From an optimization exercise on the open Yosys and OpenROAD flow, aimed at small area; shortcuts taken in it are not production practice.
At most, simulation tests tie the RTL to the original design; equivalence was not proved.
Some runs may be left out. An edit can pass the tests and still lose a function that they never use.
Only the layout flow was run in run 5; the RTL was not checked for function there.

$ cat flow/run.sh
#!/bin/bash
# synth_recipe.tcl (not shown) runs the flow's synth.tcl, then flattens the netlist and writes it again
# the make line also repeats each setting of config.mk as NAME=value (left out here)
make -C /OpenROAD-flow-scripts/flow DESIGN_CONFIG=/design/flow/config.mk WORK_HOME=/design/flow/orfs CLKGATE_MAP_FILE= SYNTH_SCRIPT=/design/flow/synth_recipe.tcl finish
$ cat flow/constraint.sdc
create_clock -name core_clock -period 11.0 [get_ports {clk_i}]
set_input_delay 2.2000 -clock core_clock [delete_from_list [all_inputs] [get_ports {clk_i}]]
set_output_delay 2.2000 -clock core_clock [all_outputs]
set_load 0.01 [all_outputs]
$ cat flow/design.v
`timescale 1ns / 1ps
module buck_converter(clk_i, rst_i, e_i, v_1_o, v_2i_o, v_2d_o, a_out );
	input 		clk_i;
	input 		rst_i;      
	input   [31:0]		e_i;        
	output  [31:0]		v_1_o;
	output  [15:0]		v_2i_o;
	output  [15:0]		v_2d_o;
	output    	a_out;
	reg  [31:0]	   r_e_val;
	reg  [31:0] 	v_1;
	reg  [63:0] 	v_2;      
	reg  [63:0] 	i_l;      
	reg  [63:0] 	i_c;      
	reg              a;
	wire  [31:0] 	CONST_1   =    {16'b0000_0000_0000_0000,16'b0000_0000_1000_0011};  
	wire  [31:0] 	CONST_2   =    {16'b0000_0000_0000_0000,16'b1110_1000_1000_0100};  
	wire  [31:0] 	CONST_3   =    {16'b0000_0000_0000_0010,16'b0000_0000_0000_0000};  
	wire  [31:0] 	CONST_4   =    {16'b0000_0000_0000_0000,16'b0000_0000_0011_1011};  
	always @(posedge clk_i) 
	begin 
	if (rst_i)
		begin
		r_e_val <= 32'd0;
		v_1     <= 32'd0;
		v_2     <= 64'd0;
		i_l     <= 64'd0;
		i_c     <= 64'd0;
		a       <= 1'b0;
		end
	else
		begin
		r_e_val 	<= e_i;
		if(a == 1'b0)
			begin
			i_l 	<= i_l + ((v_1 - v_2[47:16])* CONST_1);
			i_c 	<= (v_2[47:16]* CONST_3) - i_c ;
			end
		else 
			begin
			v_2 	<= ((i_l[47:16] + i_c[47:16]) * CONST_2) +(r_e_val * CONST_4);
			v_1 	<= r_e_val;
			end
		a <= a+ 1'b1;
		end
	end
	assign v_1_o = v_1 ;
	assign v_2i_o = v_2[47:32] ;
	assign v_2d_o = v_2[31:16] ;
	assign a_out = a;
endmodule
$ cat flow/config.mk
export PLATFORM = sky130hd
export DESIGN_NAME = buck_converter
export DESIGN_NICKNAME = buck_converter
export VERILOG_FILES = /design/flow/design.v
export SDC_FILE = /design/flow/constraint.sdc
export NUM_CORES = 4
export LEC_CHECK = 0
export CAP_MARGIN = 20
export CORE_MARGIN = 2
export CORE_UTILIZATION = 40
export PLACE_DENSITY = 0.6
export SLEW_MARGIN = 20
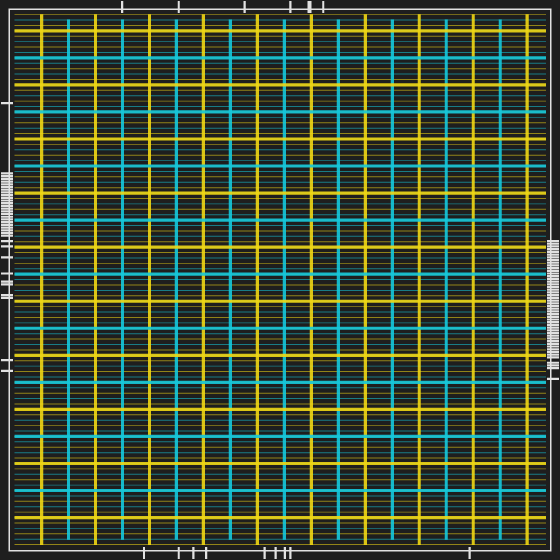
Run 1: supply network
Pins as bars on the die edge.
legend:
  yellow:
    net: VSS
  cyan:
    net: VDD
met1 rails: 99
met4 straps: 19
signal pins: 99

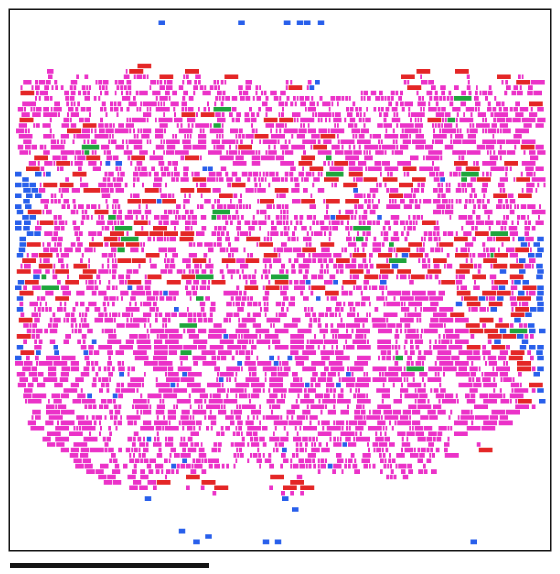
Run 1: cell classes on the final placement
The bar under the picture is 100 µm long.
legend:
  magenta:
    class: all other logic
    cells: 3055
    share_of_their_area: 81%
  red:
    class: flip-flops
    cells: 191
    share_of_their_area: 13%
  green:
    class: clock drivers and dummy loads
    cells: 32
    share_of_their_area: 1.9%
  blue:
    class: other buffers and delay cells
    cells: 140
    share_of_their_area: 4.3%

==> flow_summary_export.csv, run 1 <==
group,metric,value,unit
worst_hold_path,hp-class,"reg -> reg",
setup_path,r2r_cells,41,
yosys,synth_fp_nets,4113,
timing,finClkSkew,0.0167,ns
timing,finalHoldViolCount,0,
placed_design,preCtsSetupSlack,0.00883,ns
setup_path,crit_start,"i_l[16]$_SDFFE_PP0N_",
setup_path,rr_startpoint,"i_l[16]$_SDFFE_PP0N_",
setup_path,critPathLaunchType,"flip-flop",
grt,antenna_found_initial,0,
floorplanning,rows,98,
clock_tree,clock-root-buffer,"clkbuf_16",
grt,grt_pass1_wl,127000,µm
clock_tree,cts_setup_buffers,0,
final_layout,syn2layout_area_growth,10.3,%
detailed_routing,route.met3.wl,4280,µm
final_layout,nets,4197,
yosys,synth-edff-count,0,
detailed_routing,vias_per_cell,5.31,
setup_path,cp.depth,41,
grt,grt_max_degree,83,
clock_tree,h-tree-depth,4,
grt,grt_pass1_vias,22954,
clock_tree,worstSkewPairLatency,0.51,ns
clock_tree,clock_path_buffers,2,
final_layout,final_cells,4369,
grt,grt_usage,22.0,%
setup_path,cp_num_buf_inv,6,
timing,period_share,94.2,%
setup_path,crit_end,"v_2[46]$_SDFFE_PP0P_",
setup_path,critPathRequiredTime,11.40,ns
floorplanning,die_x,272,µm
detailed_routing,firstDrtPassIters,6,
timing,fmax,0.0965,GHz
yosys,netlist_area,28600,µm²
run_status,outcome,"finished clean",
setup_path,crit_slowest_cell,"or4b_1",
worst_hold_path,hold_path_end,"i_c[30]$_SDFFE_PP0N_",
yosys,synth_seq_cells,191,
yosys,synthFlopType,"dfxtp_1",
setup_path,crit_top_cell,"fa_1",
worst_hold_path,hold_depth,2,
setup_path,slowest_delay,0.56,ns
floorplanning,initial_core_util,40.2,%
detailed_routing,ant_nets,0,
clock_tree,cts-resized-gates,1,
floorplanning,die_y,272,µm
timing,min_period,10.37,ns
worst_hold_path,hold_start,"i_c[30]$_SDFFE_PP0N_",
clock_tree,clkTransAtPathRegs,0.08,ns
placed_design,hpwl,65300,µm
grt,gr-total-overflow,0,
setup_path,critPathKind,"reg -> reg",
timing,setup_viol,0,
timing,maxSlewHeadroom,28.7,%
timing,fin_ws,0.634,ns
clock_tree,clock_sinks,191,
setup_path,crit_arrival,10.76,ns
timing,setup_tns,0,ns
yosys,syn_avg_cell_area,8.62,µm²
yosys,synthDistinctLibCells,85,
yosys,ys_seq_area_share,13.3,%
setup_path,cp-end-kind,"flip-flop",
detailed_routing,wl_met2,35800,µm
final_layout,drive_gt1_share,4.36,%
yosys,yosys_warnings,1,
clock_tree,ctsHoldBuffers,0,
final_layout,finish.instance_area,31600,µm²
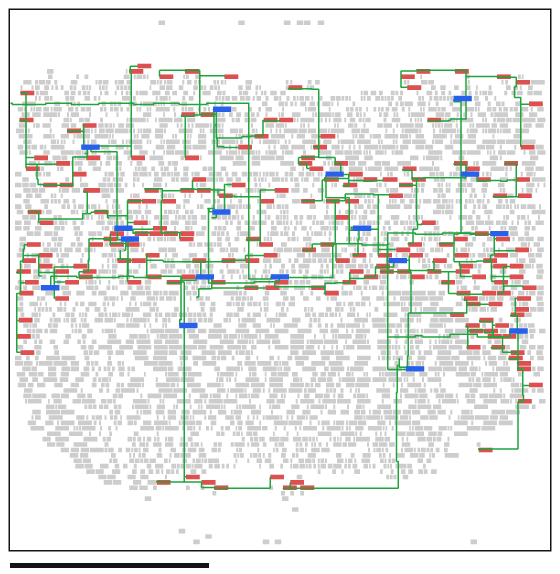
Run 1: clock network drawn from the DEF
The bar under the picture is 100 µm long.
legend:
  green:
    item: clock wires
    length: 3580 µm
  red:
    item: flip-flops
    count: 191
  blue:
    item: cells driving clock nets
    count: 17
routed clock nets: 18

-- run 1: cells by family (layout without fill, tap and decap cells) --
family                     count (synthesis)  after routing  share of synthesized area (%)
AOI/OAI and AO/OA                        736            736                           16.6
xor gates and xnor gates                 199            199                           6.09
adders and majority gates                761            761                           40.9
buffers and inverters                    691            788                           9.10
DFF                                      191            191                           13.3
muxes                                     67             67                           2.37
other                                      0              1                              0
and+or+nand+nor                          676            676                           11.5
-- run 1: Yosys cell counts, drive strengths merged, types with 20 or more instances --
cell	n	share of area [%]
nor3	41	0.72
nor2b	58	1.3
inv	616	8.1
o21a	27	0.71
buf	22	0.32
fa	294	21
a211oi	34	0.95
o21ai	124	2.2
ha	464	20
and3	21	0.47
o22ai	20	0.44
nand2b	29	0.63
o21bai	28	0.73
nor2	233	3.1
dfxtp	191	13
xor2	77	2.4
o211ai	22	0.58
nand3	45	0.79
or3	22	0.48
nand4	26	0.57
xnor2	122	3.7
mux2i	61	2.1
a21oi	242	4.2
a21o	90	2.4
a31oi	23	0.50
nand2	130	1.7
clkbuf	53	0.71
-- run 1: registers in the layout, indices dropped and copies added, names as in the netlist --
register / flops
a: 1
v_2: 32
v_1: 32
i_l: 48
r_e_val: 32
i_c: 46
-- run 1: cell usage in the layout (no fill, tap or decap), drive strengths merged, types with 43 or more instances in the layout --
cell type        n
nand3           45
ha             464
xor2            77
nor2           233
a21o            90
mux2i           61
dfxtp          191
nand2          130
nor2b           58
a21oi          242
fa             294
inv            623
o21ai          124
buf             43
xnor2          122
clkdlybuf4s50   97
-- run 1: layout make-up --
type	count	area [µm²]
repair buffers	140	1300
flip-flops and latches	191	3830
well taps	950	1190
multi-input cells	2439	22400
fillers	7097	39700
inverters	616	2310
clock inverters	15	148
clock buffers	17	425
diodes	1	2.50
-- run 1: per-layer routing --
metal / vias to the layer above / global-route usage (%)
met3: 100 / 3.51
met5: - / 0
li1: 11360 / -
met2: 550 / 35.7
met4: 0 / 6.41
met1: 11197 / 30.0
==> run 2: a larger rewrite; changed files in full <==
==> flow/design.v <==
`timescale 1ns / 1ps
module buck_converter(clk_i, rst_i, e_i, v_1_o, v_2i_o, v_2d_o, a_out );
	input 		clk_i;
	input 		rst_i;      
	input   [31:0]	e_i;        
	output  [31:0]	v_1_o;
	output  [15:0]	v_2i_o;
	output  [15:0]	v_2d_o;
	output    	a_out;
	reg  [31:0] r_e_val;
	reg  [31:0] v_1;
	reg  [31:0] v_2h;
	reg  [47:0] q;
	reg  [30:0] i_c;
	reg         a;
	wire [31:0] m  = a ? r_e_val : ~v_2h;
	wire [30:0] xa = a ? q[47:17] : ~v_2h[30:0];
  wire n0 = xa[0] ^ i_c[0];
  wire n1 = xa[0] & i_c[0];
  wire n2 = xa[1] ^ i_c[1] ^ n1;
  wire n3 = (xa[1] & i_c[1]) | (n1 & (xa[1] ^ i_c[1]));
  wire n4 = xa[2] ^ i_c[2] ^ n3;
  wire n5 = (xa[2] & i_c[2]) | (n3 & (xa[2] ^ i_c[2]));
  wire n6 = xa[3] ^ i_c[3] ^ n5;
  wire n7 = (xa[3] & i_c[3]) | (n5 & (xa[3] ^ i_c[3]));
  wire n8 = xa[4] ^ i_c[4] ^ n7;
  wire n9 = (xa[4] & i_c[4]) | (n7 & (xa[4] ^ i_c[4]));
  wire n10 = xa[5] ^ i_c[5] ^ n9;
  wire n11 = (xa[5] & i_c[5]) | (n9 & (xa[5] ^ i_c[5]));
  wire n12 = xa[6] ^ i_c[6] ^ n11;
  wire n13 = (xa[6] & i_c[6]) | (n11 & (xa[6] ^ i_c[6]));
  wire n14 = xa[7] ^ i_c[7];
  wire n15 = xa[7] & i_c[7];
  wire n16 = xa[8] ^ i_c[8] ^ n15;
  wire n17 = (xa[8] & i_c[8]) | (n15 & (xa[8] ^ i_c[8]));
  wire n18 = xa[9] ^ i_c[9] ^ n17;
  wire n19 = (xa[9] & i_c[9]) | (n17 & (xa[9] ^ i_c[9]));
  wire n20 = xa[10] ^ i_c[10] ^ n19;
  wire n21 = (xa[10] & i_c[10]) | (n19 & (xa[10] ^ i_c[10]));
  wire n22 = xa[11] ^ i_c[11] ^ n21;
  wire n23 = (xa[11] & i_c[11]) | (n21 & (xa[11] ^ i_c[11]));
  wire n24 = xa[12] ^ i_c[12] ^ n23;
  wire n25 = (xa[12] & i_c[12]) | (n23 & (xa[12] ^ i_c[12]));
  wire n26 = n14 ^ n13;
  wire n27 = n16 ^ (n13 & n14);
  wire n28 = n14 & n16;
  wire n29 = n18 ^ (n13 & n28);
  wire n30 = n28 & n18;
  wire n31 = n20 ^ (n13 & n30);
  wire n32 = n30 & n20;
  wire n33 = n22 ^ (n13 & n32);
  wire n34 = n32 & n22;
  wire n35 = n24 ^ (n13 & n34);
  wire n36 = n34 & n24;
  wire n37 = n25 | (n13 & n36);
  wire n38 = xa[13] ^ i_c[13];
  wire n39 = xa[13] & i_c[13];
  wire n40 = xa[14] ^ i_c[14] ^ n39;
  wire n41 = (xa[14] & i_c[14]) | (n39 & (xa[14] ^ i_c[14]));
  wire n42 = xa[15] ^ i_c[15] ^ n41;
  wire n43 = (xa[15] & i_c[15]) | (n41 & (xa[15] ^ i_c[15]));
  wire n44 = xa[16] ^ i_c[16] ^ n43;
  wire n45 = (xa[16] & i_c[16]) | (n43 & (xa[16] ^ i_c[16]));
  wire n46 = xa[17] ^ i_c[17] ^ n45;
  wire n47 = (xa[17] & i_c[17]) | (n45 & (xa[17] ^ i_c[17]));
  wire n48 = xa[18] ^ i_c[18] ^ n47;
  wire n49 = (xa[18] & i_c[18]) | (n47 & (xa[18] ^ i_c[18]));
  wire n50 = n38 ^ n37;
  wire n51 = n40 ^ (n37 & n38);
  wire n52 = n38 & n40;
  wire n53 = n42 ^ (n37 & n52);
  wire n54 = n52 & n42;
  wire n55 = n44 ^ (n37 & n54);
  wire n56 = n54 & n44;
  wire n57 = n46 ^ (n37 & n56);
  wire n58 = n56 & n46;
  wire n59 = n48 ^ (n37 & n58);
  wire n60 = n58 & n48;
  wire n61 = n49 | (n37 & n60);
  wire n62 = xa[19] ^ i_c[19];
  wire n63 = xa[19] & i_c[19];
  wire n64 = xa[20] ^ i_c[20] ^ n63;
  wire n65 = (xa[20] & i_c[20]) | (n63 & (xa[20] ^ i_c[20]));
  wire n66 = xa[21] ^ i_c[21] ^ n65;
  wire n67 = (xa[21] & i_c[21]) | (n65 & (xa[21] ^ i_c[21]));
  wire n68 = xa[22] ^ i_c[22] ^ n67;
  wire n69 = (xa[22] & i_c[22]) | (n67 & (xa[22] ^ i_c[22]));
  wire n70 = xa[23] ^ i_c[23] ^ n69;
  wire n71 = (xa[23] & i_c[23]) | (n69 & (xa[23] ^ i_c[23]));
  wire n72 = n62 ^ n61;
  wire n73 = n64 ^ (n61 & n62);
  wire n74 = n62 & n64;
  wire n75 = n66 ^ (n61 & n74);
  wire n76 = n74 & n66;
  wire n77 = n68 ^ (n61 & n76);
  wire n78 = n76 & n68;
  wire n79 = n70 ^ (n61 & n78);
  wire n80 = n78 & n70;
  wire n81 = n71 | (n61 & n80);
  wire n82 = xa[24] ^ i_c[24];
  wire n83 = xa[24] & i_c[24];
  wire n84 = xa[25] ^ i_c[25] ^ n83;
  wire n85 = (xa[25] & i_c[25]) | (n83 & (xa[25] ^ i_c[25]));
  wire n86 = xa[26] ^ i_c[26] ^ n85;
  wire n87 = (xa[26] & i_c[26]) | (n85 & (xa[26] ^ i_c[26]));
  wire n88 = xa[27] ^ i_c[27] ^ n87;
  wire n89 = (xa[27] & i_c[27]) | (n87 & (xa[27] ^ i_c[27]));
  wire n90 = n82 ^ n81;
  wire n91 = n84 ^ (n81 & n82);
  wire n92 = n82 & n84;
  wire n93 = n86 ^ (n81 & n92);
  wire n94 = n92 & n86;
  wire n95 = n88 ^ (n81 & n94);
  wire n96 = n94 & n88;
  wire n97 = n89 | (n81 & n96);
  wire n98 = xa[28] ^ i_c[28];
  wire n99 = xa[28] & i_c[28];
  wire n100 = xa[29] ^ i_c[29] ^ n99;
  wire n101 = (xa[29] & i_c[29]) | (n99 & (xa[29] ^ i_c[29]));
  wire n102 = xa[30] ^ i_c[30] ^ n101;
  wire n103 = (xa[30] & i_c[30]) | (n101 & (xa[30] ^ i_c[30]));
  wire n104 = n98 ^ n97;
  wire n105 = n100 ^ (n97 & n98);
  wire n106 = n98 & n100;
  wire n107 = n102 ^ (n97 & n106);
  wire n108 = n106 & n102;
  wire n109 = n103 ^ (n97 & n108);
  wire n110 = n108 & n103;
  wire n111 = n97 & n110;
  wire n112 = q[0] ^ a ^ m[0];
  wire n113 = (q[0] & a) | (m[0] & (q[0] ^ a));
  wire n114 = q[1] ^ m[1] ^ m[0];
  wire n115 = (q[1] & m[1]) | (m[0] & (q[1] ^ m[1]));
  wire n116 = q[2] ^ m[2] ^ m[1];
  wire n117 = (q[2] & m[2]) | (m[1] & (q[2] ^ m[2]));
  wire n118 = q[3] ^ m[3] ^ m[2];
  wire n119 = (q[3] & m[3]) | (m[2] & (q[3] ^ m[3]));
  wire n120 = q[4] ^ m[4] ^ m[3];
  wire n121 = (q[4] & m[4]) | (m[3] & (q[4] ^ m[4]));
  wire n122 = q[5] ^ m[5] ^ m[4];
  wire n123 = (q[5] & m[5]) | (m[4] & (q[5] ^ m[5]));
  wire n124 = q[6] ^ m[6] ^ m[5];
  wire n125 = (q[6] & m[6]) | (m[5] & (q[6] ^ m[6]));
  wire n126 = n123 ^ n124;
  wire n127 = n123 | n124;
  wire n128 = q[7] ^ m[7] ^ m[6];
  wire n129 = (q[7] & m[7]) | (m[6] & (q[7] ^ m[7]));
  wire n130 = m[0] ^ n125 ^ n128;
  wire n131 = (m[0] & n125) | (n128 & (m[0] ^ n125));
  wire n132 = q[8] ^ m[8] ^ m[7];
  wire n133 = (q[8] & m[8]) | (m[7] & (q[8] ^ m[8]));
  wire n134 = m[1] ^ n129 ^ n132;
  wire n135 = (m[1] & n129) | (n132 & (m[1] ^ n129));
  wire n136 = q[9] ^ m[9] ^ m[8];
  wire n137 = (q[9] & m[9]) | (m[8] & (q[9] ^ m[9]));
  wire n138 = m[2] ^ n133 ^ n136;
  wire n139 = (m[2] & n133) | (n136 & (m[2] ^ n133));
  wire n140 = q[10] ^ m[10] ^ m[9];
  wire n141 = (q[10] & m[10]) | (m[9] & (q[10] ^ m[10]));
  wire n142 = m[3] ^ n137 ^ n140;
  wire n143 = (m[3] & n137) | (n140 & (m[3] ^ n137));
  wire n144 = q[11] ^ m[11] ^ m[10];
  wire n145 = (q[11] & m[11]) | (m[10] & (q[11] ^ m[11]));
  wire n146 = m[4] ^ n141 ^ n144;
  wire n147 = (m[4] & n141) | (n144 & (m[4] ^ n141));
  wire n148 = q[12] ^ m[12] ^ m[11];
  wire n149 = (q[12] & m[12]) | (m[11] & (q[12] ^ m[12]));
  wire n150 = m[5] ^ n145 ^ n148;
  wire n151 = (m[5] & n145) | (n148 & (m[5] ^ n145));
  wire n152 = q[13] ^ m[13] ^ m[12];
  wire n153 = (q[13] & m[13]) | (m[12] & (q[13] ^ m[13]));
  wire n154 = m[6] ^ n149 ^ n152;
  wire n155 = (m[6] & n149) | (n152 & (m[6] ^ n149));
  wire n156 = q[14] ^ m[14] ^ m[13];
  wire n157 = (q[14] & m[14]) | (m[13] & (q[14] ^ m[14]));
  wire n158 = m[7] ^ n153 ^ n156;
  wire n159 = (m[7] & n153) | (n156 & (m[7] ^ n153));
  wire n160 = q[15] ^ m[15] ^ m[14];
  wire n161 = (q[15] & m[15]) | (m[14] & (q[15] ^ m[15]));
  wire n162 = m[8] ^ n157 ^ n160;
  wire n163 = (m[8] & n157) | (n160 & (m[8] ^ n157));
  wire n164 = q[16] ^ m[16] ^ m[15];
  wire n165 = (q[16] & m[16]) | (m[15] & (q[16] ^ m[16]));
  wire n166 = m[9] ^ n161 ^ n164;
  wire n167 = (m[9] & n161) | (n164 & (m[9] ^ n161));
  wire n168 = q[17] ^ m[17] ^ m[16];
  wire n169 = (q[17] & m[17]) | (m[16] & (q[17] ^ m[17]));
  wire n170 = m[10] ^ n165 ^ n168;
  wire n171 = (m[10] & n165) | (n168 & (m[10] ^ n165));
  wire n172 = q[18] ^ m[18] ^ m[17];
  wire n173 = (q[18] & m[18]) | (m[17] & (q[18] ^ m[18]));
  wire n174 = m[11] ^ n169 ^ n172;
  wire n175 = (m[11] & n169) | (n172 & (m[11] ^ n169));
  wire n176 = q[19] ^ m[19] ^ m[18];
  wire n177 = (q[19] & m[19]) | (m[18] & (q[19] ^ m[19]));
  wire n178 = m[12] ^ n173 ^ n176;
  wire n179 = (m[12] & n173) | (n176 & (m[12] ^ n173));
  wire n180 = q[20] ^ m[20] ^ m[19];
  wire n181 = (q[20] & m[20]) | (m[19] & (q[20] ^ m[20]));
  wire n182 = m[13] ^ n177 ^ n180;
  wire n183 = (m[13] & n177) | (n180 & (m[13] ^ n177));
  wire n184 = q[21] ^ m[21] ^ m[20];
  wire n185 = (q[21] & m[21]) | (m[20] & (q[21] ^ m[21]));
  wire n186 = m[14] ^ n181 ^ n184;
  wire n187 = (m[14] & n181) | (n184 & (m[14] ^ n181));
  wire n188 = q[22] ^ m[22] ^ m[21];
  wire n189 = (q[22] & m[22]) | (m[21] & (q[22] ^ m[22]));
  wire n190 = m[15] ^ n185 ^ n188;
  wire n191 = (m[15] & n185) | (n188 & (m[15] ^ n185));
  wire n192 = q[23] ^ m[23] ^ m[22];
  wire n193 = (q[23] & m[23]) | (m[22] & (q[23] ^ m[23]));
  wire n194 = m[16] ^ n189 ^ n192;
  wire n195 = (m[16] & n189) | (n192 & (m[16] ^ n189));
  wire n196 = q[24] ^ m[24] ^ m[23];
  wire n197 = (q[24] & m[24]) | (m[23] & (q[24] ^ m[24]));
  wire n198 = m[17] ^ n193 ^ n196;
  wire n199 = (m[17] & n193) | (n196 & (m[17] ^ n193));
  wire n200 = q[25] ^ m[25] ^ m[24];
  wire n201 = (q[25] & m[25]) | (m[24] & (q[25] ^ m[25]));
  wire n202 = m[18] ^ n197 ^ n200;
  wire n203 = (m[18] & n197) | (n200 & (m[18] ^ n197));
  wire n204 = q[26] ^ m[26] ^ m[25];
  wire n205 = (q[26] & m[26]) | (m[25] & (q[26] ^ m[26]));
  wire n206 = m[19] ^ n201 ^ n204;
  wire n207 = (m[19] & n201) | (n204 & (m[19] ^ n201));
  wire n208 = q[27] ^ m[27] ^ m[26];
  wire n209 = (q[27] & m[27]) | (m[26] & (q[27] ^ m[27]));
  wire n210 = m[20] ^ n205 ^ n208;
  wire n211 = (m[20] & n205) | (n208 & (m[20] ^ n205));
  wire n212 = q[28] ^ m[28] ^ m[27];
  wire n213 = (q[28] & m[28]) | (m[27] & (q[28] ^ m[28]));
  wire n214 = m[21] ^ n209 ^ n212;
  wire n215 = (m[21] & n209) | (n212 & (m[21] ^ n209));
  wire n216 = q[29] ^ m[29] ^ m[28];
  wire n217 = (q[29] & m[29]) | (m[28] & (q[29] ^ m[29]));
  wire n218 = m[22] ^ n213 ^ n216;
  wire n219 = (m[22] & n213) | (n216 & (m[22] ^ n213));
  wire n220 = q[30] ^ m[30] ^ m[29];
  wire n221 = (q[30] & m[30]) | (m[29] & (q[30] ^ m[30]));
  wire n222 = m[23] ^ n217 ^ n220;
  wire n223 = (m[23] & n217) | (n220 & (m[23] ^ n217));
  wire n224 = q[31] ^ m[31] ^ m[30];
  wire n225 = (q[31] & m[31]) | (m[30] & (q[31] ^ m[31]));
  wire n226 = m[24] ^ n221;
  wire n227 = m[24] | n221;
  wire n228 = ~n226;
  wire n229 = n224 ^ n223 ^ n228;
  wire n230 = (n224 & n223) | (n228 & (n224 ^ n223));
  wire n231 = q[32] ^ m[31] ^ m[25];
  wire n232 = (q[32] & m[31]) | (m[25] & (q[32] ^ m[31]));
  wire n233 = n225 ^ n231 ^ n227;
  wire n234 = (n225 & n231) | (n227 & (n225 ^ n231));
  wire n235 = q[33] ^ m[26] ^ n232;
  wire n236 = (q[33] & m[26]) | (n232 & (q[33] ^ m[26]));
  wire n237 = n235 ^ n234;
  wire n238 = n235 | n234;
  wire n239 = q[34] ^ m[27] ^ n236;
  wire n240 = (q[34] & m[27]) | (n236 & (q[34] ^ m[27]));
  wire n241 = n238 ^ n239;
  wire n242 = n238 | n239;
  wire n243 = q[35] ^ m[28] ^ n240;
  wire n244 = (q[35] & m[28]) | (n240 & (q[35] ^ m[28]));
  wire n245 = n242 ^ n243;
  wire n246 = n242 | n243;
  wire n247 = q[36] ^ m[29] ^ n244;
  wire n248 = (q[36] & m[29]) | (n244 & (q[36] ^ m[29]));
  wire n249 = n246 ^ n247;
  wire n250 = n246 | n247;
  wire n251 = q[37] ^ m[30] ^ n248;
  wire n252 = (q[37] & m[30]) | (n248 & (q[37] ^ m[30]));
  wire n253 = n250 ^ n251;
  wire n254 = n250 | n251;
  wire n255 = q[38] ^ m[31] ^ n252;
  wire n256 = (q[38] & m[31]) | (n252 & (q[38] ^ m[31]));
  wire n257 = q[39] ^ n256;
  wire n258 = q[39] | n256;
  wire n259 = q[40] ^ n258;
  wire n260 = q[40] | n258;
  wire n261 = q[41] ^ n260;
  wire n262 = q[41] | n260;
  wire n263 = q[42] ^ n262;
  wire n264 = q[42] | n262;
  wire n265 = q[43] ^ n264;
  wire n266 = q[43] | n264;
  wire n267 = q[44] ^ n266;
  wire n268 = q[44] | n266;
  wire n269 = q[45] ^ n268;
  wire n270 = q[45] | n268;
  wire n271 = q[46] ^ n270;
  wire n272 = q[46] | n270;
  wire n273 = n113 ^ n114 ^ n112;
  wire n274 = (n113 & n114) | (n112 & (n113 ^ n114));
  wire n275 = n115 ^ n116 ^ n274;
  wire n276 = (n115 & n116) | (n274 & (n115 ^ n116));
  wire n277 = n117 ^ n118 ^ n276;
  wire n278 = (n117 & n118) | (n276 & (n117 ^ n118));
  wire n279 = n119 ^ n120 ^ n278;
  wire n280 = (n119 & n120) | (n278 & (n119 ^ n120));
  wire n281 = n121 ^ n122 ^ n280;
  wire n282 = (n121 & n122) | (n280 & (n121 ^ n122));
  wire n283 = n126 ^ n282;
  wire n284 = ~n126 & n282;
  wire n285 = n127 ^ n130 ^ n284;
  wire n286 = (n127 & n130) | (n284 & (n127 ^ n130));
  wire n287 = n131 ^ n134 ^ n286;
  wire n288 = (n131 & n134) | (n286 & (n131 ^ n134));
  wire n289 = n135 ^ n138 ^ n288;
  wire n290 = (n135 & n138) | (n288 & (n135 ^ n138));
  wire n291 = n139 ^ n142 ^ n290;
  wire n292 = (n139 & n142) | (n290 & (n139 ^ n142));
  wire n293 = n143 ^ n146 ^ n292;
  wire n294 = (n143 & n146) | (n292 & (n143 ^ n146));
  wire n295 = n147 ^ n150;
  wire n296 = n147 & n150;
  wire n297 = n151 ^ n154 ^ n296;
  wire n298 = (n151 & n154) | (n296 & (n151 ^ n154));
  wire n299 = n155 ^ n158 ^ n298;
  wire n300 = (n155 & n158) | (n298 & (n155 ^ n158));
  wire n301 = n159 ^ n162 ^ n300;
  wire n302 = (n159 & n162) | (n300 & (n159 ^ n162));
  wire n303 = n163 ^ n166 ^ n302;
  wire n304 = (n163 & n166) | (n302 & (n163 ^ n166));
  wire n305 = n167 ^ n170 ^ n304;
  wire n306 = (n167 & n170) | (n304 & (n167 ^ n170));
  wire n307 = n171 ^ n174 ^ n306;
  wire n308 = (n171 & n174) | (n306 & (n171 ^ n174));
  wire n309 = n175 ^ n178 ^ n308;
  wire n310 = (n175 & n178) | (n308 & (n175 ^ n178));
  wire n311 = n179 ^ n182 ^ n310;
  wire n312 = (n179 & n182) | (n310 & (n179 ^ n182));
  wire n313 = n183 ^ n186 ^ n312;
  wire n314 = (n183 & n186) | (n312 & (n183 ^ n186));
  wire n315 = n295 ^ n294;
  wire n316 = n297 ^ (n294 & n295);
  wire n317 = n295 & n297;
  wire n318 = n299 ^ (n294 & n317);
  wire n319 = n317 & n299;
  wire n320 = n301 ^ (n294 & n319);
  wire n321 = n319 & n301;
  wire n322 = n303 ^ (n294 & n321);
  wire n323 = n321 & n303;
  wire n324 = n305 ^ (n294 & n323);
  wire n325 = n323 & n305;
  wire n326 = n307 ^ (n294 & n325);
  wire n327 = n325 & n307;
  wire n328 = n309 ^ (n294 & n327);
  wire n329 = n327 & n309;
  wire n330 = n311 ^ (n294 & n329);
  wire n331 = n329 & n311;
  wire n332 = n313 ^ (n294 & n331);
  wire n333 = n331 & n313;
  wire n334 = n314 | (n294 & n333);
  wire n335 = n187 ^ n190;
  wire n336 = n187 & n190;
  wire n337 = n191 ^ n194 ^ n336;
  wire n338 = (n191 & n194) | (n336 & (n191 ^ n194));
  wire n339 = n195 ^ n198 ^ n338;
  wire n340 = (n195 & n198) | (n338 & (n195 ^ n198));
  wire n341 = n199 ^ n202 ^ n340;
  wire n342 = (n199 & n202) | (n340 & (n199 ^ n202));
  wire n343 = n203 ^ n206 ^ n342;
  wire n344 = (n203 & n206) | (n342 & (n203 ^ n206));
  wire n345 = n207 ^ n210 ^ n344;
  wire n346 = (n207 & n210) | (n344 & (n207 ^ n210));
  wire n347 = n211 ^ n214 ^ n346;
  wire n348 = (n211 & n214) | (n346 & (n211 ^ n214));
  wire n349 = n215 ^ n218 ^ n348;
  wire n350 = (n215 & n218) | (n348 & (n215 ^ n218));
  wire n351 = n219 ^ n222 ^ n350;
  wire n352 = (n219 & n222) | (n350 & (n219 ^ n222));
  wire n353 = n335 ^ n334;
  wire n354 = n337 ^ (n334 & n335);
  wire n355 = n335 & n337;
  wire n356 = n339 ^ (n334 & n355);
  wire n357 = n355 & n339;
  wire n358 = n341 ^ (n334 & n357);
  wire n359 = n357 & n341;
  wire n360 = n343 ^ (n334 & n359);
  wire n361 = n359 & n343;
  wire n362 = n345 ^ (n334 & n361);
  wire n363 = n361 & n345;
  wire n364 = n347 ^ (n334 & n363);
  wire n365 = n363 & n347;
  wire n366 = n349 ^ (n334 & n365);
  wire n367 = n365 & n349;
  wire n368 = n351 ^ (n334 & n367);
  wire n369 = n367 & n351;
  wire n370 = n352 | (n334 & n369);
  wire n371 = n230 ^ n233;
  wire n372 = n230 & n233;
  wire n373 = n237 ^ n372;
  wire n374 = ~n237 & n372;
  wire n375 = n241 ^ n374;
  wire n376 = ~n241 & n374;
  wire n377 = n245 ^ n376;
  wire n378 = ~n245 & n376;
  wire n379 = n249 ^ n378;
  wire n380 = ~n249 & n378;
  wire n381 = n253 ^ n380;
  wire n382 = ~n253 & n380;
  wire n383 = n254 ^ n255 ^ n382;
  wire n384 = (n254 & n255) | (n382 & (n254 ^ n255));
  wire n385 = n229 ^ n370;
  wire n386 = n371 ^ (n370 & n229);
  wire n387 = n229 & n371;
  wire n388 = ~n373 ^ (n370 & n387);
  wire n389 = n387 & ~n373;
  wire n390 = ~n375 ^ (n370 & n389);
  wire n391 = n389 & ~n375;
  wire n392 = ~n377 ^ (n370 & n391);
  wire n393 = n391 & ~n377;
  wire n394 = ~n379 ^ (n370 & n393);
  wire n395 = n393 & ~n379;
  wire n396 = ~n381 ^ (n370 & n395);
  wire n397 = n395 & ~n381;
  wire n398 = n383 ^ (n370 & n397);
  wire n399 = n397 & n383;
  wire n400 = n384 | (n370 & n399);
  wire n401 = q[47] ^ n272;
  wire n402 = q[47] & n272;
  wire n403 = ~n257 ^ n400;
  wire n404 = ~n259 ^ (n400 & ~n257);
  wire n405 = ~n257 & ~n259;
  wire n406 = ~n261 ^ (n400 & n405);
  wire n407 = n405 & ~n261;
  wire n408 = ~n263 ^ (n400 & n407);
  wire n409 = n407 & ~n263;
  wire n410 = ~n265 ^ (n400 & n409);
  wire n411 = n409 & ~n265;
  wire n412 = ~n267 ^ (n400 & n411);
  wire n413 = n411 & ~n267;
  wire n414 = ~n269 ^ (n400 & n413);
  wire n415 = n413 & ~n269;
  wire n416 = ~n271 ^ (n400 & n415);
  wire n417 = n415 & ~n271;
  wire n418 = n401 ^ (n400 & n417);
  wire n419 = n417 & n401;
  wire n420 = n402 | (n400 & n419);
  wire n421 = ~q[16];
  wire n422 = n421 ^ r_e_val[0] ^ r_e_val[2];
  wire n423 = (n421 & r_e_val[0]) | (r_e_val[2] & (n421 ^ r_e_val[0]));
  wire n424 = r_e_val[1] ^ r_e_val[3] ^ n423;
  wire n425 = (r_e_val[1] & r_e_val[3]) | (n423 & (r_e_val[1] ^ r_e_val[3]));
  wire n426 = r_e_val[2] ^ r_e_val[4] ^ n425;
  wire n427 = (r_e_val[2] & r_e_val[4]) | (n425 & (r_e_val[2] ^ r_e_val[4]));
  wire n428 = r_e_val[3] ^ r_e_val[5] ^ n427;
  wire n429 = (r_e_val[3] & r_e_val[5]) | (n427 & (r_e_val[3] ^ r_e_val[5]));
  wire n430 = ~r_e_val[0];
  wire n431 = n430 ^ r_e_val[4] ^ r_e_val[6];
  wire n432 = (n430 & r_e_val[4]) | (r_e_val[6] & (n430 ^ r_e_val[4]));
  wire n433 = ~n6;
  wire n434 = n431 ^ n429 ^ n433;
  wire n435 = (n431 & n429) | (n433 & (n431 ^ n429));
  wire n436 = ~r_e_val[5];
  wire n437 = q[16] ^ r_e_val[1] ^ n436;
  wire n438 = (q[16] & r_e_val[1]) | (n436 & (q[16] ^ r_e_val[1]));
  wire n439 = ~n437;
  wire n440 = r_e_val[7] ^ n432 ^ n439;
  wire n441 = (r_e_val[7] & n432) | (n439 & (r_e_val[7] ^ n432));
  wire n442 = ~n8;
  wire n443 = n440 ^ n435 ^ n442;
  wire n444 = (n440 & n435) | (n442 & (n440 ^ n435));
  wire n445 = ~r_e_val[2];
  wire n446 = n445 ^ r_e_val[6] ^ r_e_val[8];
  wire n447 = (n445 & r_e_val[6]) | (r_e_val[8] & (n445 ^ r_e_val[6]));
  wire n448 = ~n446;
  wire n449 = n438 ^ n0 ^ n448;
  wire n450 = (n438 & n0) | (n448 & (n438 ^ n0));
  wire n451 = ~n441;
  wire n452 = n451 ^ n449 ^ n10;
  wire n453 = (n451 & n449) | (n10 & (n451 ^ n449));
  wire n454 = ~r_e_val[3];
  wire n455 = n454 ^ r_e_val[7] ^ r_e_val[9];
  wire n456 = (n454 & r_e_val[7]) | (r_e_val[9] & (n454 ^ r_e_val[7]));
  wire n457 = ~n2;
  wire n458 = n447 ^ n455 ^ n457;
  wire n459 = (n447 & n455) | (n457 & (n447 ^ n455));
  wire n460 = ~n458;
  wire n461 = n450 ^ n12 ^ n460;
  wire n462 = (n450 & n12) | (n460 & (n450 ^ n12));
  wire n463 = ~r_e_val[8];
  wire n464 = n26 ^ r_e_val[4] ^ n463;
  wire n465 = (n26 & r_e_val[4]) | (n463 & (n26 ^ r_e_val[4]));
  wire n466 = ~n464;
  wire n467 = r_e_val[10] ^ n456 ^ n466;
  wire n468 = (r_e_val[10] & n456) | (n466 & (r_e_val[10] ^ n456));
  wire n469 = ~n4;
  wire n470 = n467 ^ n459 ^ n469;
  wire n471 = (n467 & n459) | (n469 & (n467 ^ n459));
  wire n472 = q[16] ^ n27 ^ r_e_val[5];
  wire n473 = (q[16] & n27) | (r_e_val[5] & (q[16] ^ n27));
  wire n474 = ~n465;
  wire n475 = r_e_val[9] ^ r_e_val[11] ^ n474;
  wire n476 = (r_e_val[9] & r_e_val[11]) | (n474 & (r_e_val[9] ^ r_e_val[11]));
  wire n477 = ~n472;
  wire n478 = n477 ^ n468 ^ n475;
  wire n479 = (n477 & n468) | (n475 & (n477 ^ n468));
  wire n480 = n478 ^ n471 ^ n433;
  wire n481 = (n478 & n471) | (n433 & (n478 ^ n471));
  wire n482 = ~r_e_val[10];
  wire n483 = n29 ^ r_e_val[6] ^ n482;
  wire n484 = (n29 & r_e_val[6]) | (n482 & (n29 ^ r_e_val[6]));
  wire n485 = ~r_e_val[12];
  wire n486 = n485 ^ n473 ^ n483;
  wire n487 = (n485 & n473) | (n483 & (n485 ^ n473));
  wire n488 = ~n476;
  wire n489 = n0 ^ n486 ^ n488;
  wire n490 = (n0 & n486) | (n488 & (n0 ^ n486));
  wire n491 = ~n479;
  wire n492 = n491 ^ n489 ^ n8;
  wire n493 = (n491 & n489) | (n8 & (n491 ^ n489));
  wire n494 = q[16] ^ r_e_val[11];
  wire n495 = q[16] & r_e_val[11];
  wire n496 = ~r_e_val[13];
  wire n497 = n31 ^ r_e_val[7] ^ n496;
  wire n498 = (n31 & r_e_val[7]) | (n496 & (n31 ^ r_e_val[7]));
  wire n499 = ~n494;
  wire n500 = n499 ^ n484 ^ n497;
  wire n501 = (n499 & n484) | (n497 & (n499 ^ n484));
  wire n502 = n487 ^ n2 ^ n500;
  wire n503 = (n487 & n2) | (n500 & (n487 ^ n2));
  wire n504 = n490 ^ n502 ^ n10;
  wire n505 = (n490 & n502) | (n10 & (n490 ^ n502));
  wire n506 = n33 ^ r_e_val[8] ^ n485;
  wire n507 = (n33 & r_e_val[8]) | (n485 & (n33 ^ r_e_val[8]));
  wire n508 = ~n498;
  wire n509 = r_e_val[14] ^ n495 ^ n508;
  wire n510 = (r_e_val[14] & n495) | (n508 & (r_e_val[14] ^ n495));
  wire n511 = ~n0;
  wire n512 = n506 ^ n501 ^ n511;
  wire n513 = (n506 & n501) | (n511 & (n506 ^ n501));
  wire n514 = ~n509;
  wire n515 = n514 ^ n4 ^ n503;
  wire n516 = (n514 & n4) | (n503 & (n514 ^ n4));
  wire n517 = n512 ^ n515 ^ n12;
  wire n518 = (n512 & n515) | (n12 & (n512 ^ n515));
  wire n519 = n26 ^ n35 ^ r_e_val[9];
  wire n520 = (n26 & n35) | (r_e_val[9] & (n26 ^ n35));
  wire n521 = ~n507;
  wire n522 = r_e_val[13] ^ r_e_val[15] ^ n521;
  wire n523 = (r_e_val[13] & r_e_val[15]) | (n521 & (r_e_val[13] ^ r_e_val[15]));
  wire n524 = ~n519;
  wire n525 = n524 ^ n510 ^ n2;
  wire n526 = (n524 & n510) | (n2 & (n524 ^ n510));
  wire n527 = ~n513;
  wire n528 = n522 ^ n525 ^ n527;
  wire n529 = (n522 & n525) | (n527 & (n522 ^ n525));
  wire n530 = ~n528;
  wire n531 = n6 ^ n516 ^ n530;
  wire n532 = (n6 & n516) | (n530 & (n6 ^ n516));
  wire n533 = q[16] ^ n27 ^ n50;
  wire n534 = (q[16] & n27) | (n50 & (q[16] ^ n27));
  wire n535 = n482 ^ r_e_val[14] ^ r_e_val[16];
  wire n536 = (n482 & r_e_val[14]) | (r_e_val[16] & (n482 ^ r_e_val[14]));
  wire n537 = ~n535;
  wire n538 = n520 ^ n533 ^ n537;
  wire n539 = (n520 & n533) | (n537 & (n520 ^ n533));
  wire n540 = ~n538;
  wire n541 = n523 ^ n4 ^ n540;
  wire n542 = (n523 & n4) | (n540 & (n523 ^ n4));
  wire n543 = n526 ^ n529 ^ n541;
  wire n544 = (n526 & n529) | (n541 & (n526 ^ n529));
  wire n545 = ~n543;
  wire n546 = n8 ^ n532 ^ n545;
  wire n547 = (n8 & n532) | (n545 & (n8 ^ n532));
  wire n548 = n29 ^ n51 ^ r_e_val[11];
  wire n549 = (n29 & n51) | (r_e_val[11] & (n29 ^ n51));
  wire n550 = ~n534;
  wire n551 = r_e_val[15] ^ r_e_val[17] ^ n550;
  wire n552 = (r_e_val[15] & r_e_val[17]) | (n550 & (r_e_val[15] ^ r_e_val[17]));
  wire n553 = ~n536;
  wire n554 = n553 ^ n548 ^ n0;
  wire n555 = (n553 & n548) | (n0 & (n553 ^ n548));
  wire n556 = ~n551;
  wire n557 = n556 ^ n539 ^ n554;
  wire n558 = (n556 & n539) | (n554 & (n556 ^ n539));
  wire n559 = ~n557;
  wire n560 = n559 ^ n6 ^ n542;
  wire n561 = (n559 & n6) | (n542 & (n559 ^ n6));
  wire n562 = ~n10;
  wire n563 = n544 ^ n560 ^ n562;
  wire n564 = (n544 & n560) | (n562 & (n544 ^ n560));
  wire n565 = n31 ^ n53 ^ r_e_val[12];
  wire n566 = (n31 & n53) | (r_e_val[12] & (n31 ^ n53));
  wire n567 = ~n549;
  wire n568 = r_e_val[16] ^ r_e_val[18] ^ n567;
  wire n569 = (r_e_val[16] & r_e_val[18]) | (n567 & (r_e_val[16] ^ r_e_val[18]));
  wire n570 = ~n565;
  wire n571 = n570 ^ n552 ^ n568;
  wire n572 = (n570 & n552) | (n568 & (n570 ^ n552));
  wire n573 = ~n571;
  wire n574 = n555 ^ n2 ^ n573;
  wire n575 = (n555 & n2) | (n573 & (n555 ^ n2));
  wire n576 = n558 ^ n574 ^ n442;
  wire n577 = (n558 & n574) | (n442 & (n558 ^ n574));
  wire n578 = ~n561;
  wire n579 = n578 ^ n576 ^ n12;
  wire n580 = (n578 & n576) | (n12 & (n578 ^ n576));
  wire n581 = n26 ^ n33 ^ n55;
  wire n582 = (n26 & n33) | (n55 & (n26 ^ n33));
  wire n583 = n496 ^ r_e_val[17] ^ r_e_val[19];
  wire n584 = (n496 & r_e_val[17]) | (r_e_val[19] & (n496 ^ r_e_val[17]));
  wire n585 = ~n583;
  wire n586 = n566 ^ n581 ^ n585;
  wire n587 = (n566 & n581) | (n585 & (n566 ^ n581));
  wire n588 = ~n586;
  wire n589 = n569 ^ n572 ^ n588;
  wire n590 = (n569 & n572) | (n588 & (n569 ^ n572));
  wire n591 = ~n589;
  wire n592 = n4 ^ n575 ^ n591;
  wire n593 = (n4 & n575) | (n591 & (n4 ^ n575));
  wire n594 = n592 ^ n577 ^ n562;
  wire n595 = (n592 & n577) | (n562 & (n592 ^ n577));
  wire n596 = n27 ^ n35 ^ n57;
  wire n597 = (n27 & n35) | (n57 & (n27 ^ n35));
  wire n598 = ~r_e_val[14];
  wire n599 = n598 ^ r_e_val[18] ^ r_e_val[20];
  wire n600 = (n598 & r_e_val[18]) | (r_e_val[20] & (n598 ^ r_e_val[18]));
  wire n601 = ~n584;
  wire n602 = n582 ^ n596 ^ n601;
  wire n603 = (n582 & n596) | (n601 & (n582 ^ n596));
  wire n604 = ~n599;
  wire n605 = n604 ^ n587 ^ n602;
  wire n606 = (n604 & n587) | (n602 & (n604 ^ n587));
  wire n607 = ~n590;
  wire n608 = n605 ^ n6 ^ n607;
  wire n609 = (n605 & n6) | (n607 & (n605 ^ n6));
  wire n610 = ~n12;
  wire n611 = n593 ^ n608 ^ n610;
  wire n612 = (n593 & n608) | (n610 & (n593 ^ n608));
  wire n613 = n26 ^ r_e_val[19] ^ r_e_val[21];
  wire n614 = (n26 & r_e_val[19]) | (r_e_val[21] & (n26 ^ r_e_val[19]));
  wire n615 = n29 ^ n50 ^ n59;
  wire n616 = (n29 & n50) | (n59 & (n29 ^ n50));
  wire n617 = ~n600;
  wire n618 = r_e_val[15] ^ n597 ^ n617;
  wire n619 = (r_e_val[15] & n597) | (n617 & (r_e_val[15] ^ n597));
  wire n620 = ~n613;
  wire n621 = n620 ^ n615 ^ n603;
  wire n622 = (n620 & n615) | (n603 & (n620 ^ n615));
  wire n623 = n618 ^ n606 ^ n621;
  wire n624 = (n618 & n606) | (n621 & (n618 ^ n606));
  wire n625 = n623 ^ n8 ^ n609;
  wire n626 = (n623 & n8) | (n609 & (n623 ^ n8));
  wire n627 = n27 ^ r_e_val[20] ^ r_e_val[22];
  wire n628 = (n27 & r_e_val[20]) | (r_e_val[22] & (n27 ^ r_e_val[20]));
  wire n629 = n31 ^ n51 ^ n72;
  wire n630 = (n31 & n51) | (n72 & (n31 ^ n51));
  wire n631 = ~n614;
  wire n632 = r_e_val[16] ^ n616 ^ n631;
  wire n633 = (r_e_val[16] & n616) | (n631 & (r_e_val[16] ^ n616));
  wire n634 = ~n627;
  wire n635 = n634 ^ n629 ^ n619;
  wire n636 = (n634 & n629) | (n619 & (n634 ^ n629));
  wire n637 = n632 ^ n622 ^ n635;
  wire n638 = (n632 & n622) | (n635 & (n632 ^ n622));
  wire n639 = n624 ^ n637 ^ n10;
  wire n640 = (n624 & n637) | (n10 & (n624 ^ n637));
  wire n641 = n29 ^ r_e_val[21] ^ r_e_val[23];
  wire n642 = (n29 & r_e_val[21]) | (r_e_val[23] & (n29 ^ r_e_val[21]));
  wire n643 = n33 ^ n53 ^ n73;
  wire n644 = (n33 & n53) | (n73 & (n33 ^ n53));
  wire n645 = ~n628;
  wire n646 = r_e_val[17] ^ n630 ^ n645;
  wire n647 = (r_e_val[17] & n630) | (n645 & (r_e_val[17] ^ n630));
  wire n648 = ~n641;
  wire n649 = n648 ^ n643 ^ n633;
  wire n650 = (n648 & n643) | (n633 & (n648 ^ n643));
  wire n651 = n646 ^ n636 ^ n649;
  wire n652 = (n646 & n636) | (n649 & (n646 ^ n636));
  wire n653 = n638 ^ n651 ^ n12;
  wire n654 = (n638 & n651) | (n12 & (n638 ^ n651));
  wire n655 = n26 ^ n35 ^ n55;
  wire n656 = (n26 & n35) | (n55 & (n26 ^ n35));
  wire n657 = n31 ^ r_e_val[22] ^ r_e_val[24];
  wire n658 = (n31 & r_e_val[22]) | (r_e_val[24] & (n31 ^ r_e_val[22]));
  wire n659 = ~n642;
  wire n660 = n75 ^ r_e_val[18] ^ n659;
  wire n661 = (n75 & r_e_val[18]) | (n659 & (n75 ^ r_e_val[18]));
  wire n662 = ~n657;
  wire n663 = n644 ^ n655 ^ n662;
  wire n664 = (n644 & n655) | (n662 & (n644 ^ n655));
  wire n665 = n647 ^ n660 ^ n663;
  wire n666 = (n647 & n660) | (n663 & (n647 ^ n660));
  wire n667 = n650 ^ n665 ^ n652;
  wire n668 = (n650 & n665) | (n652 & (n650 ^ n665));
  wire n669 = n27 ^ n50 ^ n57;
  wire n670 = (n27 & n50) | (n57 & (n27 ^ n50));
  wire n671 = n33 ^ r_e_val[23] ^ r_e_val[25];
  wire n672 = (n33 & r_e_val[23]) | (r_e_val[25] & (n33 ^ r_e_val[23]));
  wire n673 = n77 ^ r_e_val[19] ^ n656;
  wire n674 = (n77 & r_e_val[19]) | (n656 & (n77 ^ r_e_val[19]));
  wire n675 = ~n669;
  wire n676 = n658 ^ n671 ^ n675;
  wire n677 = (n658 & n671) | (n675 & (n658 ^ n671));
  wire n678 = n661 ^ n673 ^ n664;
  wire n679 = (n661 & n673) | (n664 & (n661 ^ n673));
  wire n680 = ~n676;
  wire n681 = n680 ^ n666 ^ n678;
  wire n682 = (n680 & n666) | (n678 & (n680 ^ n666));
  wire n683 = n29 ^ n51 ^ n59;
  wire n684 = (n29 & n51) | (n59 & (n29 ^ n51));
  wire n685 = n35 ^ r_e_val[24] ^ r_e_val[26];
  wire n686 = (n35 & r_e_val[24]) | (r_e_val[26] & (n35 ^ r_e_val[24]));
  wire n687 = n79 ^ r_e_val[20] ^ n670;
  wire n688 = (n79 & r_e_val[20]) | (n670 & (n79 ^ r_e_val[20]));
  wire n689 = ~n683;
  wire n690 = n672 ^ n685 ^ n689;
  wire n691 = (n672 & n685) | (n689 & (n672 ^ n685));
  wire n692 = ~n677;
  wire n693 = n674 ^ n687 ^ n692;
  wire n694 = (n674 & n687) | (n692 & (n674 ^ n687));
  wire n695 = ~n690;
  wire n696 = n695 ^ n679 ^ n693;
  wire n697 = (n695 & n679) | (n693 & (n695 ^ n679));
  wire n698 = n31 ^ n53 ^ n72;
  wire n699 = (n31 & n53) | (n72 & (n31 ^ n53));
  wire n700 = n50 ^ r_e_val[25] ^ r_e_val[27];
  wire n701 = (n50 & r_e_val[25]) | (r_e_val[27] & (n50 ^ r_e_val[25]));
  wire n702 = n90 ^ r_e_val[21] ^ n684;
  wire n703 = (n90 & r_e_val[21]) | (n684 & (n90 ^ r_e_val[21]));
  wire n704 = ~n698;
  wire n705 = n686 ^ n700 ^ n704;
  wire n706 = (n686 & n700) | (n704 & (n686 ^ n700));
  wire n707 = ~n691;
  wire n708 = n688 ^ n702 ^ n707;
  wire n709 = (n688 & n702) | (n707 & (n688 ^ n702));
  wire n710 = ~n705;
  wire n711 = n710 ^ n694 ^ n708;
  wire n712 = (n710 & n694) | (n708 & (n710 ^ n694));
  wire n713 = n33 ^ n55 ^ n73;
  wire n714 = (n33 & n55) | (n73 & (n33 ^ n55));
  wire n715 = n51 ^ r_e_val[26] ^ r_e_val[28];
  wire n716 = (n51 & r_e_val[26]) | (r_e_val[28] & (n51 ^ r_e_val[26]));
  wire n717 = n91 ^ r_e_val[22] ^ n699;
  wire n718 = (n91 & r_e_val[22]) | (n699 & (n91 ^ r_e_val[22]));
  wire n719 = ~n713;
  wire n720 = n701 ^ n715 ^ n719;
  wire n721 = (n701 & n715) | (n719 & (n701 ^ n715));
  wire n722 = ~n706;
  wire n723 = n703 ^ n717 ^ n722;
  wire n724 = (n703 & n717) | (n722 & (n703 ^ n717));
  wire n725 = ~n720;
  wire n726 = n725 ^ n709 ^ n723;
  wire n727 = (n725 & n709) | (n723 & (n725 ^ n709));
  wire n728 = n35 ^ n57 ^ n75;
  wire n729 = (n35 & n57) | (n75 & (n35 ^ n57));
  wire n730 = n53 ^ r_e_val[27] ^ r_e_val[29];
  wire n731 = (n53 & r_e_val[27]) | (r_e_val[29] & (n53 ^ r_e_val[27]));
  wire n732 = n93 ^ r_e_val[23] ^ n714;
  wire n733 = (n93 & r_e_val[23]) | (n714 & (n93 ^ r_e_val[23]));
  wire n734 = ~n728;
  wire n735 = n716 ^ n730 ^ n734;
  wire n736 = (n716 & n730) | (n734 & (n716 ^ n730));
  wire n737 = ~n721;
  wire n738 = n718 ^ n732 ^ n737;
  wire n739 = (n718 & n732) | (n737 & (n718 ^ n732));
  wire n740 = ~n735;
  wire n741 = n740 ^ n724 ^ n738;
  wire n742 = (n740 & n724) | (n738 & (n740 ^ n724));
  wire n743 = n50 ^ n59 ^ n77;
  wire n744 = (n50 & n59) | (n77 & (n50 ^ n59));
  wire n745 = n55 ^ r_e_val[28] ^ r_e_val[30];
  wire n746 = (n55 & r_e_val[28]) | (r_e_val[30] & (n55 ^ r_e_val[28]));
  wire n747 = n95 ^ r_e_val[24] ^ n729;
  wire n748 = (n95 & r_e_val[24]) | (n729 & (n95 ^ r_e_val[24]));
  wire n749 = ~n743;
  wire n750 = n731 ^ n745 ^ n749;
  wire n751 = (n731 & n745) | (n749 & (n731 ^ n745));
  wire n752 = ~n736;
  wire n753 = n733 ^ n747 ^ n752;
  wire n754 = (n733 & n747) | (n752 & (n733 ^ n747));
  wire n755 = ~n750;
  wire n756 = n755 ^ n739 ^ n753;
  wire n757 = (n755 & n739) | (n753 & (n755 ^ n739));
  wire n758 = n51 ^ n72 ^ n79;
  wire n759 = (n51 & n72) | (n79 & (n51 ^ n72));
  wire n760 = n57 ^ r_e_val[29] ^ r_e_val[31];
  wire n761 = (n57 & r_e_val[29]) | (r_e_val[31] & (n57 ^ r_e_val[29]));
  wire n762 = n104 ^ r_e_val[25] ^ n744;
  wire n763 = (n104 & r_e_val[25]) | (n744 & (n104 ^ r_e_val[25]));
  wire n764 = ~n758;
  wire n765 = n746 ^ n760 ^ n764;
  wire n766 = (n746 & n760) | (n764 & (n746 ^ n760));
  wire n767 = ~n751;
  wire n768 = n748 ^ n762 ^ n767;
  wire n769 = (n748 & n762) | (n767 & (n748 ^ n762));
  wire n770 = ~n765;
  wire n771 = n770 ^ n754 ^ n768;
  wire n772 = (n770 & n754) | (n768 & (n770 ^ n754));
  wire n773 = n53 ^ n73 ^ n90;
  wire n774 = (n53 & n73) | (n90 & (n53 ^ n73));
  wire n775 = n59 ^ r_e_val[30];
  wire n776 = n59 & r_e_val[30];
  wire n777 = ~n775;
  wire n778 = n105 ^ r_e_val[26] ^ n777;
  wire n779 = (n105 & r_e_val[26]) | (n777 & (n105 ^ r_e_val[26]));
  wire n780 = ~n761;
  wire n781 = n759 ^ n773 ^ n780;
  wire n782 = (n759 & n773) | (n780 & (n759 ^ n773));
  wire n783 = ~n766;
  wire n784 = n763 ^ n778 ^ n783;
  wire n785 = (n763 & n778) | (n783 & (n763 ^ n778));
  wire n786 = n781 ^ n769 ^ n784;
  wire n787 = (n781 & n769) | (n784 & (n781 ^ n769));
  wire n788 = n55 ^ n75 ^ n91;
  wire n789 = (n55 & n75) | (n91 & (n55 ^ n75));
  wire n790 = n72 ^ r_e_val[31];
  wire n791 = n72 & r_e_val[31];
  wire n792 = ~n776;
  wire n793 = n107 ^ r_e_val[27] ^ n792;
  wire n794 = (n107 & r_e_val[27]) | (n792 & (n107 ^ r_e_val[27]));
  wire n795 = ~n790;
  wire n796 = n795 ^ n774 ^ n788;
  wire n797 = (n795 & n774) | (n788 & (n795 ^ n774));
  wire n798 = n779 ^ n793 ^ n782;
  wire n799 = (n779 & n793) | (n782 & (n779 ^ n793));
  wire n800 = n796 ^ n798 ^ n785;
  wire n801 = (n796 & n798) | (n785 & (n796 ^ n798));
  wire n802 = n57 ^ n77 ^ n93;
  wire n803 = (n57 & n77) | (n93 & (n57 ^ n77));
  wire n804 = ~n73;
  wire n805 = n804 ^ n109 ^ r_e_val[28];
  wire n806 = (n804 & n109) | (r_e_val[28] & (n804 ^ n109));
  wire n807 = ~n791;
  wire n808 = n807 ^ n789 ^ n802;
  wire n809 = (n807 & n789) | (n802 & (n807 ^ n789));
  wire n810 = n805 ^ n794 ^ n797;
  wire n811 = (n805 & n794) | (n797 & (n805 ^ n794));
  wire n812 = n808 ^ n799 ^ n810;
  wire n813 = (n808 & n799) | (n810 & (n808 ^ n799));
  wire n814 = n59 ^ n79 ^ n95;
  wire n815 = (n59 & n79) | (n95 & (n59 ^ n79));
  wire n816 = ~n75;
  wire n817 = n816 ^ r_e_val[29] ^ n803;
  wire n818 = (n816 & r_e_val[29]) | (n803 & (n816 ^ r_e_val[29]));
  wire n819 = n806 ^ n814;
  wire n820 = n806 | n814;
  wire n821 = ~n819;
  wire n822 = n821 ^ n809 ^ n817;
  wire n823 = (n821 & n809) | (n817 & (n821 ^ n809));
  wire n824 = n811 ^ n822 ^ n813;
  wire n825 = (n811 & n822) | (n813 & (n811 ^ n822));
  wire n826 = n72 ^ n90 ^ n104;
  wire n827 = (n72 & n90) | (n104 & (n72 ^ n90));
  wire n828 = ~n77;
  wire n829 = n828 ^ r_e_val[30] ^ n815;
  wire n830 = (n828 & r_e_val[30]) | (n815 & (n828 ^ r_e_val[30]));
  wire n831 = n826 ^ n820;
  wire n832 = n826 | n820;
  wire n833 = ~n831;
  wire n834 = n818 ^ n829 ^ n833;
  wire n835 = (n818 & n829) | (n833 & (n818 ^ n829));
  wire n836 = n823 ^ n834 ^ n825;
  wire n837 = (n823 & n834) | (n825 & (n823 ^ n834));
  wire n838 = n73 ^ n91 ^ n105;
  wire n839 = (n73 & n91) | (n105 & (n73 ^ n91));
  wire n840 = ~n79;
  wire n841 = n840 ^ r_e_val[31] ^ n827;
  wire n842 = (n840 & r_e_val[31]) | (n827 & (n840 ^ r_e_val[31]));
  wire n843 = n838 ^ n830;
  wire n844 = n838 | n830;
  wire n845 = ~n843;
  wire n846 = n841 ^ n832 ^ n845;
  wire n847 = (n841 & n832) | (n845 & (n841 ^ n832));
  wire n848 = n835 ^ n846 ^ n837;
  wire n849 = (n835 & n846) | (n837 & (n835 ^ n846));
  wire n850 = n75 ^ n93 ^ n107;
  wire n851 = (n75 & n93) | (n107 & (n75 ^ n93));
  wire n852 = ~n90;
  wire n853 = n852 ^ n839 ^ n850;
  wire n854 = (n852 & n839) | (n850 & (n852 ^ n839));
  wire n855 = n842 ^ n853;
  wire n856 = n842 | n853;
  wire n857 = ~n855;
  wire n858 = n844 ^ n847 ^ n857;
  wire n859 = (n844 & n847) | (n857 & (n844 ^ n847));
  wire n860 = n77 ^ n95 ^ n109;
  wire n861 = (n77 & n95) | (n109 & (n77 ^ n95));
  wire n862 = ~n91;
  wire n863 = n862 ^ n851 ^ n860;
  wire n864 = (n862 & n851) | (n860 & (n862 ^ n851));
  wire n865 = n854 ^ n863;
  wire n866 = n854 | n863;
  wire n867 = ~n865;
  wire n868 = n856 ^ n859 ^ n867;
  wire n869 = (n856 & n859) | (n867 & (n856 ^ n859));
  wire n870 = ~n93;
  wire n871 = n79 ^ n104 ^ n870;
  wire n872 = (n79 & n104) | (n870 & (n79 ^ n104));
  wire n873 = n861 ^ n871;
  wire n874 = n861 | n871;
  wire n875 = ~n873;
  wire n876 = n875 ^ n864 ^ n866;
  wire n877 = (n875 & n864) | (n866 & (n875 ^ n864));
  wire n878 = ~n95;
  wire n879 = n90 ^ n105 ^ n878;
  wire n880 = (n90 & n105) | (n878 & (n90 ^ n105));
  wire n881 = n872 ^ n879;
  wire n882 = n872 | n879;
  wire n883 = ~n881;
  wire n884 = n874 ^ n877 ^ n883;
  wire n885 = (n874 & n877) | (n883 & (n874 ^ n877));
  wire n886 = ~n104;
  wire n887 = n91 ^ n107 ^ n886;
  wire n888 = (n91 & n107) | (n886 & (n91 ^ n107));
  wire n889 = n880 ^ n887;
  wire n890 = n880 | n887;
  wire n891 = ~n889;
  wire n892 = n882 ^ n885 ^ n891;
  wire n893 = (n882 & n885) | (n891 & (n882 ^ n885));
  wire n894 = ~n105;
  wire n895 = n93 ^ n109 ^ n894;
  wire n896 = (n93 & n109) | (n894 & (n93 ^ n109));
  wire n897 = n888 ^ n895;
  wire n898 = n888 | n895;
  wire n899 = ~n897;
  wire n900 = n890 ^ n893 ^ n899;
  wire n901 = (n890 & n893) | (n899 & (n890 ^ n893));
  wire n902 = ~n107;
  wire n903 = n95 ^ n902 ^ n896;
  wire n904 = (n95 & n902) | (n896 & (n95 ^ n902));
  wire n905 = n898 ^ n903;
  wire n906 = n898 | n903;
  wire n907 = ~n109;
  wire n908 = n104 ^ n907 ^ n904;
  wire n909 = (n104 & n907) | (n904 & (n104 ^ n907));
  wire n910 = n906 ^ n908;
  wire n911 = n906 | n908;
  wire n912 = n105 ^ n909 ^ n911;
  wire n913 = (n105 & n909) | (n911 & (n105 ^ n909));
  wire n914 = n107 ^ n913;
  wire n915 = n107 | n913;
  wire n916 = r_e_val[1] ^ r_e_val[0];
  wire n917 = ~r_e_val[1] & ~r_e_val[0];
  wire n918 = n422 ^ n917;
  wire n919 = ~n422 | n917;
  wire n920 = ~n424;
  wire n921 = n0 ^ n920 ^ n919;
  wire n922 = (n0 & n920) | (n919 & (n0 ^ n920));
  wire n923 = ~n426;
  wire n924 = n2 ^ n923 ^ n922;
  wire n925 = (n2 & n923) | (n922 & (n2 ^ n923));
  wire n926 = ~n428;
  wire n927 = n4 ^ n926 ^ n925;
  wire n928 = (n4 & n926) | (n925 & (n4 ^ n926));
  wire n929 = n434 ^ n928;
  wire n930 = ~n434 & n928;
  wire n931 = n443 ^ n930;
  wire n932 = ~n443 & n930;
  wire n933 = ~n444;
  wire n934 = n933 ^ n452 ^ n932;
  wire n935 = (n933 & n452) | (n932 & (n933 ^ n452));
  wire n936 = n453 ^ n461 ^ n935;
  wire n937 = (n453 & n461) | (n935 & (n453 ^ n461));
  wire n938 = ~n470;
  wire n939 = n462 ^ n938 ^ n937;
  wire n940 = (n462 & n938) | (n937 & (n462 ^ n938));
  wire n941 = n480 ^ n940;
  wire n942 = ~n480 & n940;
  wire n943 = ~n481;
  wire n944 = n943 ^ n492 ^ n942;
  wire n945 = (n943 & n492) | (n942 & (n943 ^ n492));
  wire n946 = n493 ^ n504 ^ n945;
  wire n947 = (n493 & n504) | (n945 & (n493 ^ n504));
  wire n948 = n505 ^ n517 ^ n947;
  wire n949 = (n505 & n517) | (n947 & (n505 ^ n517));
  wire n950 = n518 ^ n531 ^ n949;
  wire n951 = (n518 & n531) | (n949 & (n518 ^ n531));
  wire n952 = n546 ^ n951;
  wire n953 = n546 & n951;
  wire n954 = ~n563;
  wire n955 = n547 ^ n954 ^ n953;
  wire n956 = (n547 & n954) | (n953 & (n547 ^ n954));
  wire n957 = ~n564;
  wire n958 = n957 ^ n579 ^ n956;
  wire n959 = (n957 & n579) | (n956 & (n957 ^ n579));
  wire n960 = n580 ^ n594 ^ n959;
  wire n961 = (n580 & n594) | (n959 & (n580 ^ n594));
  wire n962 = n595 ^ n611 ^ n961;
  wire n963 = (n595 & n611) | (n961 & (n595 ^ n611));
  wire n964 = n612 ^ n625 ^ n963;
  wire n965 = (n612 & n625) | (n963 & (n612 ^ n625));
  wire n966 = n626 ^ n639;
  wire n967 = n626 & n639;
  wire n968 = n640 ^ n653 ^ n967;
  wire n969 = (n640 & n653) | (n967 & (n640 ^ n653));
  wire n970 = n654 ^ n667 ^ n969;
  wire n971 = (n654 & n667) | (n969 & (n654 ^ n667));
  wire n972 = n668 ^ n681 ^ n971;
  wire n973 = (n668 & n681) | (n971 & (n668 ^ n681));
  wire n974 = n682 ^ n696 ^ n973;
  wire n975 = (n682 & n696) | (n973 & (n682 ^ n696));
  wire n976 = n697 ^ n711 ^ n975;
  wire n977 = (n697 & n711) | (n975 & (n697 ^ n711));
  wire n978 = n966 ^ n965;
  wire n979 = n968 ^ (n965 & n966);
  wire n980 = n966 & n968;
  wire n981 = n970 ^ (n965 & n980);
  wire n982 = n980 & n970;
  wire n983 = n972 ^ (n965 & n982);
  wire n984 = n982 & n972;
  wire n985 = n974 ^ (n965 & n984);
  wire n986 = n984 & n974;
  wire n987 = n976 ^ (n965 & n986);
  wire n988 = n986 & n976;
  wire n989 = n977 | (n965 & n988);
  wire n990 = n712 ^ n726;
  wire n991 = n712 & n726;
  wire n992 = n727 ^ n741 ^ n991;
  wire n993 = (n727 & n741) | (n991 & (n727 ^ n741));
  wire n994 = n742 ^ n756 ^ n993;
  wire n995 = (n742 & n756) | (n993 & (n742 ^ n756));
  wire n996 = n757 ^ n771 ^ n995;
  wire n997 = (n757 & n771) | (n995 & (n757 ^ n771));
  wire n998 = n772 ^ n786 ^ n997;
  wire n999 = (n772 & n786) | (n997 & (n772 ^ n786));
  wire n1000 = n787 ^ n800 ^ n999;
  wire n1001 = (n787 & n800) | (n999 & (n787 ^ n800));
  wire n1002 = n990 ^ n989;
  wire n1003 = n992 ^ (n989 & n990);
  wire n1004 = n990 & n992;
  wire n1005 = n994 ^ (n989 & n1004);
  wire n1006 = n1004 & n994;
  wire n1007 = n996 ^ (n989 & n1006);
  wire n1008 = n1006 & n996;
  wire n1009 = n998 ^ (n989 & n1008);
  wire n1010 = n1008 & n998;
  wire n1011 = n1000 ^ (n989 & n1010);
  wire n1012 = n1010 & n1000;
  wire n1013 = n1001 | (n989 & n1012);
  wire n1014 = n801 ^ n812;
  wire n1015 = n801 & n812;
  wire n1016 = n824 ^ n1015;
  wire n1017 = n824 & n1015;
  wire n1018 = n836 ^ n1017;
  wire n1019 = n836 & n1017;
  wire n1020 = n848 ^ n1019;
  wire n1021 = n848 & n1019;
  wire n1022 = n849 ^ n858 ^ n1021;
  wire n1023 = (n849 & n858) | (n1021 & (n849 ^ n858));
  wire n1024 = n1014 ^ n1013;
  wire n1025 = n1016 ^ (n1013 & n1014);
  wire n1026 = n1014 & n1016;
  wire n1027 = n1018 ^ (n1013 & n1026);
  wire n1028 = n1026 & n1018;
  wire n1029 = n1020 ^ (n1013 & n1028);
  wire n1030 = n1028 & n1020;
  wire n1031 = n1022 ^ (n1013 & n1030);
  wire n1032 = n1030 & n1022;
  wire n1033 = n1023 | (n1013 & n1032);
  wire n1034 = n869 ^ n876;
  wire n1035 = n869 & n876;
  wire n1036 = n884 ^ n1035;
  wire n1037 = n884 & n1035;
  wire n1038 = n892 ^ n1037;
  wire n1039 = n892 & n1037;
  wire n1040 = n868 ^ n1033;
  wire n1041 = n1034 ^ (n1033 & n868);
  wire n1042 = n868 & n1034;
  wire n1043 = n1036 ^ (n1033 & n1042);
  wire n1044 = n1042 & n1036;
  wire n1045 = n1038 ^ (n1033 & n1044);
  wire n1046 = n1044 & n1038;
  wire n1047 = n1039 | (n1033 & n1046);
  wire n1048 = n901 ^ n905;
  wire n1049 = n901 & ~n905;
  wire n1050 = n910 ^ n1049;
  wire n1051 = ~n910 & n1049;
  wire n1052 = n912 ^ n1051;
  wire n1053 = n912 & n1051;
  wire n1054 = n914 ^ n1053;
  wire n1055 = ~n914 & n1053;
  wire n1056 = n900 ^ n1047;
  wire n1057 = ~n1048 ^ (n1047 & n900);
  wire n1058 = n900 & ~n1048;
  wire n1059 = ~n1050 ^ (n1047 & n1058);
  wire n1060 = n1058 & ~n1050;
  wire n1061 = n1052 ^ (n1047 & n1060);
  wire n1062 = n1060 & n1052;
  wire n1063 = ~n1054 ^ (n1047 & n1062);
  wire n1064 = n1062 & ~n1054;
  wire n1065 = n1055 | (n1047 & n1064);
	wire [47:0] q_n  = {n418, n416, n414, n412, n410, n408, n406, n404, n403, n398, n396, n394, n392, n390, n388, n386, n385, n368, n366, n364, n362, n360, n358, n356, n354, n353, n332, n330, n328, n326, n324, n322, n320, n318, n316, n315, n293, n291, n289, n287, n285, ~n283, n281, n279, n277, n275, n273, ~n112};
	wire [31:0] v2_n = {n1063, n1061, n1059, n1057, n1056, n1045, n1043, n1041, n1040, n1031, n1029, n1027, n1025, n1024, n1011, n1009, n1007, n1005, n1003, n1002, n987, n985, n983, n981, n979, n978, n964, n962, n960, n958, n955, n952};
	wire [30:0] ic_n = ~{n107, n105, n104, n95, n93, n91, n90, n79, n77, n75, n73, n72, n59, n57, n55, n53, n51, n50, n35, n33, n31, n29, n27, n26, n12, n10, n8, n6, n4, n2, n0};
	always @(posedge clk_i) begin
		r_e_val <= e_i;
		if (rst_i) begin
			v_1  <= 32'd0;
			v_2h <= 32'd0;
			q    <= 48'h7FBE80000042;
			i_c  <= 31'd0;
			a    <= 1'b0;
		end else begin
			a <= ~a;
			q <= q_n;
			if (!a) begin
				i_c <= ic_n;
			end else begin
				v_2h <= v2_n;
				v_1  <= r_e_val;
			end
		end
	end
	assign v_1_o  = v_1;
	assign v_2i_o = v_2h[31:16];
	assign v_2d_o = v_2h[15:0];
	assign a_out  = a;
endmodule
==> flow/config.mk <==
export PLATFORM = sky130hd
export DESIGN_NAME = buck_converter
export DESIGN_NICKNAME = buck_converter
export VERILOG_FILES = /design/flow/design.v
export SDC_FILE = /design/flow/constraint.sdc
export NUM_CORES = 4
export LEC_CHECK = 0
export ABC_AREA = 1
export CAP_MARGIN = 20
export CORE_MARGIN = 2
export CORE_UTILIZATION = 40
export CTS_BUF_LIST = sky130_fd_sc_hd__clkbuf_2 sky130_fd_sc_hd__clkbuf_4 sky130_fd_sc_hd__clkbuf_8
export PLACE_DENSITY = 0.6
export SLEW_MARGIN = 20
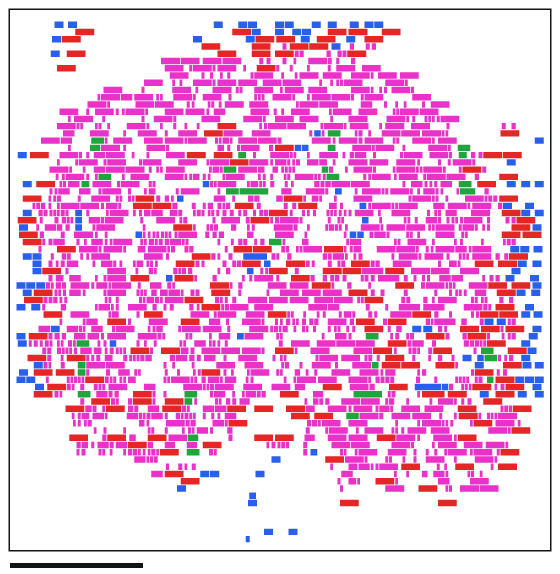
Run 2: cell classes on the final placement
The bar under the picture is 50 µm long.
legend:
  green:
    class: clock drivers and dummy loads
    cells: 32
    share_of_their_area: 2.4%
  red:
    class: flip-flops
    cells: 176
    share_of_their_area: 20%
  magenta:
    class: all other logic
    cells: 1504
    share_of_their_area: 70%
  blue:
    class: other buffers and delay cells
    cells: 123
    share_of_their_area: 6.9%

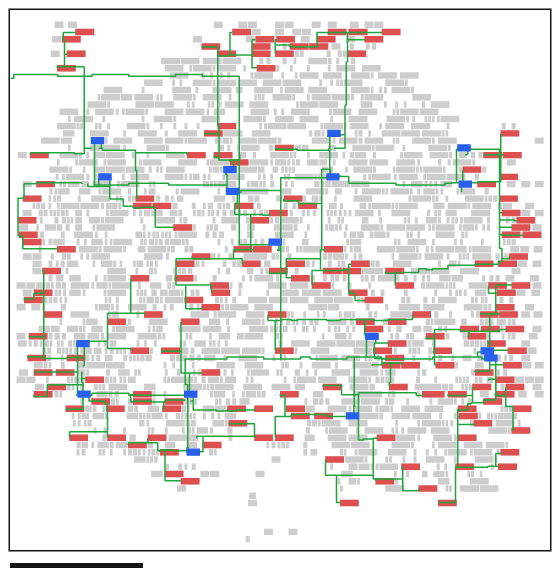
Run 2: clock network drawn from the DEF
The bar under the picture is 50 µm long.
legend:
  green:
    item: clock wires
    length: 2670 µm
  blue:
    item: cells driving clock nets
    count: 17
  red:
    item: flip-flops
    count: 176
routed clock nets: 18

==> run 2 against run 1 <==
Compared with the run above: clock skew is 0.0072 ns higher; count of clock-buffer cells in the layout is 1 higher; critical path type unchanged; setup slack better by 0.071 ns; still clean; first-iteration DRC count is 62% lower; cell count is 46% lower; global-route usage is 1.3 points lower; sequential cell count is 15 lower; via count is 52% lower.
==> flow_summary_export.csv, run 2 <==
group,metric,value,unit
setup_path,cp-end-kind,"flip-flop",
detailed_routing,firstDrtPassIters,5,
setup_path,slowest_delay,0.49,ns
worst_hold_path,hold_start,"v_1[15]$_SDFFE_PP0P_",
final_layout,sh_seq_area,19.7,%
yosys,synthDistinctLibCells,32,
final_layout,seq_area,3530,µm²
final_layout,nMultiInputCombCells,977,
flow_run,cap_violations,0,
setup_path,rr_startpoint,"a$_SDFF_PP0_",
grt,grtUsageMet2,35.8,%
final_layout,fillers,3739,
final_layout,buffer_area_share,6.70,%
detailed_routing,routedWlPerCell,17.1,µm
setup_path,cp_max_fo,13,
floorplanning,taps,518,
yosys,synthFlopType,"dfxtp_1",
yosys,synth_top_area_share,39.8,%
detailed_routing,wirelength,40200,µm
yosys,ys_seq_area_share,22.3,%
yosys,synth_area_leaders,"fa_1 40%, dfxtp_1 22%, inv_1 12%, ha_1 6.4%, nand2_1 4.0%",
yosys,synth.most_common_cell,"inv_1",
grt,met1_usage,25.9,%
final_layout,syn2layout_area_growth,13.6,%
timing,finClkSkew,0.0239,ns
yosys,yosys-top-cells-count,"525 x inv_1, 314 x fa_1, 176 x dfxtp_1",
final_layout,multiInputGateArea,10200,µm²
grt,grt_pass1_wl,63800,µm
final_layout,clkCellAreaFrac,2.32,%
worst_hold_path,hp-class,"reg -> reg",
floorplanning,die_x,203,µm
yosys,synth_fp_nets,2152,
floorplanning,rows,72,
final_layout,multi_input_area_share,56.6,%
setup_path,critPathKind,"reg -> reg",
setup_path,cp_num_buf_inv,13,
setup_path,crit_top_cell,"inv_1",
grt,gr-total-overflow,0,
grt,antenna_found_initial,0,
final_layout,nNonClkInverters,527,
detailed_routing,vias,11035,
placed_design,hpwl,33000,µm
yosys,synthCells,1723,
setup_path,rr_endpoint,"v_2h[28]$_SDFFE_PP0P_",
yosys,syn_avg_cell_area,9.17,µm²
final_layout,final_common_cell,"inv_1",
setup_path,critPathRequiredTime,11.38,ns
final_layout,seq_cells,176,
timing,fmax,0.0971,GHz
final_layout,buffers_excl_clock,123,
floorplanning,initial_core_util,40.7,%
timing,setup_viol,0,
grt,grtUsageMet3,3.64,%
grt,grt_max_degree,139,
setup_path,cp.depth,57,
clock_tree,clock_sinks,176,
final_layout,nets,2251,
final_layout,final_cells,2353,
final_layout,nClkBuffers,18,
setup_path,crit_family,"adder cells",
setup_path,crit_slowest_cell,"fa_1",
clock_tree,cts_tree,"yes",
placed_design,place_inst,2317,
detailed_routing,ant_nets,0,
timing,finalHoldViolCount,0,
final_layout,largest_register,"q",
final_layout,largestClassByArea,"multi-input gates",
floorplanning,die_y,203,µm
setup_path,r2r_cells,57,
yosys,netlist_area,15800,µm²
detailed_routing,vias_per_cell,4.69,
yosys,synth_seq_cells,176,
grt,grt_pass1_vias,11556,
yosys,synth_top_area_cell,"fa_1",
clock_tree,h-tree-depth,4,
floorplanning,core,38800,µm²
setup_path,ff2ff_setup_slack,0.71,ns
yosys,synth-edff-count,0,
final_layout,drive_gt1_share,5.78,%
worst_hold_path,hold_depth,2,
timing,period_share,93.6,%
grt,grt_usage,20.7,%
timing,tightest_slew,0.976,ns
run_status,outcome,"finished clean",
clock_tree,clkTransAtPathRegs,0.11,ns
clock_tree,clock_path_buffers,2,
final_layout,antenna_cells,0,
clock_tree,worstSkewPairLatency,0.53,ns
final_layout,largest_reg_flops,48,
setup_path,crit_arrival,10.68,ns
setup_path,critPathLaunchType,"flip-flop",
worst_hold_path,hold_path_end,"v_1[15]$_SDFFE_PP0P_",
timing,maxSlewHeadroom,34.3,%
timing,min_period,10.29,ns
grt,grt_busiest_layer,"met2",
final_layout,layout_common_cells,"524 x inv_1, 308 x fa_1, 175 x dfxtp_1",
clock_tree,clock-root-buffer,"clkbuf_8",
yosys,yosys_warnings,1,
run 2: cell count changes after synthesis, sizes merged, moves of 37 or more:
cell   before  now
nor2      233   91
nor3       41    4
ha        464   81
a21oi     242   85
nand2     130  180
xnor2     122    7
a21o       90    3
mux2i      61    0
xor2       77    7
inv       616  526
nor2b      58    0
run 2: per-stage QoR:
stage | setup TNS (ns) | setup slack (ns) | instance area [µm²] | hold WS [ns]
after global placement | 0 | 0.450 | 17400 | 0.480
after global routing | -0.0267 | -0.0267 | 17900 | 0.541
final | 0 | 0.706 | 17900 | 0.510
after floorplan | 0 | 0.307 | 15800 | 0.466
after CTS | 0 | 0.185 | 17800 | 0.512
after detailed placement | 0 | 0.230 | 17400 | 0.483
run 2: logic make-up (layout without fill, tap and decap cells):
| logic type | Yosys count | count (layout) | synth area share (%) |
|---|---|---|---|
| compound gates | 229 | 229 | 7.61 |
| xor+xnor | 14 | 14 | 0.776 |
| fa+ha+maj | 395 | 395 | 46.2 |
| buf+inv | 570 | 682 | 13.6 |
| flops | 176 | 176 | 22.3 |
| simple gates | 339 | 339 | 9.47 |
run 2: how the worst max path moves through the flow:
stage | start | to
floorplan | a$_SDFF_PP0_ | v_2h[28]$_SDFFE_PP0P_
finish | a$_SDFF_PP0_ | v_2h[28]$_SDFFE_PP0P_
global placement | a$_SDFF_PP0_ | v_2h[28]$_SDFFE_PP0P_
global route | a$_SDFF_PP0_ | v_2h[28]$_SDFFE_PP0P_
detailed placement | a$_SDFF_PP0_ | v_2h[28]$_SDFFE_PP0P_
CTS | a$_SDFF_PP0_ | v_2h[28]$_SDFFE_PP0P_
run 2: metal layers:
metal	wire length [µm]	up-vias
met5	0	-
met4	1370	0
met3	1760	74
met2	20100	238
met1	16900	5468
li1	-	5255
run 2: timing repair:
| item | CTS | global route |
|---|---|---|
| resized for setup | 0 | 17 |
| buffers inserted | 0 | 3 |
| hold buffers | 0 | 0 |
| endpoints found under the setup margin | 0 | 16 |
run 2: worst min-delay path: stages (launching register included):
cell and delay [ns]:
dfxtp_1 0.34, o21ai_0 0.07, nor2_1 0.07
==> run 2 -> run 3 <==
--- a/flow/config.mk
+++ b/flow/config.mk
@@ -9,6 +9,5 @@
 export CAP_MARGIN = 20
 export CORE_MARGIN = 2
 export CORE_UTILIZATION = 40
-export CTS_BUF_LIST = sky130_fd_sc_hd__clkbuf_2 sky130_fd_sc_hd__clkbuf_4 sky130_fd_sc_hd__clkbuf_8
 export PLACE_DENSITY = 0.6
 export SLEW_MARGIN = 20
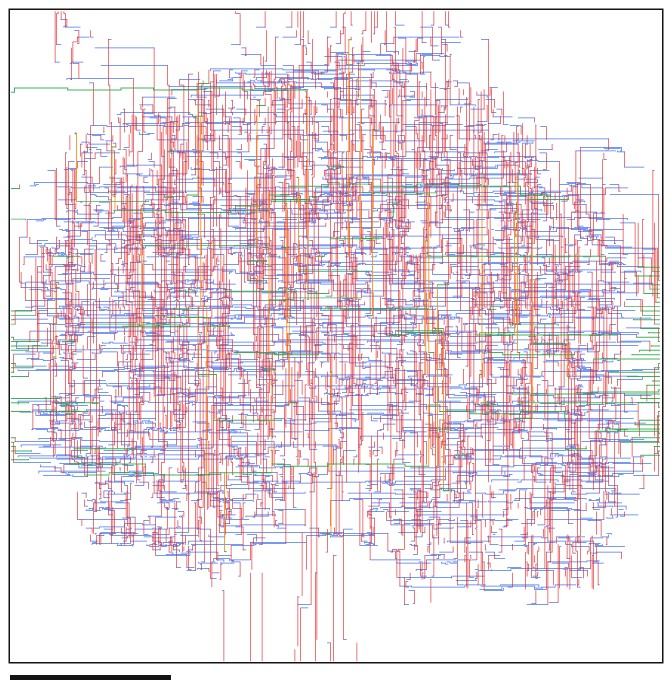
Run 3: metal layers overlaid
The bar under the picture is 50 µm long.
legend:
  blue:
    layer: met1
    wire_length: 17200 µm
  orange:
    layer: met4
    wire_length: 1270 µm
  green:
    layer: met3
    wire_length: 1630 µm
  red:
    layer: met2
    wire_length: 20.3 mm

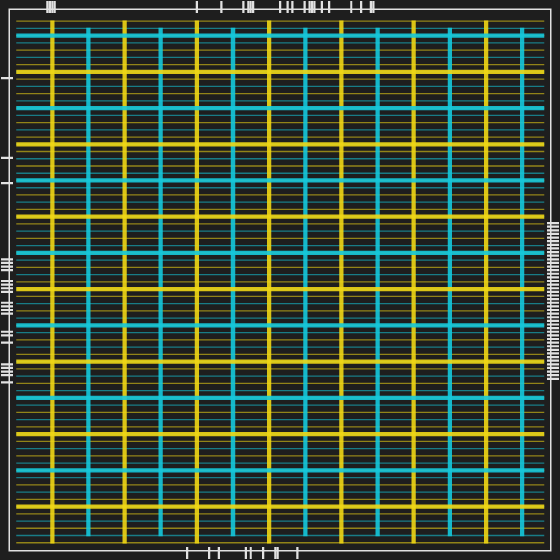
Run 3: supply network
Pins as bars on the die edge.
legend:
  cyan:
    net: VDD
  yellow:
    net: VSS
met1 rails: 73
rows: 72
met5 straps: 14
signal pins: 99
met4 straps: 14

==> run 3 against run 2 <==
Compared with the run above: synthesized cell count did not move; synthesized area did not move; sequential cell count did not move; cell count did not move; sequential share of layout area fell by 0.19 points; hold slack got worse by 0.0077 ns; maximum frequency fell by 0.59%; critical path type unchanged; critical endpoint unchanged; highest routed layer unchanged.
==> flow_summary_export.csv, run 3 <==
group,metric,value,unit
setup_path,r2r_cells,58,
floorplanning,die_x,203,µm
final_layout,largest_register,"q",
detailed_routing,vias,11067,
clock_tree,clock_path_buffers,2,
timing,period_share,94.1,%
clock_tree,clkTransAtPathRegs,0.08,ns
run_status,outcome,"finished clean",
floorplanning,core,38800,µm²
final_layout,nets,2251,
final_layout,antenna_cells,0,
yosys,synth_area_leaders,"fa_1 40%, dfxtp_1 22%, inv_1 12%, ha_1 6.4%, nand2_1 4.0%",
yosys,yosys-top-cells-count,"525 x inv_1, 314 x fa_1, 176 x dfxtp_1",
final_layout,seq_area,3530,µm²
yosys,synth_fp_nets,2152,
grt,grt_usage,20.8,%
yosys,synthDistinctLibCells,32,
detailed_routing,vias_per_cell,4.70,
setup_path,cp-end-kind,"flip-flop",
clock_tree,ctsHoldBuffers,0,
final_layout,layout_common_cells,"524 x inv_1, 308 x fa_1, 175 x dfxtp_1",
worst_hold_path,hold_depth,2,
placed_design,hpwl,33000,µm
clock_tree,cts-resized-gates,0,
setup_path,critPathKind,"reg -> reg",
setup_path,cp_max_fo,13,
final_layout,fillers,3715,
setup_path,slowest_delay,0.49,ns
setup_path,rr_endpoint,"v_2h[28]$_SDFFE_PP0P_",
clock_tree,cts_tree,"yes",
placed_design,preCtsSetupSlack,0.230,ns
detailed_routing,routedWlPerCell,17.2,µm
yosys,synth.most_common_cell,"inv_1",
yosys,synth_top_area_share,39.8,%
detailed_routing,ant_nets,0,
final_layout,final_common_cell,"inv_1",
## run 3: cell families (layout without fill, tap and decap cells)
logic type | Yosys count | in the layout | synth area share, %
compound gates | 229 | 229 | 7.61
buf+inv | 570 | 682 | 13.6
flops | 176 | 176 | 22.3
xor+xnor | 14 | 14 | 0.776
fa+ha+maj | 395 | 395 | 46.2
simple gates | 339 | 339 | 9.47
## run 3: critical path, delay by kind of cell, from the launching register on
family / cells / cell delay (ns)
AO/OA/AOI/OAI: 4 / 0.33
adder cells (fa/ha/maj): 20 / 6.73
AND/OR/NAND/NOR: 21 / 1.88
flip-flops: 1 / 0.37
buffers and inverters: 13 / 0.88
## run 3: worst max path at each step
| stage | startpoint | end | slack (ns) | depth (start not counted) |
|---|---|---|---|---|
| 5_1_grt | a$_SDFF_PP0_ | v_2h[28]$_SDFFE_PP0P_ | -0.03 | 58 |
| 4_1_cts | a$_SDFF_PP0_ | v_2h[28]$_SDFFE_PP0P_ | 0.20 | 58 |
| 2_1_floorplan | a$_SDFF_PP0_ | v_2h[28]$_SDFFE_PP0P_ | 0.31 | 60 |
| 3_5_place_dp | a$_SDFF_PP0_ | v_2h[28]$_SDFFE_PP0P_ | 0.23 | 58 |
| 3_3_place_gp | a$_SDFF_PP0_ | v_2h[28]$_SDFFE_PP0P_ | 0.45 | 58 |
| 6_report | a$_SDFF_PP0_ | v_2h[28]$_SDFFE_PP0P_ | 0.64 | 58 |
## run 3: area by class of cell
type	instances	share of cell area, %
clock inverter	13	0.801
multi-input combinational	977	56.0
clock buffer	19	2.51
tap	518	3.58
timing repair buffer	123	6.63
inverter	527	11.0
sequential	176	19.5
## run 3: routing by layer
metal / vias to the layer above / wire, µm / GRT usage, %
met4: 0 / 1270 / 7.33
met2: 241 / 20300 / 36.2
met5: - / 0 / 0
li1: 5250 / - / -
met1: 5515 / 17200 / 26.0
met3: 61 / 1630 / 3.63
## run 3: per-stage QoR
| step | area [µm²] | TNS, ns | util (%) |
|---|---|---|---|
| 2_1_floorplan | 15800 | 0 | - |
| 3_3_place_gp | 17400 | 0 | 44.9 |
| 3_5_place_dp | 17400 | 0 | 44.9 |
| 4_1_cts | 18000 | 0 | 46.4 |
| 5_1_grt | 18100 | -0.0322 | 46.7 |
| 6_report | 18100 | 0 | 46.7 |
==> run 3 -> run 4 <==
==> flow/flow/run.sh (new file) <==
#!/bin/bash
# Own layout flow: the standard synthesis, then the same synthesis run
# again on a copy of design.v whose spelled-out full/half adders are turned
# into sky130 fa/ha cells (flow/mknet.py), so Yosys cannot re-extract them
# with inverters around them.  The adder netlist is used only if its
# registers (names and cell types) are exactly those of the standard
# synthesis; otherwise the standard netlist is laid out.  The rest is
# the standard flow (standard.sh).
set -euo pipefail
W=$(pwd)
R=$W/orfs/results/$FLOW_PLATFORM/buck_converter/base
RF=$W/orfs_fa/results/$FLOW_PLATFORM/buck_converter/base
EXTRA=()
if [[ -f flow/extra.txt ]]; then mapfile -t EXTRA < flow/extra.txt; fi

bash standard.sh synth > std_synth.log 2>&1
cp "$R/1_2_yosys.v" "$W/std_1_2_yosys.v"

use_fa=0
if python3 flow/mknet.py design.v "$W/design_fa.v" > mknet.log 2>&1; then
  sed "s#WORK_HOME=[^ ]*#WORK_HOME=$W/orfs_fa#" standard.sh > standard_fa.sh
  if bash standard_fa.sh VERILOG_FILES="$W/design_fa.v" synth > fa_synth.log 2>&1; then
    if python3 flow/netopt.py "$RF/1_2_yosys.v" "$W/fa_opt.v" > netopt.log 2>&1 \
       && python3 flow/regcmp.py "$W/std_1_2_yosys.v" "$W/fa_opt.v" > regcmp.log 2>&1; then
      use_fa=1
    fi
  fi
fi
echo "use_fa=$use_fa" | tee use_fa.log
if [[ $use_fa == 1 ]]; then
  cp "$W/fa_opt.v" "$R/1_2_yosys.v"
  rm -f "$R/1_synth.odb" "$R/1_synth.sdc"
fi
bash standard.sh "${EXTRA[@]}" finish > finish.log 2>&1
==> flow/flow/extra.txt (new file) <==
BUFFER_PORTS_ARGS=-buffer_cell sky130_fd_sc_hd__buf_1
==> flow/flow/mknet.py (new file) <==
#!/usr/bin/env python3
"""Turn the full and half adders that design.v spells out as
    wire s = x ^ y ^ z;  wire c = (x & y) | (z & (x ^ y));
    wire s = x ^ y;      wire c = x & y;
into sky130 fa/ha cell instances, so that synthesis keeps them as written.
usage: mknet.py design.v out.v"""
import re, sys

NAME = r'[A-Za-z_][\w$]*(?:\[\d+\])?'
W = re.compile(r'^\s*wire\s+(' + NAME + r')\s*=\s*(.*?);\s*$')
lines = open(sys.argv[1]).read().split('\n')
out = []
i = 0
nfa = nha = 0
while i < len(lines):
    m1 = W.match(lines[i])
    m2 = W.match(lines[i + 1]) if m1 and i + 1 < len(lines) else None
    if m1 and m2:
        s, e1 = m1.groups(); c, e2 = m2.groups()
        f = re.fullmatch(r'(%s) \^ (%s) \^ (%s)' % (NAME, NAME, NAME), e1)
        if f:
            x, y, z = f.groups()
            if e2 == '(%s & %s) | (%s & (%s ^ %s))' % (x, y, z, x, y):
                out.append('  wire %s, %s;' % (s, c))
                out.append('  sky130_fd_sc_hd__fa_1 fa%d (.A(%s), .B(%s), .CIN(%s), .SUM(%s), .COUT(%s));' % (nfa, x, y, z, s, c))
                nfa += 1; i += 2; continue
        h = re.fullmatch(r'(%s) \^ (%s)' % (NAME, NAME), e1)
        if h:
            x, y = h.groups()
            if e2 == '%s & %s' % (x, y):
                out.append('  wire %s, %s;' % (s, c))
                out.append('  sky130_fd_sc_hd__ha_1 ha%d (.A(%s), .B(%s), .SUM(%s), .COUT(%s));' % (nha, x, y, s, c))
                nha += 1; i += 2; continue
    out.append(lines[i]); i += 1
open(sys.argv[2], 'w').write('\n'.join(out))
sys.stderr.write('mknet: %d fa, %d ha\n' % (nfa, nha))
==> flow/flow/netopt.py (new file) <==
#!/usr/bin/env python3
"""Remove inverters around full adders in a flat Yosys netlist.

A full adder is self-dual: FA(~a,~b,~c) = (~sum, ~cout).  Every sky130 fa
cell may therefore be "flipped" (fed complemented inputs, giving
complemented outputs).  This script drops the netlist's inverters, picks a
flip for each fa cell that needs few inverters, and puts back one inverter
per signal whose complement is still needed.  Registers, ports and all
other cells are left as they are.

usage: netopt.py IN.v OUT.v
"""
import re, sys, collections

INV = re.compile(r'sky130_fd_sc_hd__(clk)?inv_\d+$')
FA = re.compile(r'sky130_fd_sc_hd__fa_\d+$')
OUTPINS = {'X', 'Y', 'Q', 'Q_N', 'COUT', 'SUM', 'HI', 'LO'}

def main():
    src = open(sys.argv[1]).read()
    m = re.search(r'^module\s+(\S+)\s*\((.*?)\);', src, re.M | re.S)
    body_start = m.end()
    end = src.rindex('endmodule')
    body = src[body_start:end]
    # split declarations and cells
    cell_re = re.compile(r'^\s*(sky130_fd_sc_hd__\w+)\s+(\S+)\s*\((.*?)\);', re.M | re.S)
    cells = []
    for cm in cell_re.finditer(body):
        pins = [(p, n.strip()) for p, n in re.findall(r'\.(\w+)\(([^()]*)\)', cm.group(3))]
        cells.append([cm.group(1), cm.group(2), pins])
    decl = cell_re.sub('', body)
    assert 'assign' not in decl, 'assign statements are not handled'
    ports_out = set()
    ports_in = set()
    for d, rng, names in re.findall(r'^\s*(input|output)\s*(\[\d+:\d+\])?\s*([^;]+);', decl, re.M):
        for nm in names.split(','):
            nm = nm.strip()
            if rng:
                hi, lo = map(int, rng[1:-1].split(':'))
                bits = ['%s[%d]' % (nm, i) for i in range(min(hi, lo), max(hi, lo) + 1)]
            else:
                bits = [nm]
            (ports_out if d == 'output' else ports_in).update(bits)
    def norm(n): return n.replace(' ', '')
    driver = {}
    for ci, (t, nm, pins) in enumerate(cells):
        for p, n in pins:
            if p in OUTPINS: driver[norm(n)] = (ci, p)
    # inverters that may be removed: not driving a port
    removable = set()
    for ci, (t, nm, pins) in enumerate(cells):
        if INV.match(t):
            y = norm(dict(pins)['Y'])
            if y not in ports_out: removable.add(ci)
    def resolve(n):
        """(source net, parity) through removable inverters."""
        par = 0
        n = norm(n)
        seen = 0
        while n in driver and driver[n][0] in removable:
            ci = driver[n][0]
            n = norm(dict(cells[ci][2])['A']); par ^= 1
            seen += 1
            assert seen < 100
        return n, par
    fas = [ci for ci, c in enumerate(cells) if FA.match(c[0])
           and not any(p in OUTPINS and norm(n) in ports_out for p, n in c[2])]
    isfa = set(fas)
    # consumers: (cell index, pin, src, par)
    cons = []
    for ci, (t, nm, pins) in enumerate(cells):
        if ci in removable: continue
        for pi, (p, n) in enumerate(pins):
            if p in OUTPINS: continue
            if n.startswith("1'b") or n == '': continue
            s, par = resolve(n)
            cons.append((ci, pi, s, par))
    # output ports driven through removable inverters are not possible (excluded above)
    srcfa = {}   # src net -> fa cell index driving it
    for ci in fas:
        for p, n in cells[ci][2]:
            if p in OUTPINS: srcfa[norm(n)] = ci
    by_src = collections.defaultdict(list)
    by_cell = collections.defaultdict(list)
    for k, (ci, pi, s, par) in enumerate(cons):
        by_src[s].append(k); by_cell[ci].append(k)
    phi = collections.defaultdict(int)
    def need(k):
        ci, pi, s, par = cons[k]
        return par ^ phi[ci] ^ (phi[srcfa[s]] if s in srcfa else 0)
    def src_cost(s):
        return 1 if any(need(k) for k in by_src[s]) else 0
    def affected(f):
        ss = set(cons[k][2] for k in by_cell[f])
        for p, n in cells[f][2]:
            if p in OUTPINS: ss.add(norm(n))
        return ss
    total = sum(src_cost(s) for s in by_src)
    before = len(removable)
    improved = True
    it = 0
    while improved and it < 50:
        improved = False; it += 1
        for f in fas:
            ss = affected(f)
            c0 = sum(src_cost(s) for s in ss)
            phi[f] ^= 1
            c1 = sum(src_cost(s) for s in ss)
            if c1 < c0:
                total += c1 - c0; improved = True
            else:
                phi[f] ^= 1
    # rebuild
    invnet = {}
    newcells = []
    newwires = []
    for k, (ci, pi, s, par) in enumerate(cons):
        if need(k):
            if s not in invnet:
                nn = '_ninv%d_' % len(invnet)
                invnet[s] = nn
                newwires.append(nn)
                newcells.append(['sky130_fd_sc_hd__inv_1', '_ninvc%d_' % (len(invnet) - 1),
                                 [('A', s), ('Y', nn)]])
            net = invnet[s]
        else:
            net = s
        p, _ = cells[ci][2][pi]
        cells[ci][2][pi] = (p, net)
    out = []
    def fmt(n):
        if n.startswith('\\') or (not re.match(r'^[A-Za-z_][\w$]*(\[\d+\])?$', n)):
            if not n.startswith('\\'): n = '\\' + n
            return n + ' '
        return n
    def fmtnet(n):
        # bus bit of a declared vector (e.g. e_i[3]) or an escaped name
        mm = re.match(r'^(\\\S+?)(\[\d+\])?$', n)
        if n.startswith('\\'):
            # escaped identifiers were normalised without the trailing space
            mb = re.match(r'^(\\\S*?)(\[\d+\])$', n)
            if mb and mb.group(1) + mb.group(2) == n and False: pass
            return n + ' '
        return n
    lines = [src[:body_start], decl.rstrip() + '\n']
    for w in newwires: lines.append('  wire %s;\n' % w)
    for ci, (t, nm, pins) in enumerate(cells + newcells):
        if ci < len(cells) and ci in removable: continue
        lines.append('  %s %s (\n%s\n  );\n' % (t, nm, ',\n'.join('    .%s(%s)' % (p, fmtnet(n)) for p, n in pins)))
    lines.append('endmodule\n')
    open(sys.argv[2], 'w').write(''.join(lines))
    sys.stderr.write('netopt: %d inverters before, %d after; %d of %d fa cells flipped\n'
                     % (before, len(invnet), sum(phi[f] for f in fas), len(fas)))

main()
==> flow/flow/regcmp.py (new file) <==
#!/usr/bin/env python3
"""Exit 0 only if two flat netlists have the same registers: the same
instance names, each of the same cell type (clocked cells: any cell with a
CLK pin)."""
import re, sys

def regs(path):
    txt = open(path).read()
    out = {}
    for t, n, pins in re.findall(r'(sky130_fd_sc_hd__\w+)\s+(\S+)\s*\((.*?)\);', txt, re.S):
        if re.search(r'\.CLK\(', pins):
            out[n] = t
    return out

a, b = regs(sys.argv[1]), regs(sys.argv[2])
if a != b or not a:
    print('registers differ: %d vs %d' % (len(a), len(b)))
    for k in sorted(set(a) ^ set(b))[:20]: print(' ', k, a.get(k), b.get(k))
    sys.exit(1)
print('registers match: %d' % len(a))
==> flow/standard.sh (new file) <==
#!/bin/bash
# synth_recipe.tcl (not shown) runs the flow's synth.tcl, then flattens the netlist and writes it again
# the make line also repeats each setting of config.mk as NAME=value (left out here)
make -C /OpenROAD-flow-scripts/flow DESIGN_CONFIG=/design/flow/config.mk WORK_HOME=/design/flow/orfs CLKGATE_MAP_FILE= SYNTH_SCRIPT=/design/flow/synth_recipe.tcl "${@:-finish}"
--- a/flow/config.mk
+++ b/flow/config.mk
@@ -9,5 +9,6 @@
 export CAP_MARGIN = 20
 export CORE_MARGIN = 2
 export CORE_UTILIZATION = 40
+export CTS_BUF_LIST = sky130_fd_sc_hd__clkbuf_2 sky130_fd_sc_hd__clkbuf_4 sky130_fd_sc_hd__clkbuf_8
 export PLACE_DENSITY = 0.6
 export SLEW_MARGIN = 20
removed: flow/run.sh
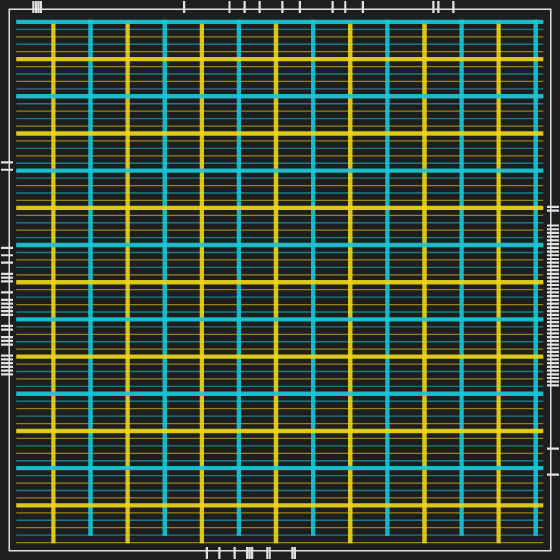
Run 4: supply network
Pins as bars on the die edge.
legend:
  yellow:
    net: VSS
  cyan:
    net: VDD
met4 straps: 14
met1 rails: 71
met5 straps: 14
signal pins: 99

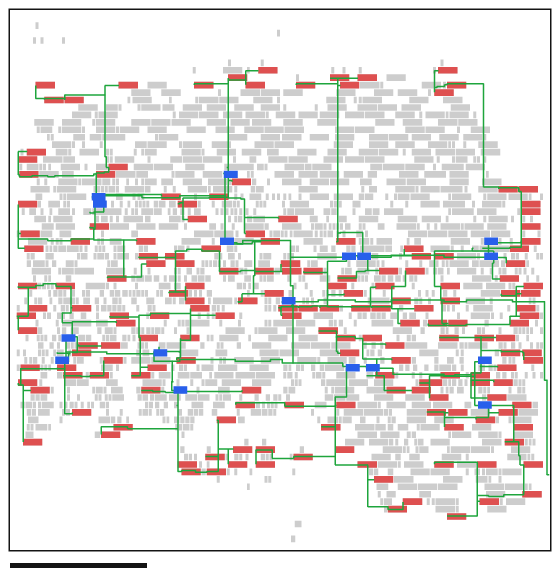
Run 4: clock network drawn from the DEF
The bar under the picture is 50 µm long.
legend:
  red:
    item: flip-flops
    count: 176
  green:
    item: clock wires
    length: 2690 µm
  blue:
    item: cells driving clock nets
    count: 17
routed clock nets: 18

==> run 4 against run 3 <==
Compared with the run above: still clean; global-route usage up 0.21 points; setup slack got worse by 0.21 ns; wire length fell by 5.7%; via count decreased by 8.2%; sequential share of layout area rose by 2.0 points; count of clock-buffer cells in the layout rose by 1; clock skew barely moved; critical path type unchanged; highest routed layer unchanged.
==> flow_summary_export.csv, run 4 <==
group,metric,value,unit
setup_path,critPathRequiredTime,11.38,ns
timing,setup_viol,0,
flow_run,cap_violations,0,
setup_path,rr_endpoint,"v_2h[28]$_SDFFE_PP0P_",
worst_hold_path,hp-class,"reg -> reg",
yosys,synth_fp_nets,1899,
run_status,outcome,"finished clean",
grt,grt_pass1_vias,10926,
final_layout,fin_util,44.7,%
detailed_routing,firstDrtPassIters,7,
clock_tree,clock-root-buffer,"clkbuf_8",
grt,grt_usage,21.0,%
timing,fin_ws,0.435,ns
grt,grt_pass1_wl,60500,µm
final_layout,largest_reg_flops,48,
detailed_routing,drt-met1-wl,15600,µm
placed_design,place_area,15900,µm²
clock_tree,ctsHoldBuffers,0,
timing,finClkSkew,0.0159,ns
placed_design,gp_congestion,0.896,
clock_tree,clock_path_buffers,2,
detailed_routing,drcViolationCount,0,
clock_tree,cts_inserted_buffers,17,
yosys,yosys_warnings,1,
floorplanning,die_x,197,µm
setup_path,crit_family,"adder cells",
detailed_routing,vias_per_cell,4.97,
placed_design,preCtsSetupSlack,0.0540,ns
final_layout,final_common_cell,"fa_1",
clock_tree,clkTransAtPathRegs,0.09,ns
setup_path,crit_slowest_cell,"fa_1",
setup_path,cp_num_buf_inv,4,
timing,setup_tns,0,ns
detailed_routing,routedWlPerCell,18.6,µm
final_layout,drive_gt1_share,7.55,%
placed_design,numPortBuffers,98,
final_layout,antenna_cells,0,
detailed_routing,route.met3.wl,2160,µm
final_layout,finish.instance_area,16400,µm²
setup_path,ff2ff_setup_slack,0.43,ns
final_layout,nets,1996,
clock_tree,h-tree-depth,4,
setup_path,r2r_cells,44,
setup_path,rr_startpoint,"a$_SDFF_PP0_",
final_layout,syn2layout_area_growth,9.61,%
setup_path,critPathKind,"reg -> reg",
setup_path,cp-end-kind,"flip-flop",
yosys,netlist_area,15000,µm²
setup_path,crit_top_cell,"fa_1",
detailed_routing,ant_nets,0,
floorplanning,core,36700,µm²
timing,finalHoldViolCount,0,
final_layout,largest_register,"q",
detailed_routing,vias,10165,
floorplanning,io_pins,99,
timing,period_share,96.0,%
timing,maxSlewHeadroom,37.6,%
timing,min_period,10.57,ns
grt,grt_max_degree,88,
setup_path,slowest_delay,0.54,ns
detailed_routing,wl_met2,19500,µm
grt,antenna_found_initial,0,
timing,fmax,0.0947,GHz
worst_hold_path,hold_start,"v_1[8]$_SDFFE_PP0P_",
worst_hold_path,hold_path_end,"v_1[8]$_SDFFE_PP0P_",
timing,drv_slew,0,
timing,tightest_slew,0.936,ns
floorplanning,initial_core_util,40.8,%
clock_tree,cts_tree,"yes",
grt,gr-total-overflow,0,
final_layout,layout_common_cells,"315 x fa_1, 260 x inv_1, 217 x nand2_1",
clock_tree,clock_sinks,176,
detailed_routing,routed.top_layer,"met4",
setup_path,cp_max_fo,6,
worst_hold_path,hold_depth,2,
floorplanning,die_y,197,µm
floorplanning,rows,70,
detailed_routing,wirelength,38100,µm
placed_design,hpwl,31800,µm
floorplanning,die-area,39000,µm²
timing,rsz0062_at_grt,"no",
clock_tree,worstSkewPairLatency,0.49,ns
yosys,syn_avg_cell_area,10.2,µm²
yosys,synthCells,1469,
detailed_routing,drt_iter0_markers,476,
setup_path,crit_start,"a$_SDFF_PP0_",
setup_path,critPathLaunchType,"flip-flop",
setup_path,crit_arrival,10.95,ns
run 4: metrics by stage:
step / cells / hold slack (ns)
after floorplan: 1469 / 0.483
after global placement: 2014 / 0.448
after detailed placement: 2014 / 0.452
after CTS: 2044 / 0.468
after global routing: 2045 / 0.483
final: 2045 / 0.467
run 4: worst reg2reg max path: cells and delay by family (launching register included):
family,cells,cell delay (ns)
AO/OA/AOI/OAI,2,0.25
XOR/XNOR,1,0.16
adder cells (fa/ha/maj),23,8.24
buffers and inverters,4,0.31
flip-flops,1,0.37
AND/OR/NAND/NOR,14,1.11
run 4: cell type report:
| type | count | area (µm²) |
|---|---|---|
| well taps | 468 | 586 |
| inverters | 264 | 992 |
| flip-flops and latches | 176 | 3530 |
| clock buffers | 20 | 263 |
| repair buffers | 120 | 534 |
| multi-input cells | 987 | 10300 |
| fillers | 3517 | 20300 |
| clock inverters | 10 | 164 |
run 4: how the worst max path moves through the flow:
stage | cells after the start | slack, ns | end
after floorplan | 47 | 0.02 | v_2h[28]$_SDFFE_PP0P_
after CTS | 45 | 0.02 | v_2h[28]$_SDFFE_PP0P_
final | 44 | 0.43 | v_2h[28]$_SDFFE_PP0P_
after detailed placement | 45 | 0.05 | v_2h[28]$_SDFFE_PP0P_
after global placement | 44 | 0.15 | v_2h[28]$_SDFFE_PP0P_
after global routing | 46 | 0.001 | v_2h[28]$_SDFFE_PP0P_
run 4: timing repair:
action / 4_1_cts / 5_1_grt
endpoints found under the setup margin: 1 / 8
pin swaps: 0 / 6
hold endpoints to repair: 0 / 0
gates resized for setup: 1 / 10
cloned: 0 / 0
buffers inserted: 0 / 1
run 4: routing by layer:
layer	GRT usage [%]	vias up
li1	-	4686
met1	26.3	5178
met2	37.1	254
met3	4.39	47
met4	5.15	0
met5	0	-
--- run 5: outline of the changes from run 4 ---
flow/design.v: 1110 -> 1031 lines; modules unchanged: 0
  buck_converter: edited, 1109 -> 1030 lines
--- a/flow/flow/run.sh
+++ b/flow/flow/run.sh
@@ -2,6 +2,8 @@
 # Own layout flow: the standard synthesis, then the same synthesis run
 # again on a copy of design.v whose spelled-out full/half adders are turned
-# into sky130 fa/ha cells (flow/mknet.py), so Yosys cannot re-extract them
-# with inverters around them.  The adder netlist is used only if its
+# into sky130 fa/ha cells (flow/mknet.py), synthesized without Yosys's
+# adder extraction (ADDER_MAP_FILE empty), so the adders stay as written
+# instead of being re-extracted with inverters around them; flow/netopt.py
+# then flips full adders to drop more inverters.  The adder netlist is used only if its
 # registers (names and cell types) are exactly those of the standard
 # synthesis; otherwise the standard netlist is laid out.  The rest is
@@ -20,5 +22,5 @@
 if python3 flow/mknet.py design.v "$W/design_fa.v" > mknet.log 2>&1; then
   sed "s#WORK_HOME=[^ ]*#WORK_HOME=$W/orfs_fa#" standard.sh > standard_fa.sh
-  if bash standard_fa.sh VERILOG_FILES="$W/design_fa.v" synth > fa_synth.log 2>&1; then
+  if bash standard_fa.sh VERILOG_FILES="$W/design_fa.v" ADDER_MAP_FILE= synth > fa_synth.log 2>&1; then
     if python3 flow/netopt.py "$RF/1_2_yosys.v" "$W/fa_opt.v" > netopt.log 2>&1 \
        && python3 flow/regcmp.py "$W/std_1_2_yosys.v" "$W/fa_opt.v" > regcmp.log 2>&1; then
==> flow/flow/extra.txt (replaced) <==
BUFFER_PORTS_ARGS=-buffer_cell sky130_fd_sc_hd__buf_1
CTS_ARGS=-sink_clustering_enable -repair_clock_nets -dont_use_dummy_load -sink_clustering_size 30 -buf_list {sky130_fd_sc_hd__clkbuf_4 sky130_fd_sc_hd__clkbuf_8}
--- a/flow/config.mk
+++ b/flow/config.mk
@@ -6,5 +6,5 @@
 export NUM_CORES = 4
 export LEC_CHECK = 0
-export ABC_AREA = 1
+export ABC_AREA = 0
 export CAP_MARGIN = 20
 export CORE_MARGIN = 2
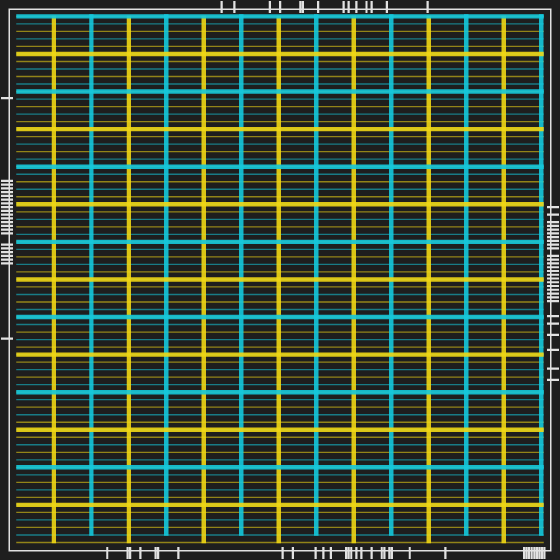
Run 5: supply network
Pins as bars on the die edge.
legend:
  yellow:
    net: VSS
  cyan:
    net: VDD
met1 rails: 71
met5 straps: 14
met4 straps: 14

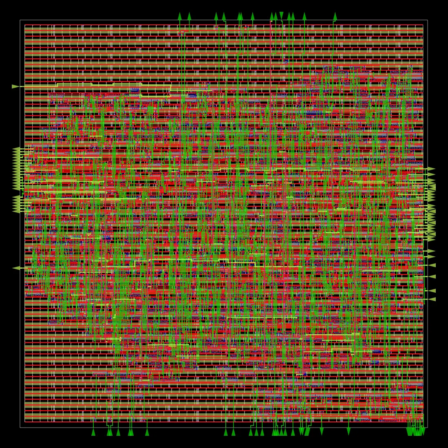
Run 5: wires after detailed routing
DR WL/cell: 19.4 µm
final wirelength: 36800 µm
DR WL met3: 1240 µm

==> run 5 against run 4 <==
Compared with the run above: die area down 2.1%; setup slack worse by 0.014 ns; clock skew up 0.031 ns; via count down 6.2%; hold slack better by 0.013 ns; global-route usage down 0.20 points; maximum frequency down 0.13%; non-clock buffer count up 28; cell count down 7.4%; final area down 1.8%; first-iteration DRC count up 4.2%; critical endpoint is now v_2h[27]$_SDFFE_PP0P_; largest cell class unchanged.
==> flow_summary_export.csv, run 5 <==
group,metric,value,unit
grt,gr-total-overflow,0,
timing,finalHoldViolCount,0,
grt,grt_usage,20.8,%
detailed_routing,vias,9537,
yosys,yosys_warnings,1,
setup_path,critPathLaunchType,"flip-flop",
yosys,synthCells,1308,
final_layout,final_common_cell,"fa_1",
setup_path,critPathKind,"reg -> reg",
worst_hold_path,hp-class,"reg -> reg",
timing,finClkSkew,0.0469,ns
clock_tree,clock_path_buffers,2,
grt,grt_pass1_wl,58900,µm
final_layout,syn2layout_area_growth,9.91,%
setup_path,critPathRequiredTime,11.41,ns
setup_path,ff2ff_setup_slack,0.42,ns
placed_design,preCtsSetupSlack,0.140,ns
placed_design,gp_congestion,0.894,
timing,rsz0062_at_grt,"no",
detailed_routing,drt_iter0_markers,496,
setup_path,cp_max_fo,21,
timing,setup_viol,0,
worst_hold_path,hold_path_end,"v_1[26]$_SDFFE_PP0P_",
final_layout,layout_common_cells,"313 x fa_1, 175 x dfxtp_1, 140 x nor2_1",
worst_hold_path,hold_depth,2,
setup_path,crit_arrival,10.99,ns
clock_tree,cts_tree,"yes",
timing,setup_tns,0,ns
grt,antenna_found_initial,0,
yosys,netlist_area,14700,µm²
timing,fmax,0.0945,GHz
yosys,synth_fp_nets,1676,
timing,period_share,96.2,%
setup_path,crit_top_cell,"fa_1",
setup_path,r2r_cells,35,
timing,tightest_slew,1.01,ns
final_layout,largest_reg_flops,48,
floorplanning,initial_core_util,40.3,%
final_layout,drive_gt1_share,6.80,%
grt,grt_max_degree,105,
timing,drv_slew,0,
setup_path,rr_startpoint,"a$_SDFF_PP0_",
final_layout,nets,1796,
timing,maxSlewHeadroom,32.2,%
yosys,syn_avg_cell_area,11.2,µm²
clock_tree,h-tree-depth,4,
floorplanning,die_x,195,µm
grt,grt_pass1_vias,10532,
final_layout,antenna_cells,0,
placed_design,numPortBuffers,98,
clock_tree,cts_inserted_buffers,17,
floorplanning,die_y,195,µm
detailed_routing,firstDrtPassIters,5,
timing,fin_ws,0.421,ns
setup_path,crit_slowest_cell,"fa_2",
clock_tree,clock_sinks,176,
floorplanning,io_pins,99,
detailed_routing,ant_nets,0,
worst_hold_path,hold_start,"v_1[26]$_SDFFE_PP0P_",
flow_run,cap_violations,0,
clock_tree,ctsHoldBuffers,0,
run_status,outcome,"finished clean",
placed_design,place_inst,1869,
clock_tree,worstSkewPairLatency,0.51,ns
setup_path,cp-end-kind,"flip-flop",
floorplanning,rows,70,
detailed_routing,drcViolationCount,0,
floorplanning,die-area,38200,µm²
detailed_routing,vias_per_cell,5.04,
setup_path,rr_endpoint,"v_2h[27]$_SDFFE_PP0P_",
final_layout,finish.instance_area,16100,µm²
clock_tree,clkTransAtPathRegs,0.11,ns
final_layout,largest_register,"q",
final_layout,fin_util,44.3,%
floorplanning,core,36300,µm²
setup_path,slowest_delay,0.57,ns
placed_design,hpwl,30700,µm
placed_design,place_area,15700,µm²
final_layout,final_cells,1894,
timing,min_period,10.58,ns
clock_tree,clock-root-buffer,"clkbuf_8",
## run 5: critical path: cells and delay by family, from the launching register on
kind	cells	cell delay, ns
xor gates and xnor gates	2	0.35
buffers and inverters	5	0.75
adders and majority gates	15	6.50
and+or+nand+nor	8	1.44
AOI/OAI and AO/OA	5	1.04
DFF	1	0.39
## run 5: through the flow
stage	hold slack (ns)
4_1_cts	0.481
5_1_grt	0.503
6_report	0.480
2_1_floorplan	0.463
3_3_place_gp	0.459
3_5_place_dp	0.465
## run 5: repair_timing
item                                    CTS  global route
resized for setup                         0            12
endpoints found under the setup margin    0            11
setup buffers                             0             7
## run 5: how the worst max path moves through the flow
stage,start,endpoint,slack [ns],cells past startpoint
floorplan,a$_SDFF_PP0_,v_2h[27]$_SDFFE_PP0P_,0.02,35
global placement,a$_SDFF_PP0_,v_2h[27]$_SDFFE_PP0P_,0.31,35
detailed placement,a$_SDFF_PP0_,v_2h[27]$_SDFFE_PP0P_,0.14,35
CTS,a$_SDFF_PP0_,v_2h[27]$_SDFFE_PP0P_,0.09,35
global route,a$_SDFF_PP0_,v_2h[27]$_SDFFE_PP0P_,0.03,35
finish,a$_SDFF_PP0_,v_2h[27]$_SDFFE_PP0P_,0.42,35
## run 5: final cells by class
cell class | count | area (µm²)
clock buffer | 17 | 234
timing repair buffer | 148 | 767
inverter | 100 | 375
sequential | 176 | 3530
fill | 3457 | 20200
multi-input combinational | 985 | 10600
tap | 468 | 586
## run 5: metal layers
layer	track usage [%]	part of all wire (%)	wire length, µm
met5	0	0	0
met4	8.37	3.7	1350
met2	37.2	52	19000
met3	3.44	3.4	1240
met1	24.9	41	15200
--- run 6: outline of the changes from run 5 ---
flow/design.v: 1031 -> 1053 lines; modules unchanged: 0
  buck_converter: edited, 1030 -> 1052 lines
--- a/flow/flow/run.sh
+++ b/flow/flow/run.sh
@@ -2,8 +2,6 @@
 # Own layout flow: the standard synthesis, then the same synthesis run
 # again on a copy of design.v whose spelled-out full/half adders are turned
-# into sky130 fa/ha cells (flow/mknet.py), synthesized without Yosys's
-# adder extraction (ADDER_MAP_FILE empty), so the adders stay as written
-# instead of being re-extracted with inverters around them; flow/netopt.py
-# then flips full adders to drop more inverters.  The adder netlist is used only if its
+# into sky130 fa/ha cells (flow/mknet.py), so Yosys cannot re-extract them
+# with inverters around them.  The adder netlist is used only if its
 # registers (names and cell types) are exactly those of the standard
 # synthesis; otherwise the standard netlist is laid out.  The rest is
@@ -22,5 +20,5 @@
 if python3 flow/mknet.py design.v "$W/design_fa.v" > mknet.log 2>&1; then
   sed "s#WORK_HOME=[^ ]*#WORK_HOME=$W/orfs_fa#" standard.sh > standard_fa.sh
-  if bash standard_fa.sh VERILOG_FILES="$W/design_fa.v" ADDER_MAP_FILE= synth > fa_synth.log 2>&1; then
+  if bash standard_fa.sh VERILOG_FILES="$W/design_fa.v" synth > fa_synth.log 2>&1; then
     if python3 flow/netopt.py "$RF/1_2_yosys.v" "$W/fa_opt.v" > netopt.log 2>&1 \
        && python3 flow/regcmp.py "$W/std_1_2_yosys.v" "$W/fa_opt.v" > regcmp.log 2>&1; then
--- a/flow/config.mk
+++ b/flow/config.mk
@@ -6,5 +6,5 @@
 export NUM_CORES = 4
 export LEC_CHECK = 0
-export ABC_AREA = 0
+export ABC_AREA = 1
 export CAP_MARGIN = 20
 export CORE_MARGIN = 2
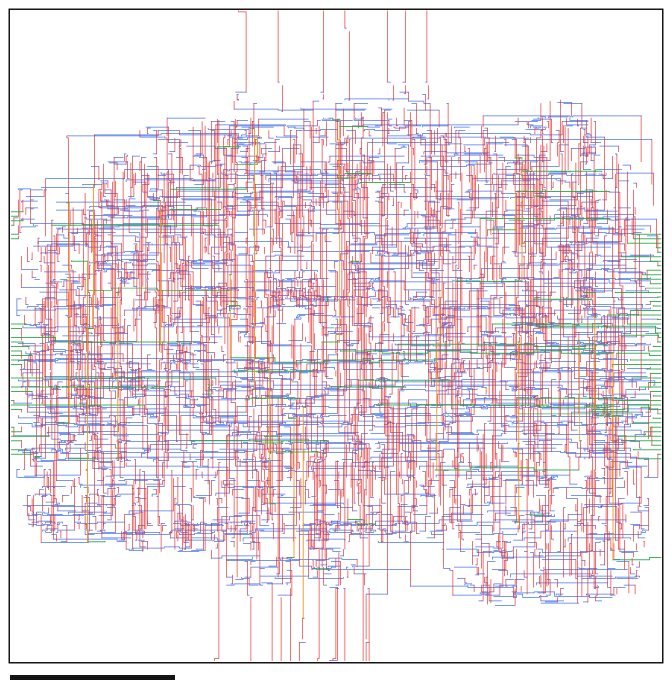
Run 6: metal layers overlaid
The bar under the picture is 50 µm long.
legend:
  green:
    layer: met3
    wire_length: 1700 µm
  orange:
    layer: met4
    wire_length: 895 µm
  red:
    layer: met2
    wire_length: 19300 µm
  blue:
    layer: met1
    wire_length: 15400 µm

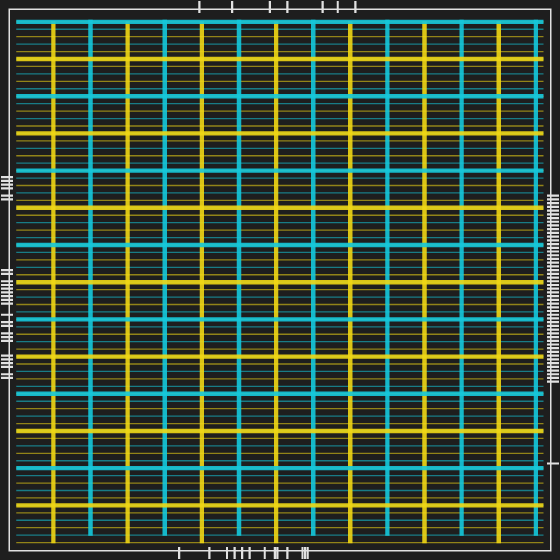
Run 6: supply network
Pins as bars on the die edge.
legend:
  cyan:
    net: VDD
  yellow:
    net: VSS
rows: 70
met4 straps: 14
met5 straps: 14

==> run 6 against run 5 <==
Compared with the run above: still clean; clock skew is 0.015 ns lower; final area down 0.29%; first-iteration DRC count shrank 17%; cell count grew 8.2%; non-clock buffer count is 40 lower; utilization is 0.55 points lower; maximum frequency up 2.4%.
==> flow_summary_export.csv, run 6 <==
group,metric,value,unit
setup_path,cp_max_fo,58,
detailed_routing,routed.top_layer,"met4",
detailed_routing,drcViolationCount,0,
floorplanning,die-area,39000,µm²
setup_path,slowest_delay,0.64,ns
yosys,yosys_warnings,1,
grt,grt_pass1_wl,60500,µm
placed_design,hpwl,31300,µm
floorplanning,io_pins,99,
timing,finClkSkew,0.0316,ns
flow_run,cap_violations,0,
final_layout,antenna_cells,0,
clock_tree,cts_inserted_buffers,17,
final_layout,drive_gt1_share,4.80,%
timing,min_period,10.33,ns
setup_path,rr_startpoint,"a$_SDFF_PP0_",
detailed_routing,drt_iter0_markers,410,
clock_tree,clock-root-buffer,"clkbuf_8",
detailed_routing,vias,10212,
timing,maxSlewHeadroom,37.3,%
detailed_routing,vias_per_cell,4.98,
timing,rsz0062_at_grt,"no",
setup_path,cp-end-kind,"flip-flop",
grt,gr-total-overflow,0,
run_status,outcome,"finished clean",
setup_path,crit_slowest_cell,"dfxtp_4",
floorplanning,core,36700,µm²
detailed_routing,drt-met1-wl,15400,µm
clock_tree,ctsHoldBuffers,0,
floorplanning,die_y,197,µm
floorplanning,die_x,197,µm
timing,tightest_slew,0.930,ns
final_layout,largest_reg_flops,48,
setup_path,critPathKind,"reg -> reg",
timing,hold_slack,0.465,ns
final_layout,final_common_cell,"fa_1",
detailed_routing,route.met3.wl,1700,µm
grt,grt_pass1_vias,11114,
timing,setup_viol,0,
worst_hold_path,hp-class,"reg -> reg",
setup_path,crit_end,"v_2h[28]$_SDFFE_PP0P_",
setup_path,ff2ff_setup_slack,0.67,ns
clock_tree,cts_setup_buffers,0,
yosys,synthCells,1500,
yosys,synth_fp_nets,1921,
setup_path,crit_start,"a$_SDFF_PP0_",
detailed_routing,wl_met2,19300,µm
timing,period_share,93.9,%
timing,drv_slew,0,
setup_path,crit_arrival,10.71,ns
detailed_routing,ant_nets,0,
clock_tree,cts_tree,"yes",
yosys,netlist_area,15000,µm²
setup_path,critPathLaunchType,"flip-flop",
detailed_routing,firstDrtPassIters,4,
clock_tree,cts-resized-gates,0,
final_layout,largest_register,"q",
setup_path,r2r_cells,38,
detailed_routing,wirelength,37300,µm
yosys,syn_avg_cell_area,9.98,µm²
setup_path,crit_top_cell,"fa_1",
placed_design,gp_congestion,0.879,
setup_path,critPathRequiredTime,11.39,ns
final_layout,syn2layout_area_growth,7.33,%
grt,antenna_found_initial,0,
timing,setup_tns,0,ns
placed_design,numPortBuffers,98,
clock_tree,clkTransAtPathRegs,0.09,ns
timing,fmax,0.0968,GHz
clock_tree,worstSkewPairLatency,0.50,ns
timing,finalHoldViolCount,0,
detailed_routing,routedWlPerCell,18.2,µm
grt,grt_usage,20.7,%
grt,grt_max_degree,86,
floorplanning,rows,70,
setup_path,rr_endpoint,"v_2h[28]$_SDFFE_PP0P_",
final_layout,fillers,3613,
clock_tree,h-tree-depth,4,
floorplanning,initial_core_util,40.8,%
final_layout,nets,2005,
clock_tree,clock_path_buffers,2,
clock_tree,clock_sinks,176,
worst_hold_path,hold_start,"v_1[18]$_SDFFE_PP0P_",
final_layout,layout_common_cells,"313 x fa_1, 277 x inv_1, 234 x nand2_1",
run 6: routing by layer:
metal  vias up  track usage, %
met5         -               0
met3        48            3.21
li1       4721               -
met4         0            6.29
met2       220            37.2
met1      5223            25.7
run 6: worst min-delay path by stage:
stage | endpoint | slack [ns] | depth (start not counted)
after global routing | v_1[16]$_SDFFE_PP0P_ | 0.49 | 2
after detailed placement | v_1[0]$_SDFFE_PP0P_ | 0.45 | 2
after global placement | v_1[16]$_SDFFE_PP0P_ | 0.45 | 2
after floorplan | i_c[10]$_SDFFE_PP0N_ | 0.48 | 2
final | v_1[18]$_SDFFE_PP0P_ | 0.46 | 2
after CTS | v_1[7]$_SDFFE_PP0P_ | 0.47 | 2
run 6: cell type report:
type                            instances  area [µm²]  share of cell area, %
Clock buffer                           17         234                   1.46
Inverter                              279        1050                   6.53
Multi-Input combinational cell       1002       10200                   63.6
Sequential cell                       176        3530                   22.0
Tap cell                              468         586                   3.64
Timing Repair Buffer                  108         444                   2.76
run 6: stage by stage:
stage                     cell area (µm²)  util, %  cells  worst slack (ns)
after detailed placement            15800     43.1   2033             0.734
after floorplan                     15000        -   1500              1.04
after global placement              15800     43.1   2033             0.891
after CTS                           16100     43.8   2050             0.710
after global routing                16100     43.8   2050             0.104
final                               16100     43.8   2050             0.672
run 6: critical path: cells and delay by family (launching register included):
family	cells	cell delay, ns
AOI/OAI and AO/OA	2	0.26
and+or+nand+nor	13	1.66
DFF	1	0.64
xor gates and xnor gates	2	0.37
adders and majority gates	16	6.27
buffers and inverters	5	0.98

[re-timing with driven ports]
The flow's constraints put no driver on any port. The routed layouts listed below were extracted and timed again, unchanged, in two steps. Step 1 sets driving cells, clkbuf_16 on the clock port and buf_2 on the other inputs (assumed; they add their load-dependent delay and slew). Step 2 moves the port delays by t, midway between the first and last clock arrival at a register: inputs arrive t later, outputs are due t later. That takes back most of the time a late clock gives input paths. a / b / c = no drivers / after step 1 / after step 2; a / b = the first two.
run	t, ns	slack for setup (ns)	clock arrival spread, ns	slew at the worst register clock pin (ns)
run 1	0.565	0.634 / 0.634 / 0.634	0.017 / 0.017	0.09 / 0.09
run 2	0.568	0.706 / 0.706 / 0.706	0.024 / 0.024	0.11 / 0.11
run 3	0.516	0.644 / 0.644 / 0.644	0.016 / 0.016	0.08 / 0.08
run 4	0.531	0.435 / 0.435 / 0.435	0.017 / 0.016	0.10 / 0.10
run 5	0.536	0.421 / 0.421 / 0.421	0.047 / 0.047	0.11 / 0.11
run 6	0.537	0.672 / 0.672 / 0.672	0.032 / 0.032	0.11 / 0.11
After both steps every run listed still meets setup and hold.
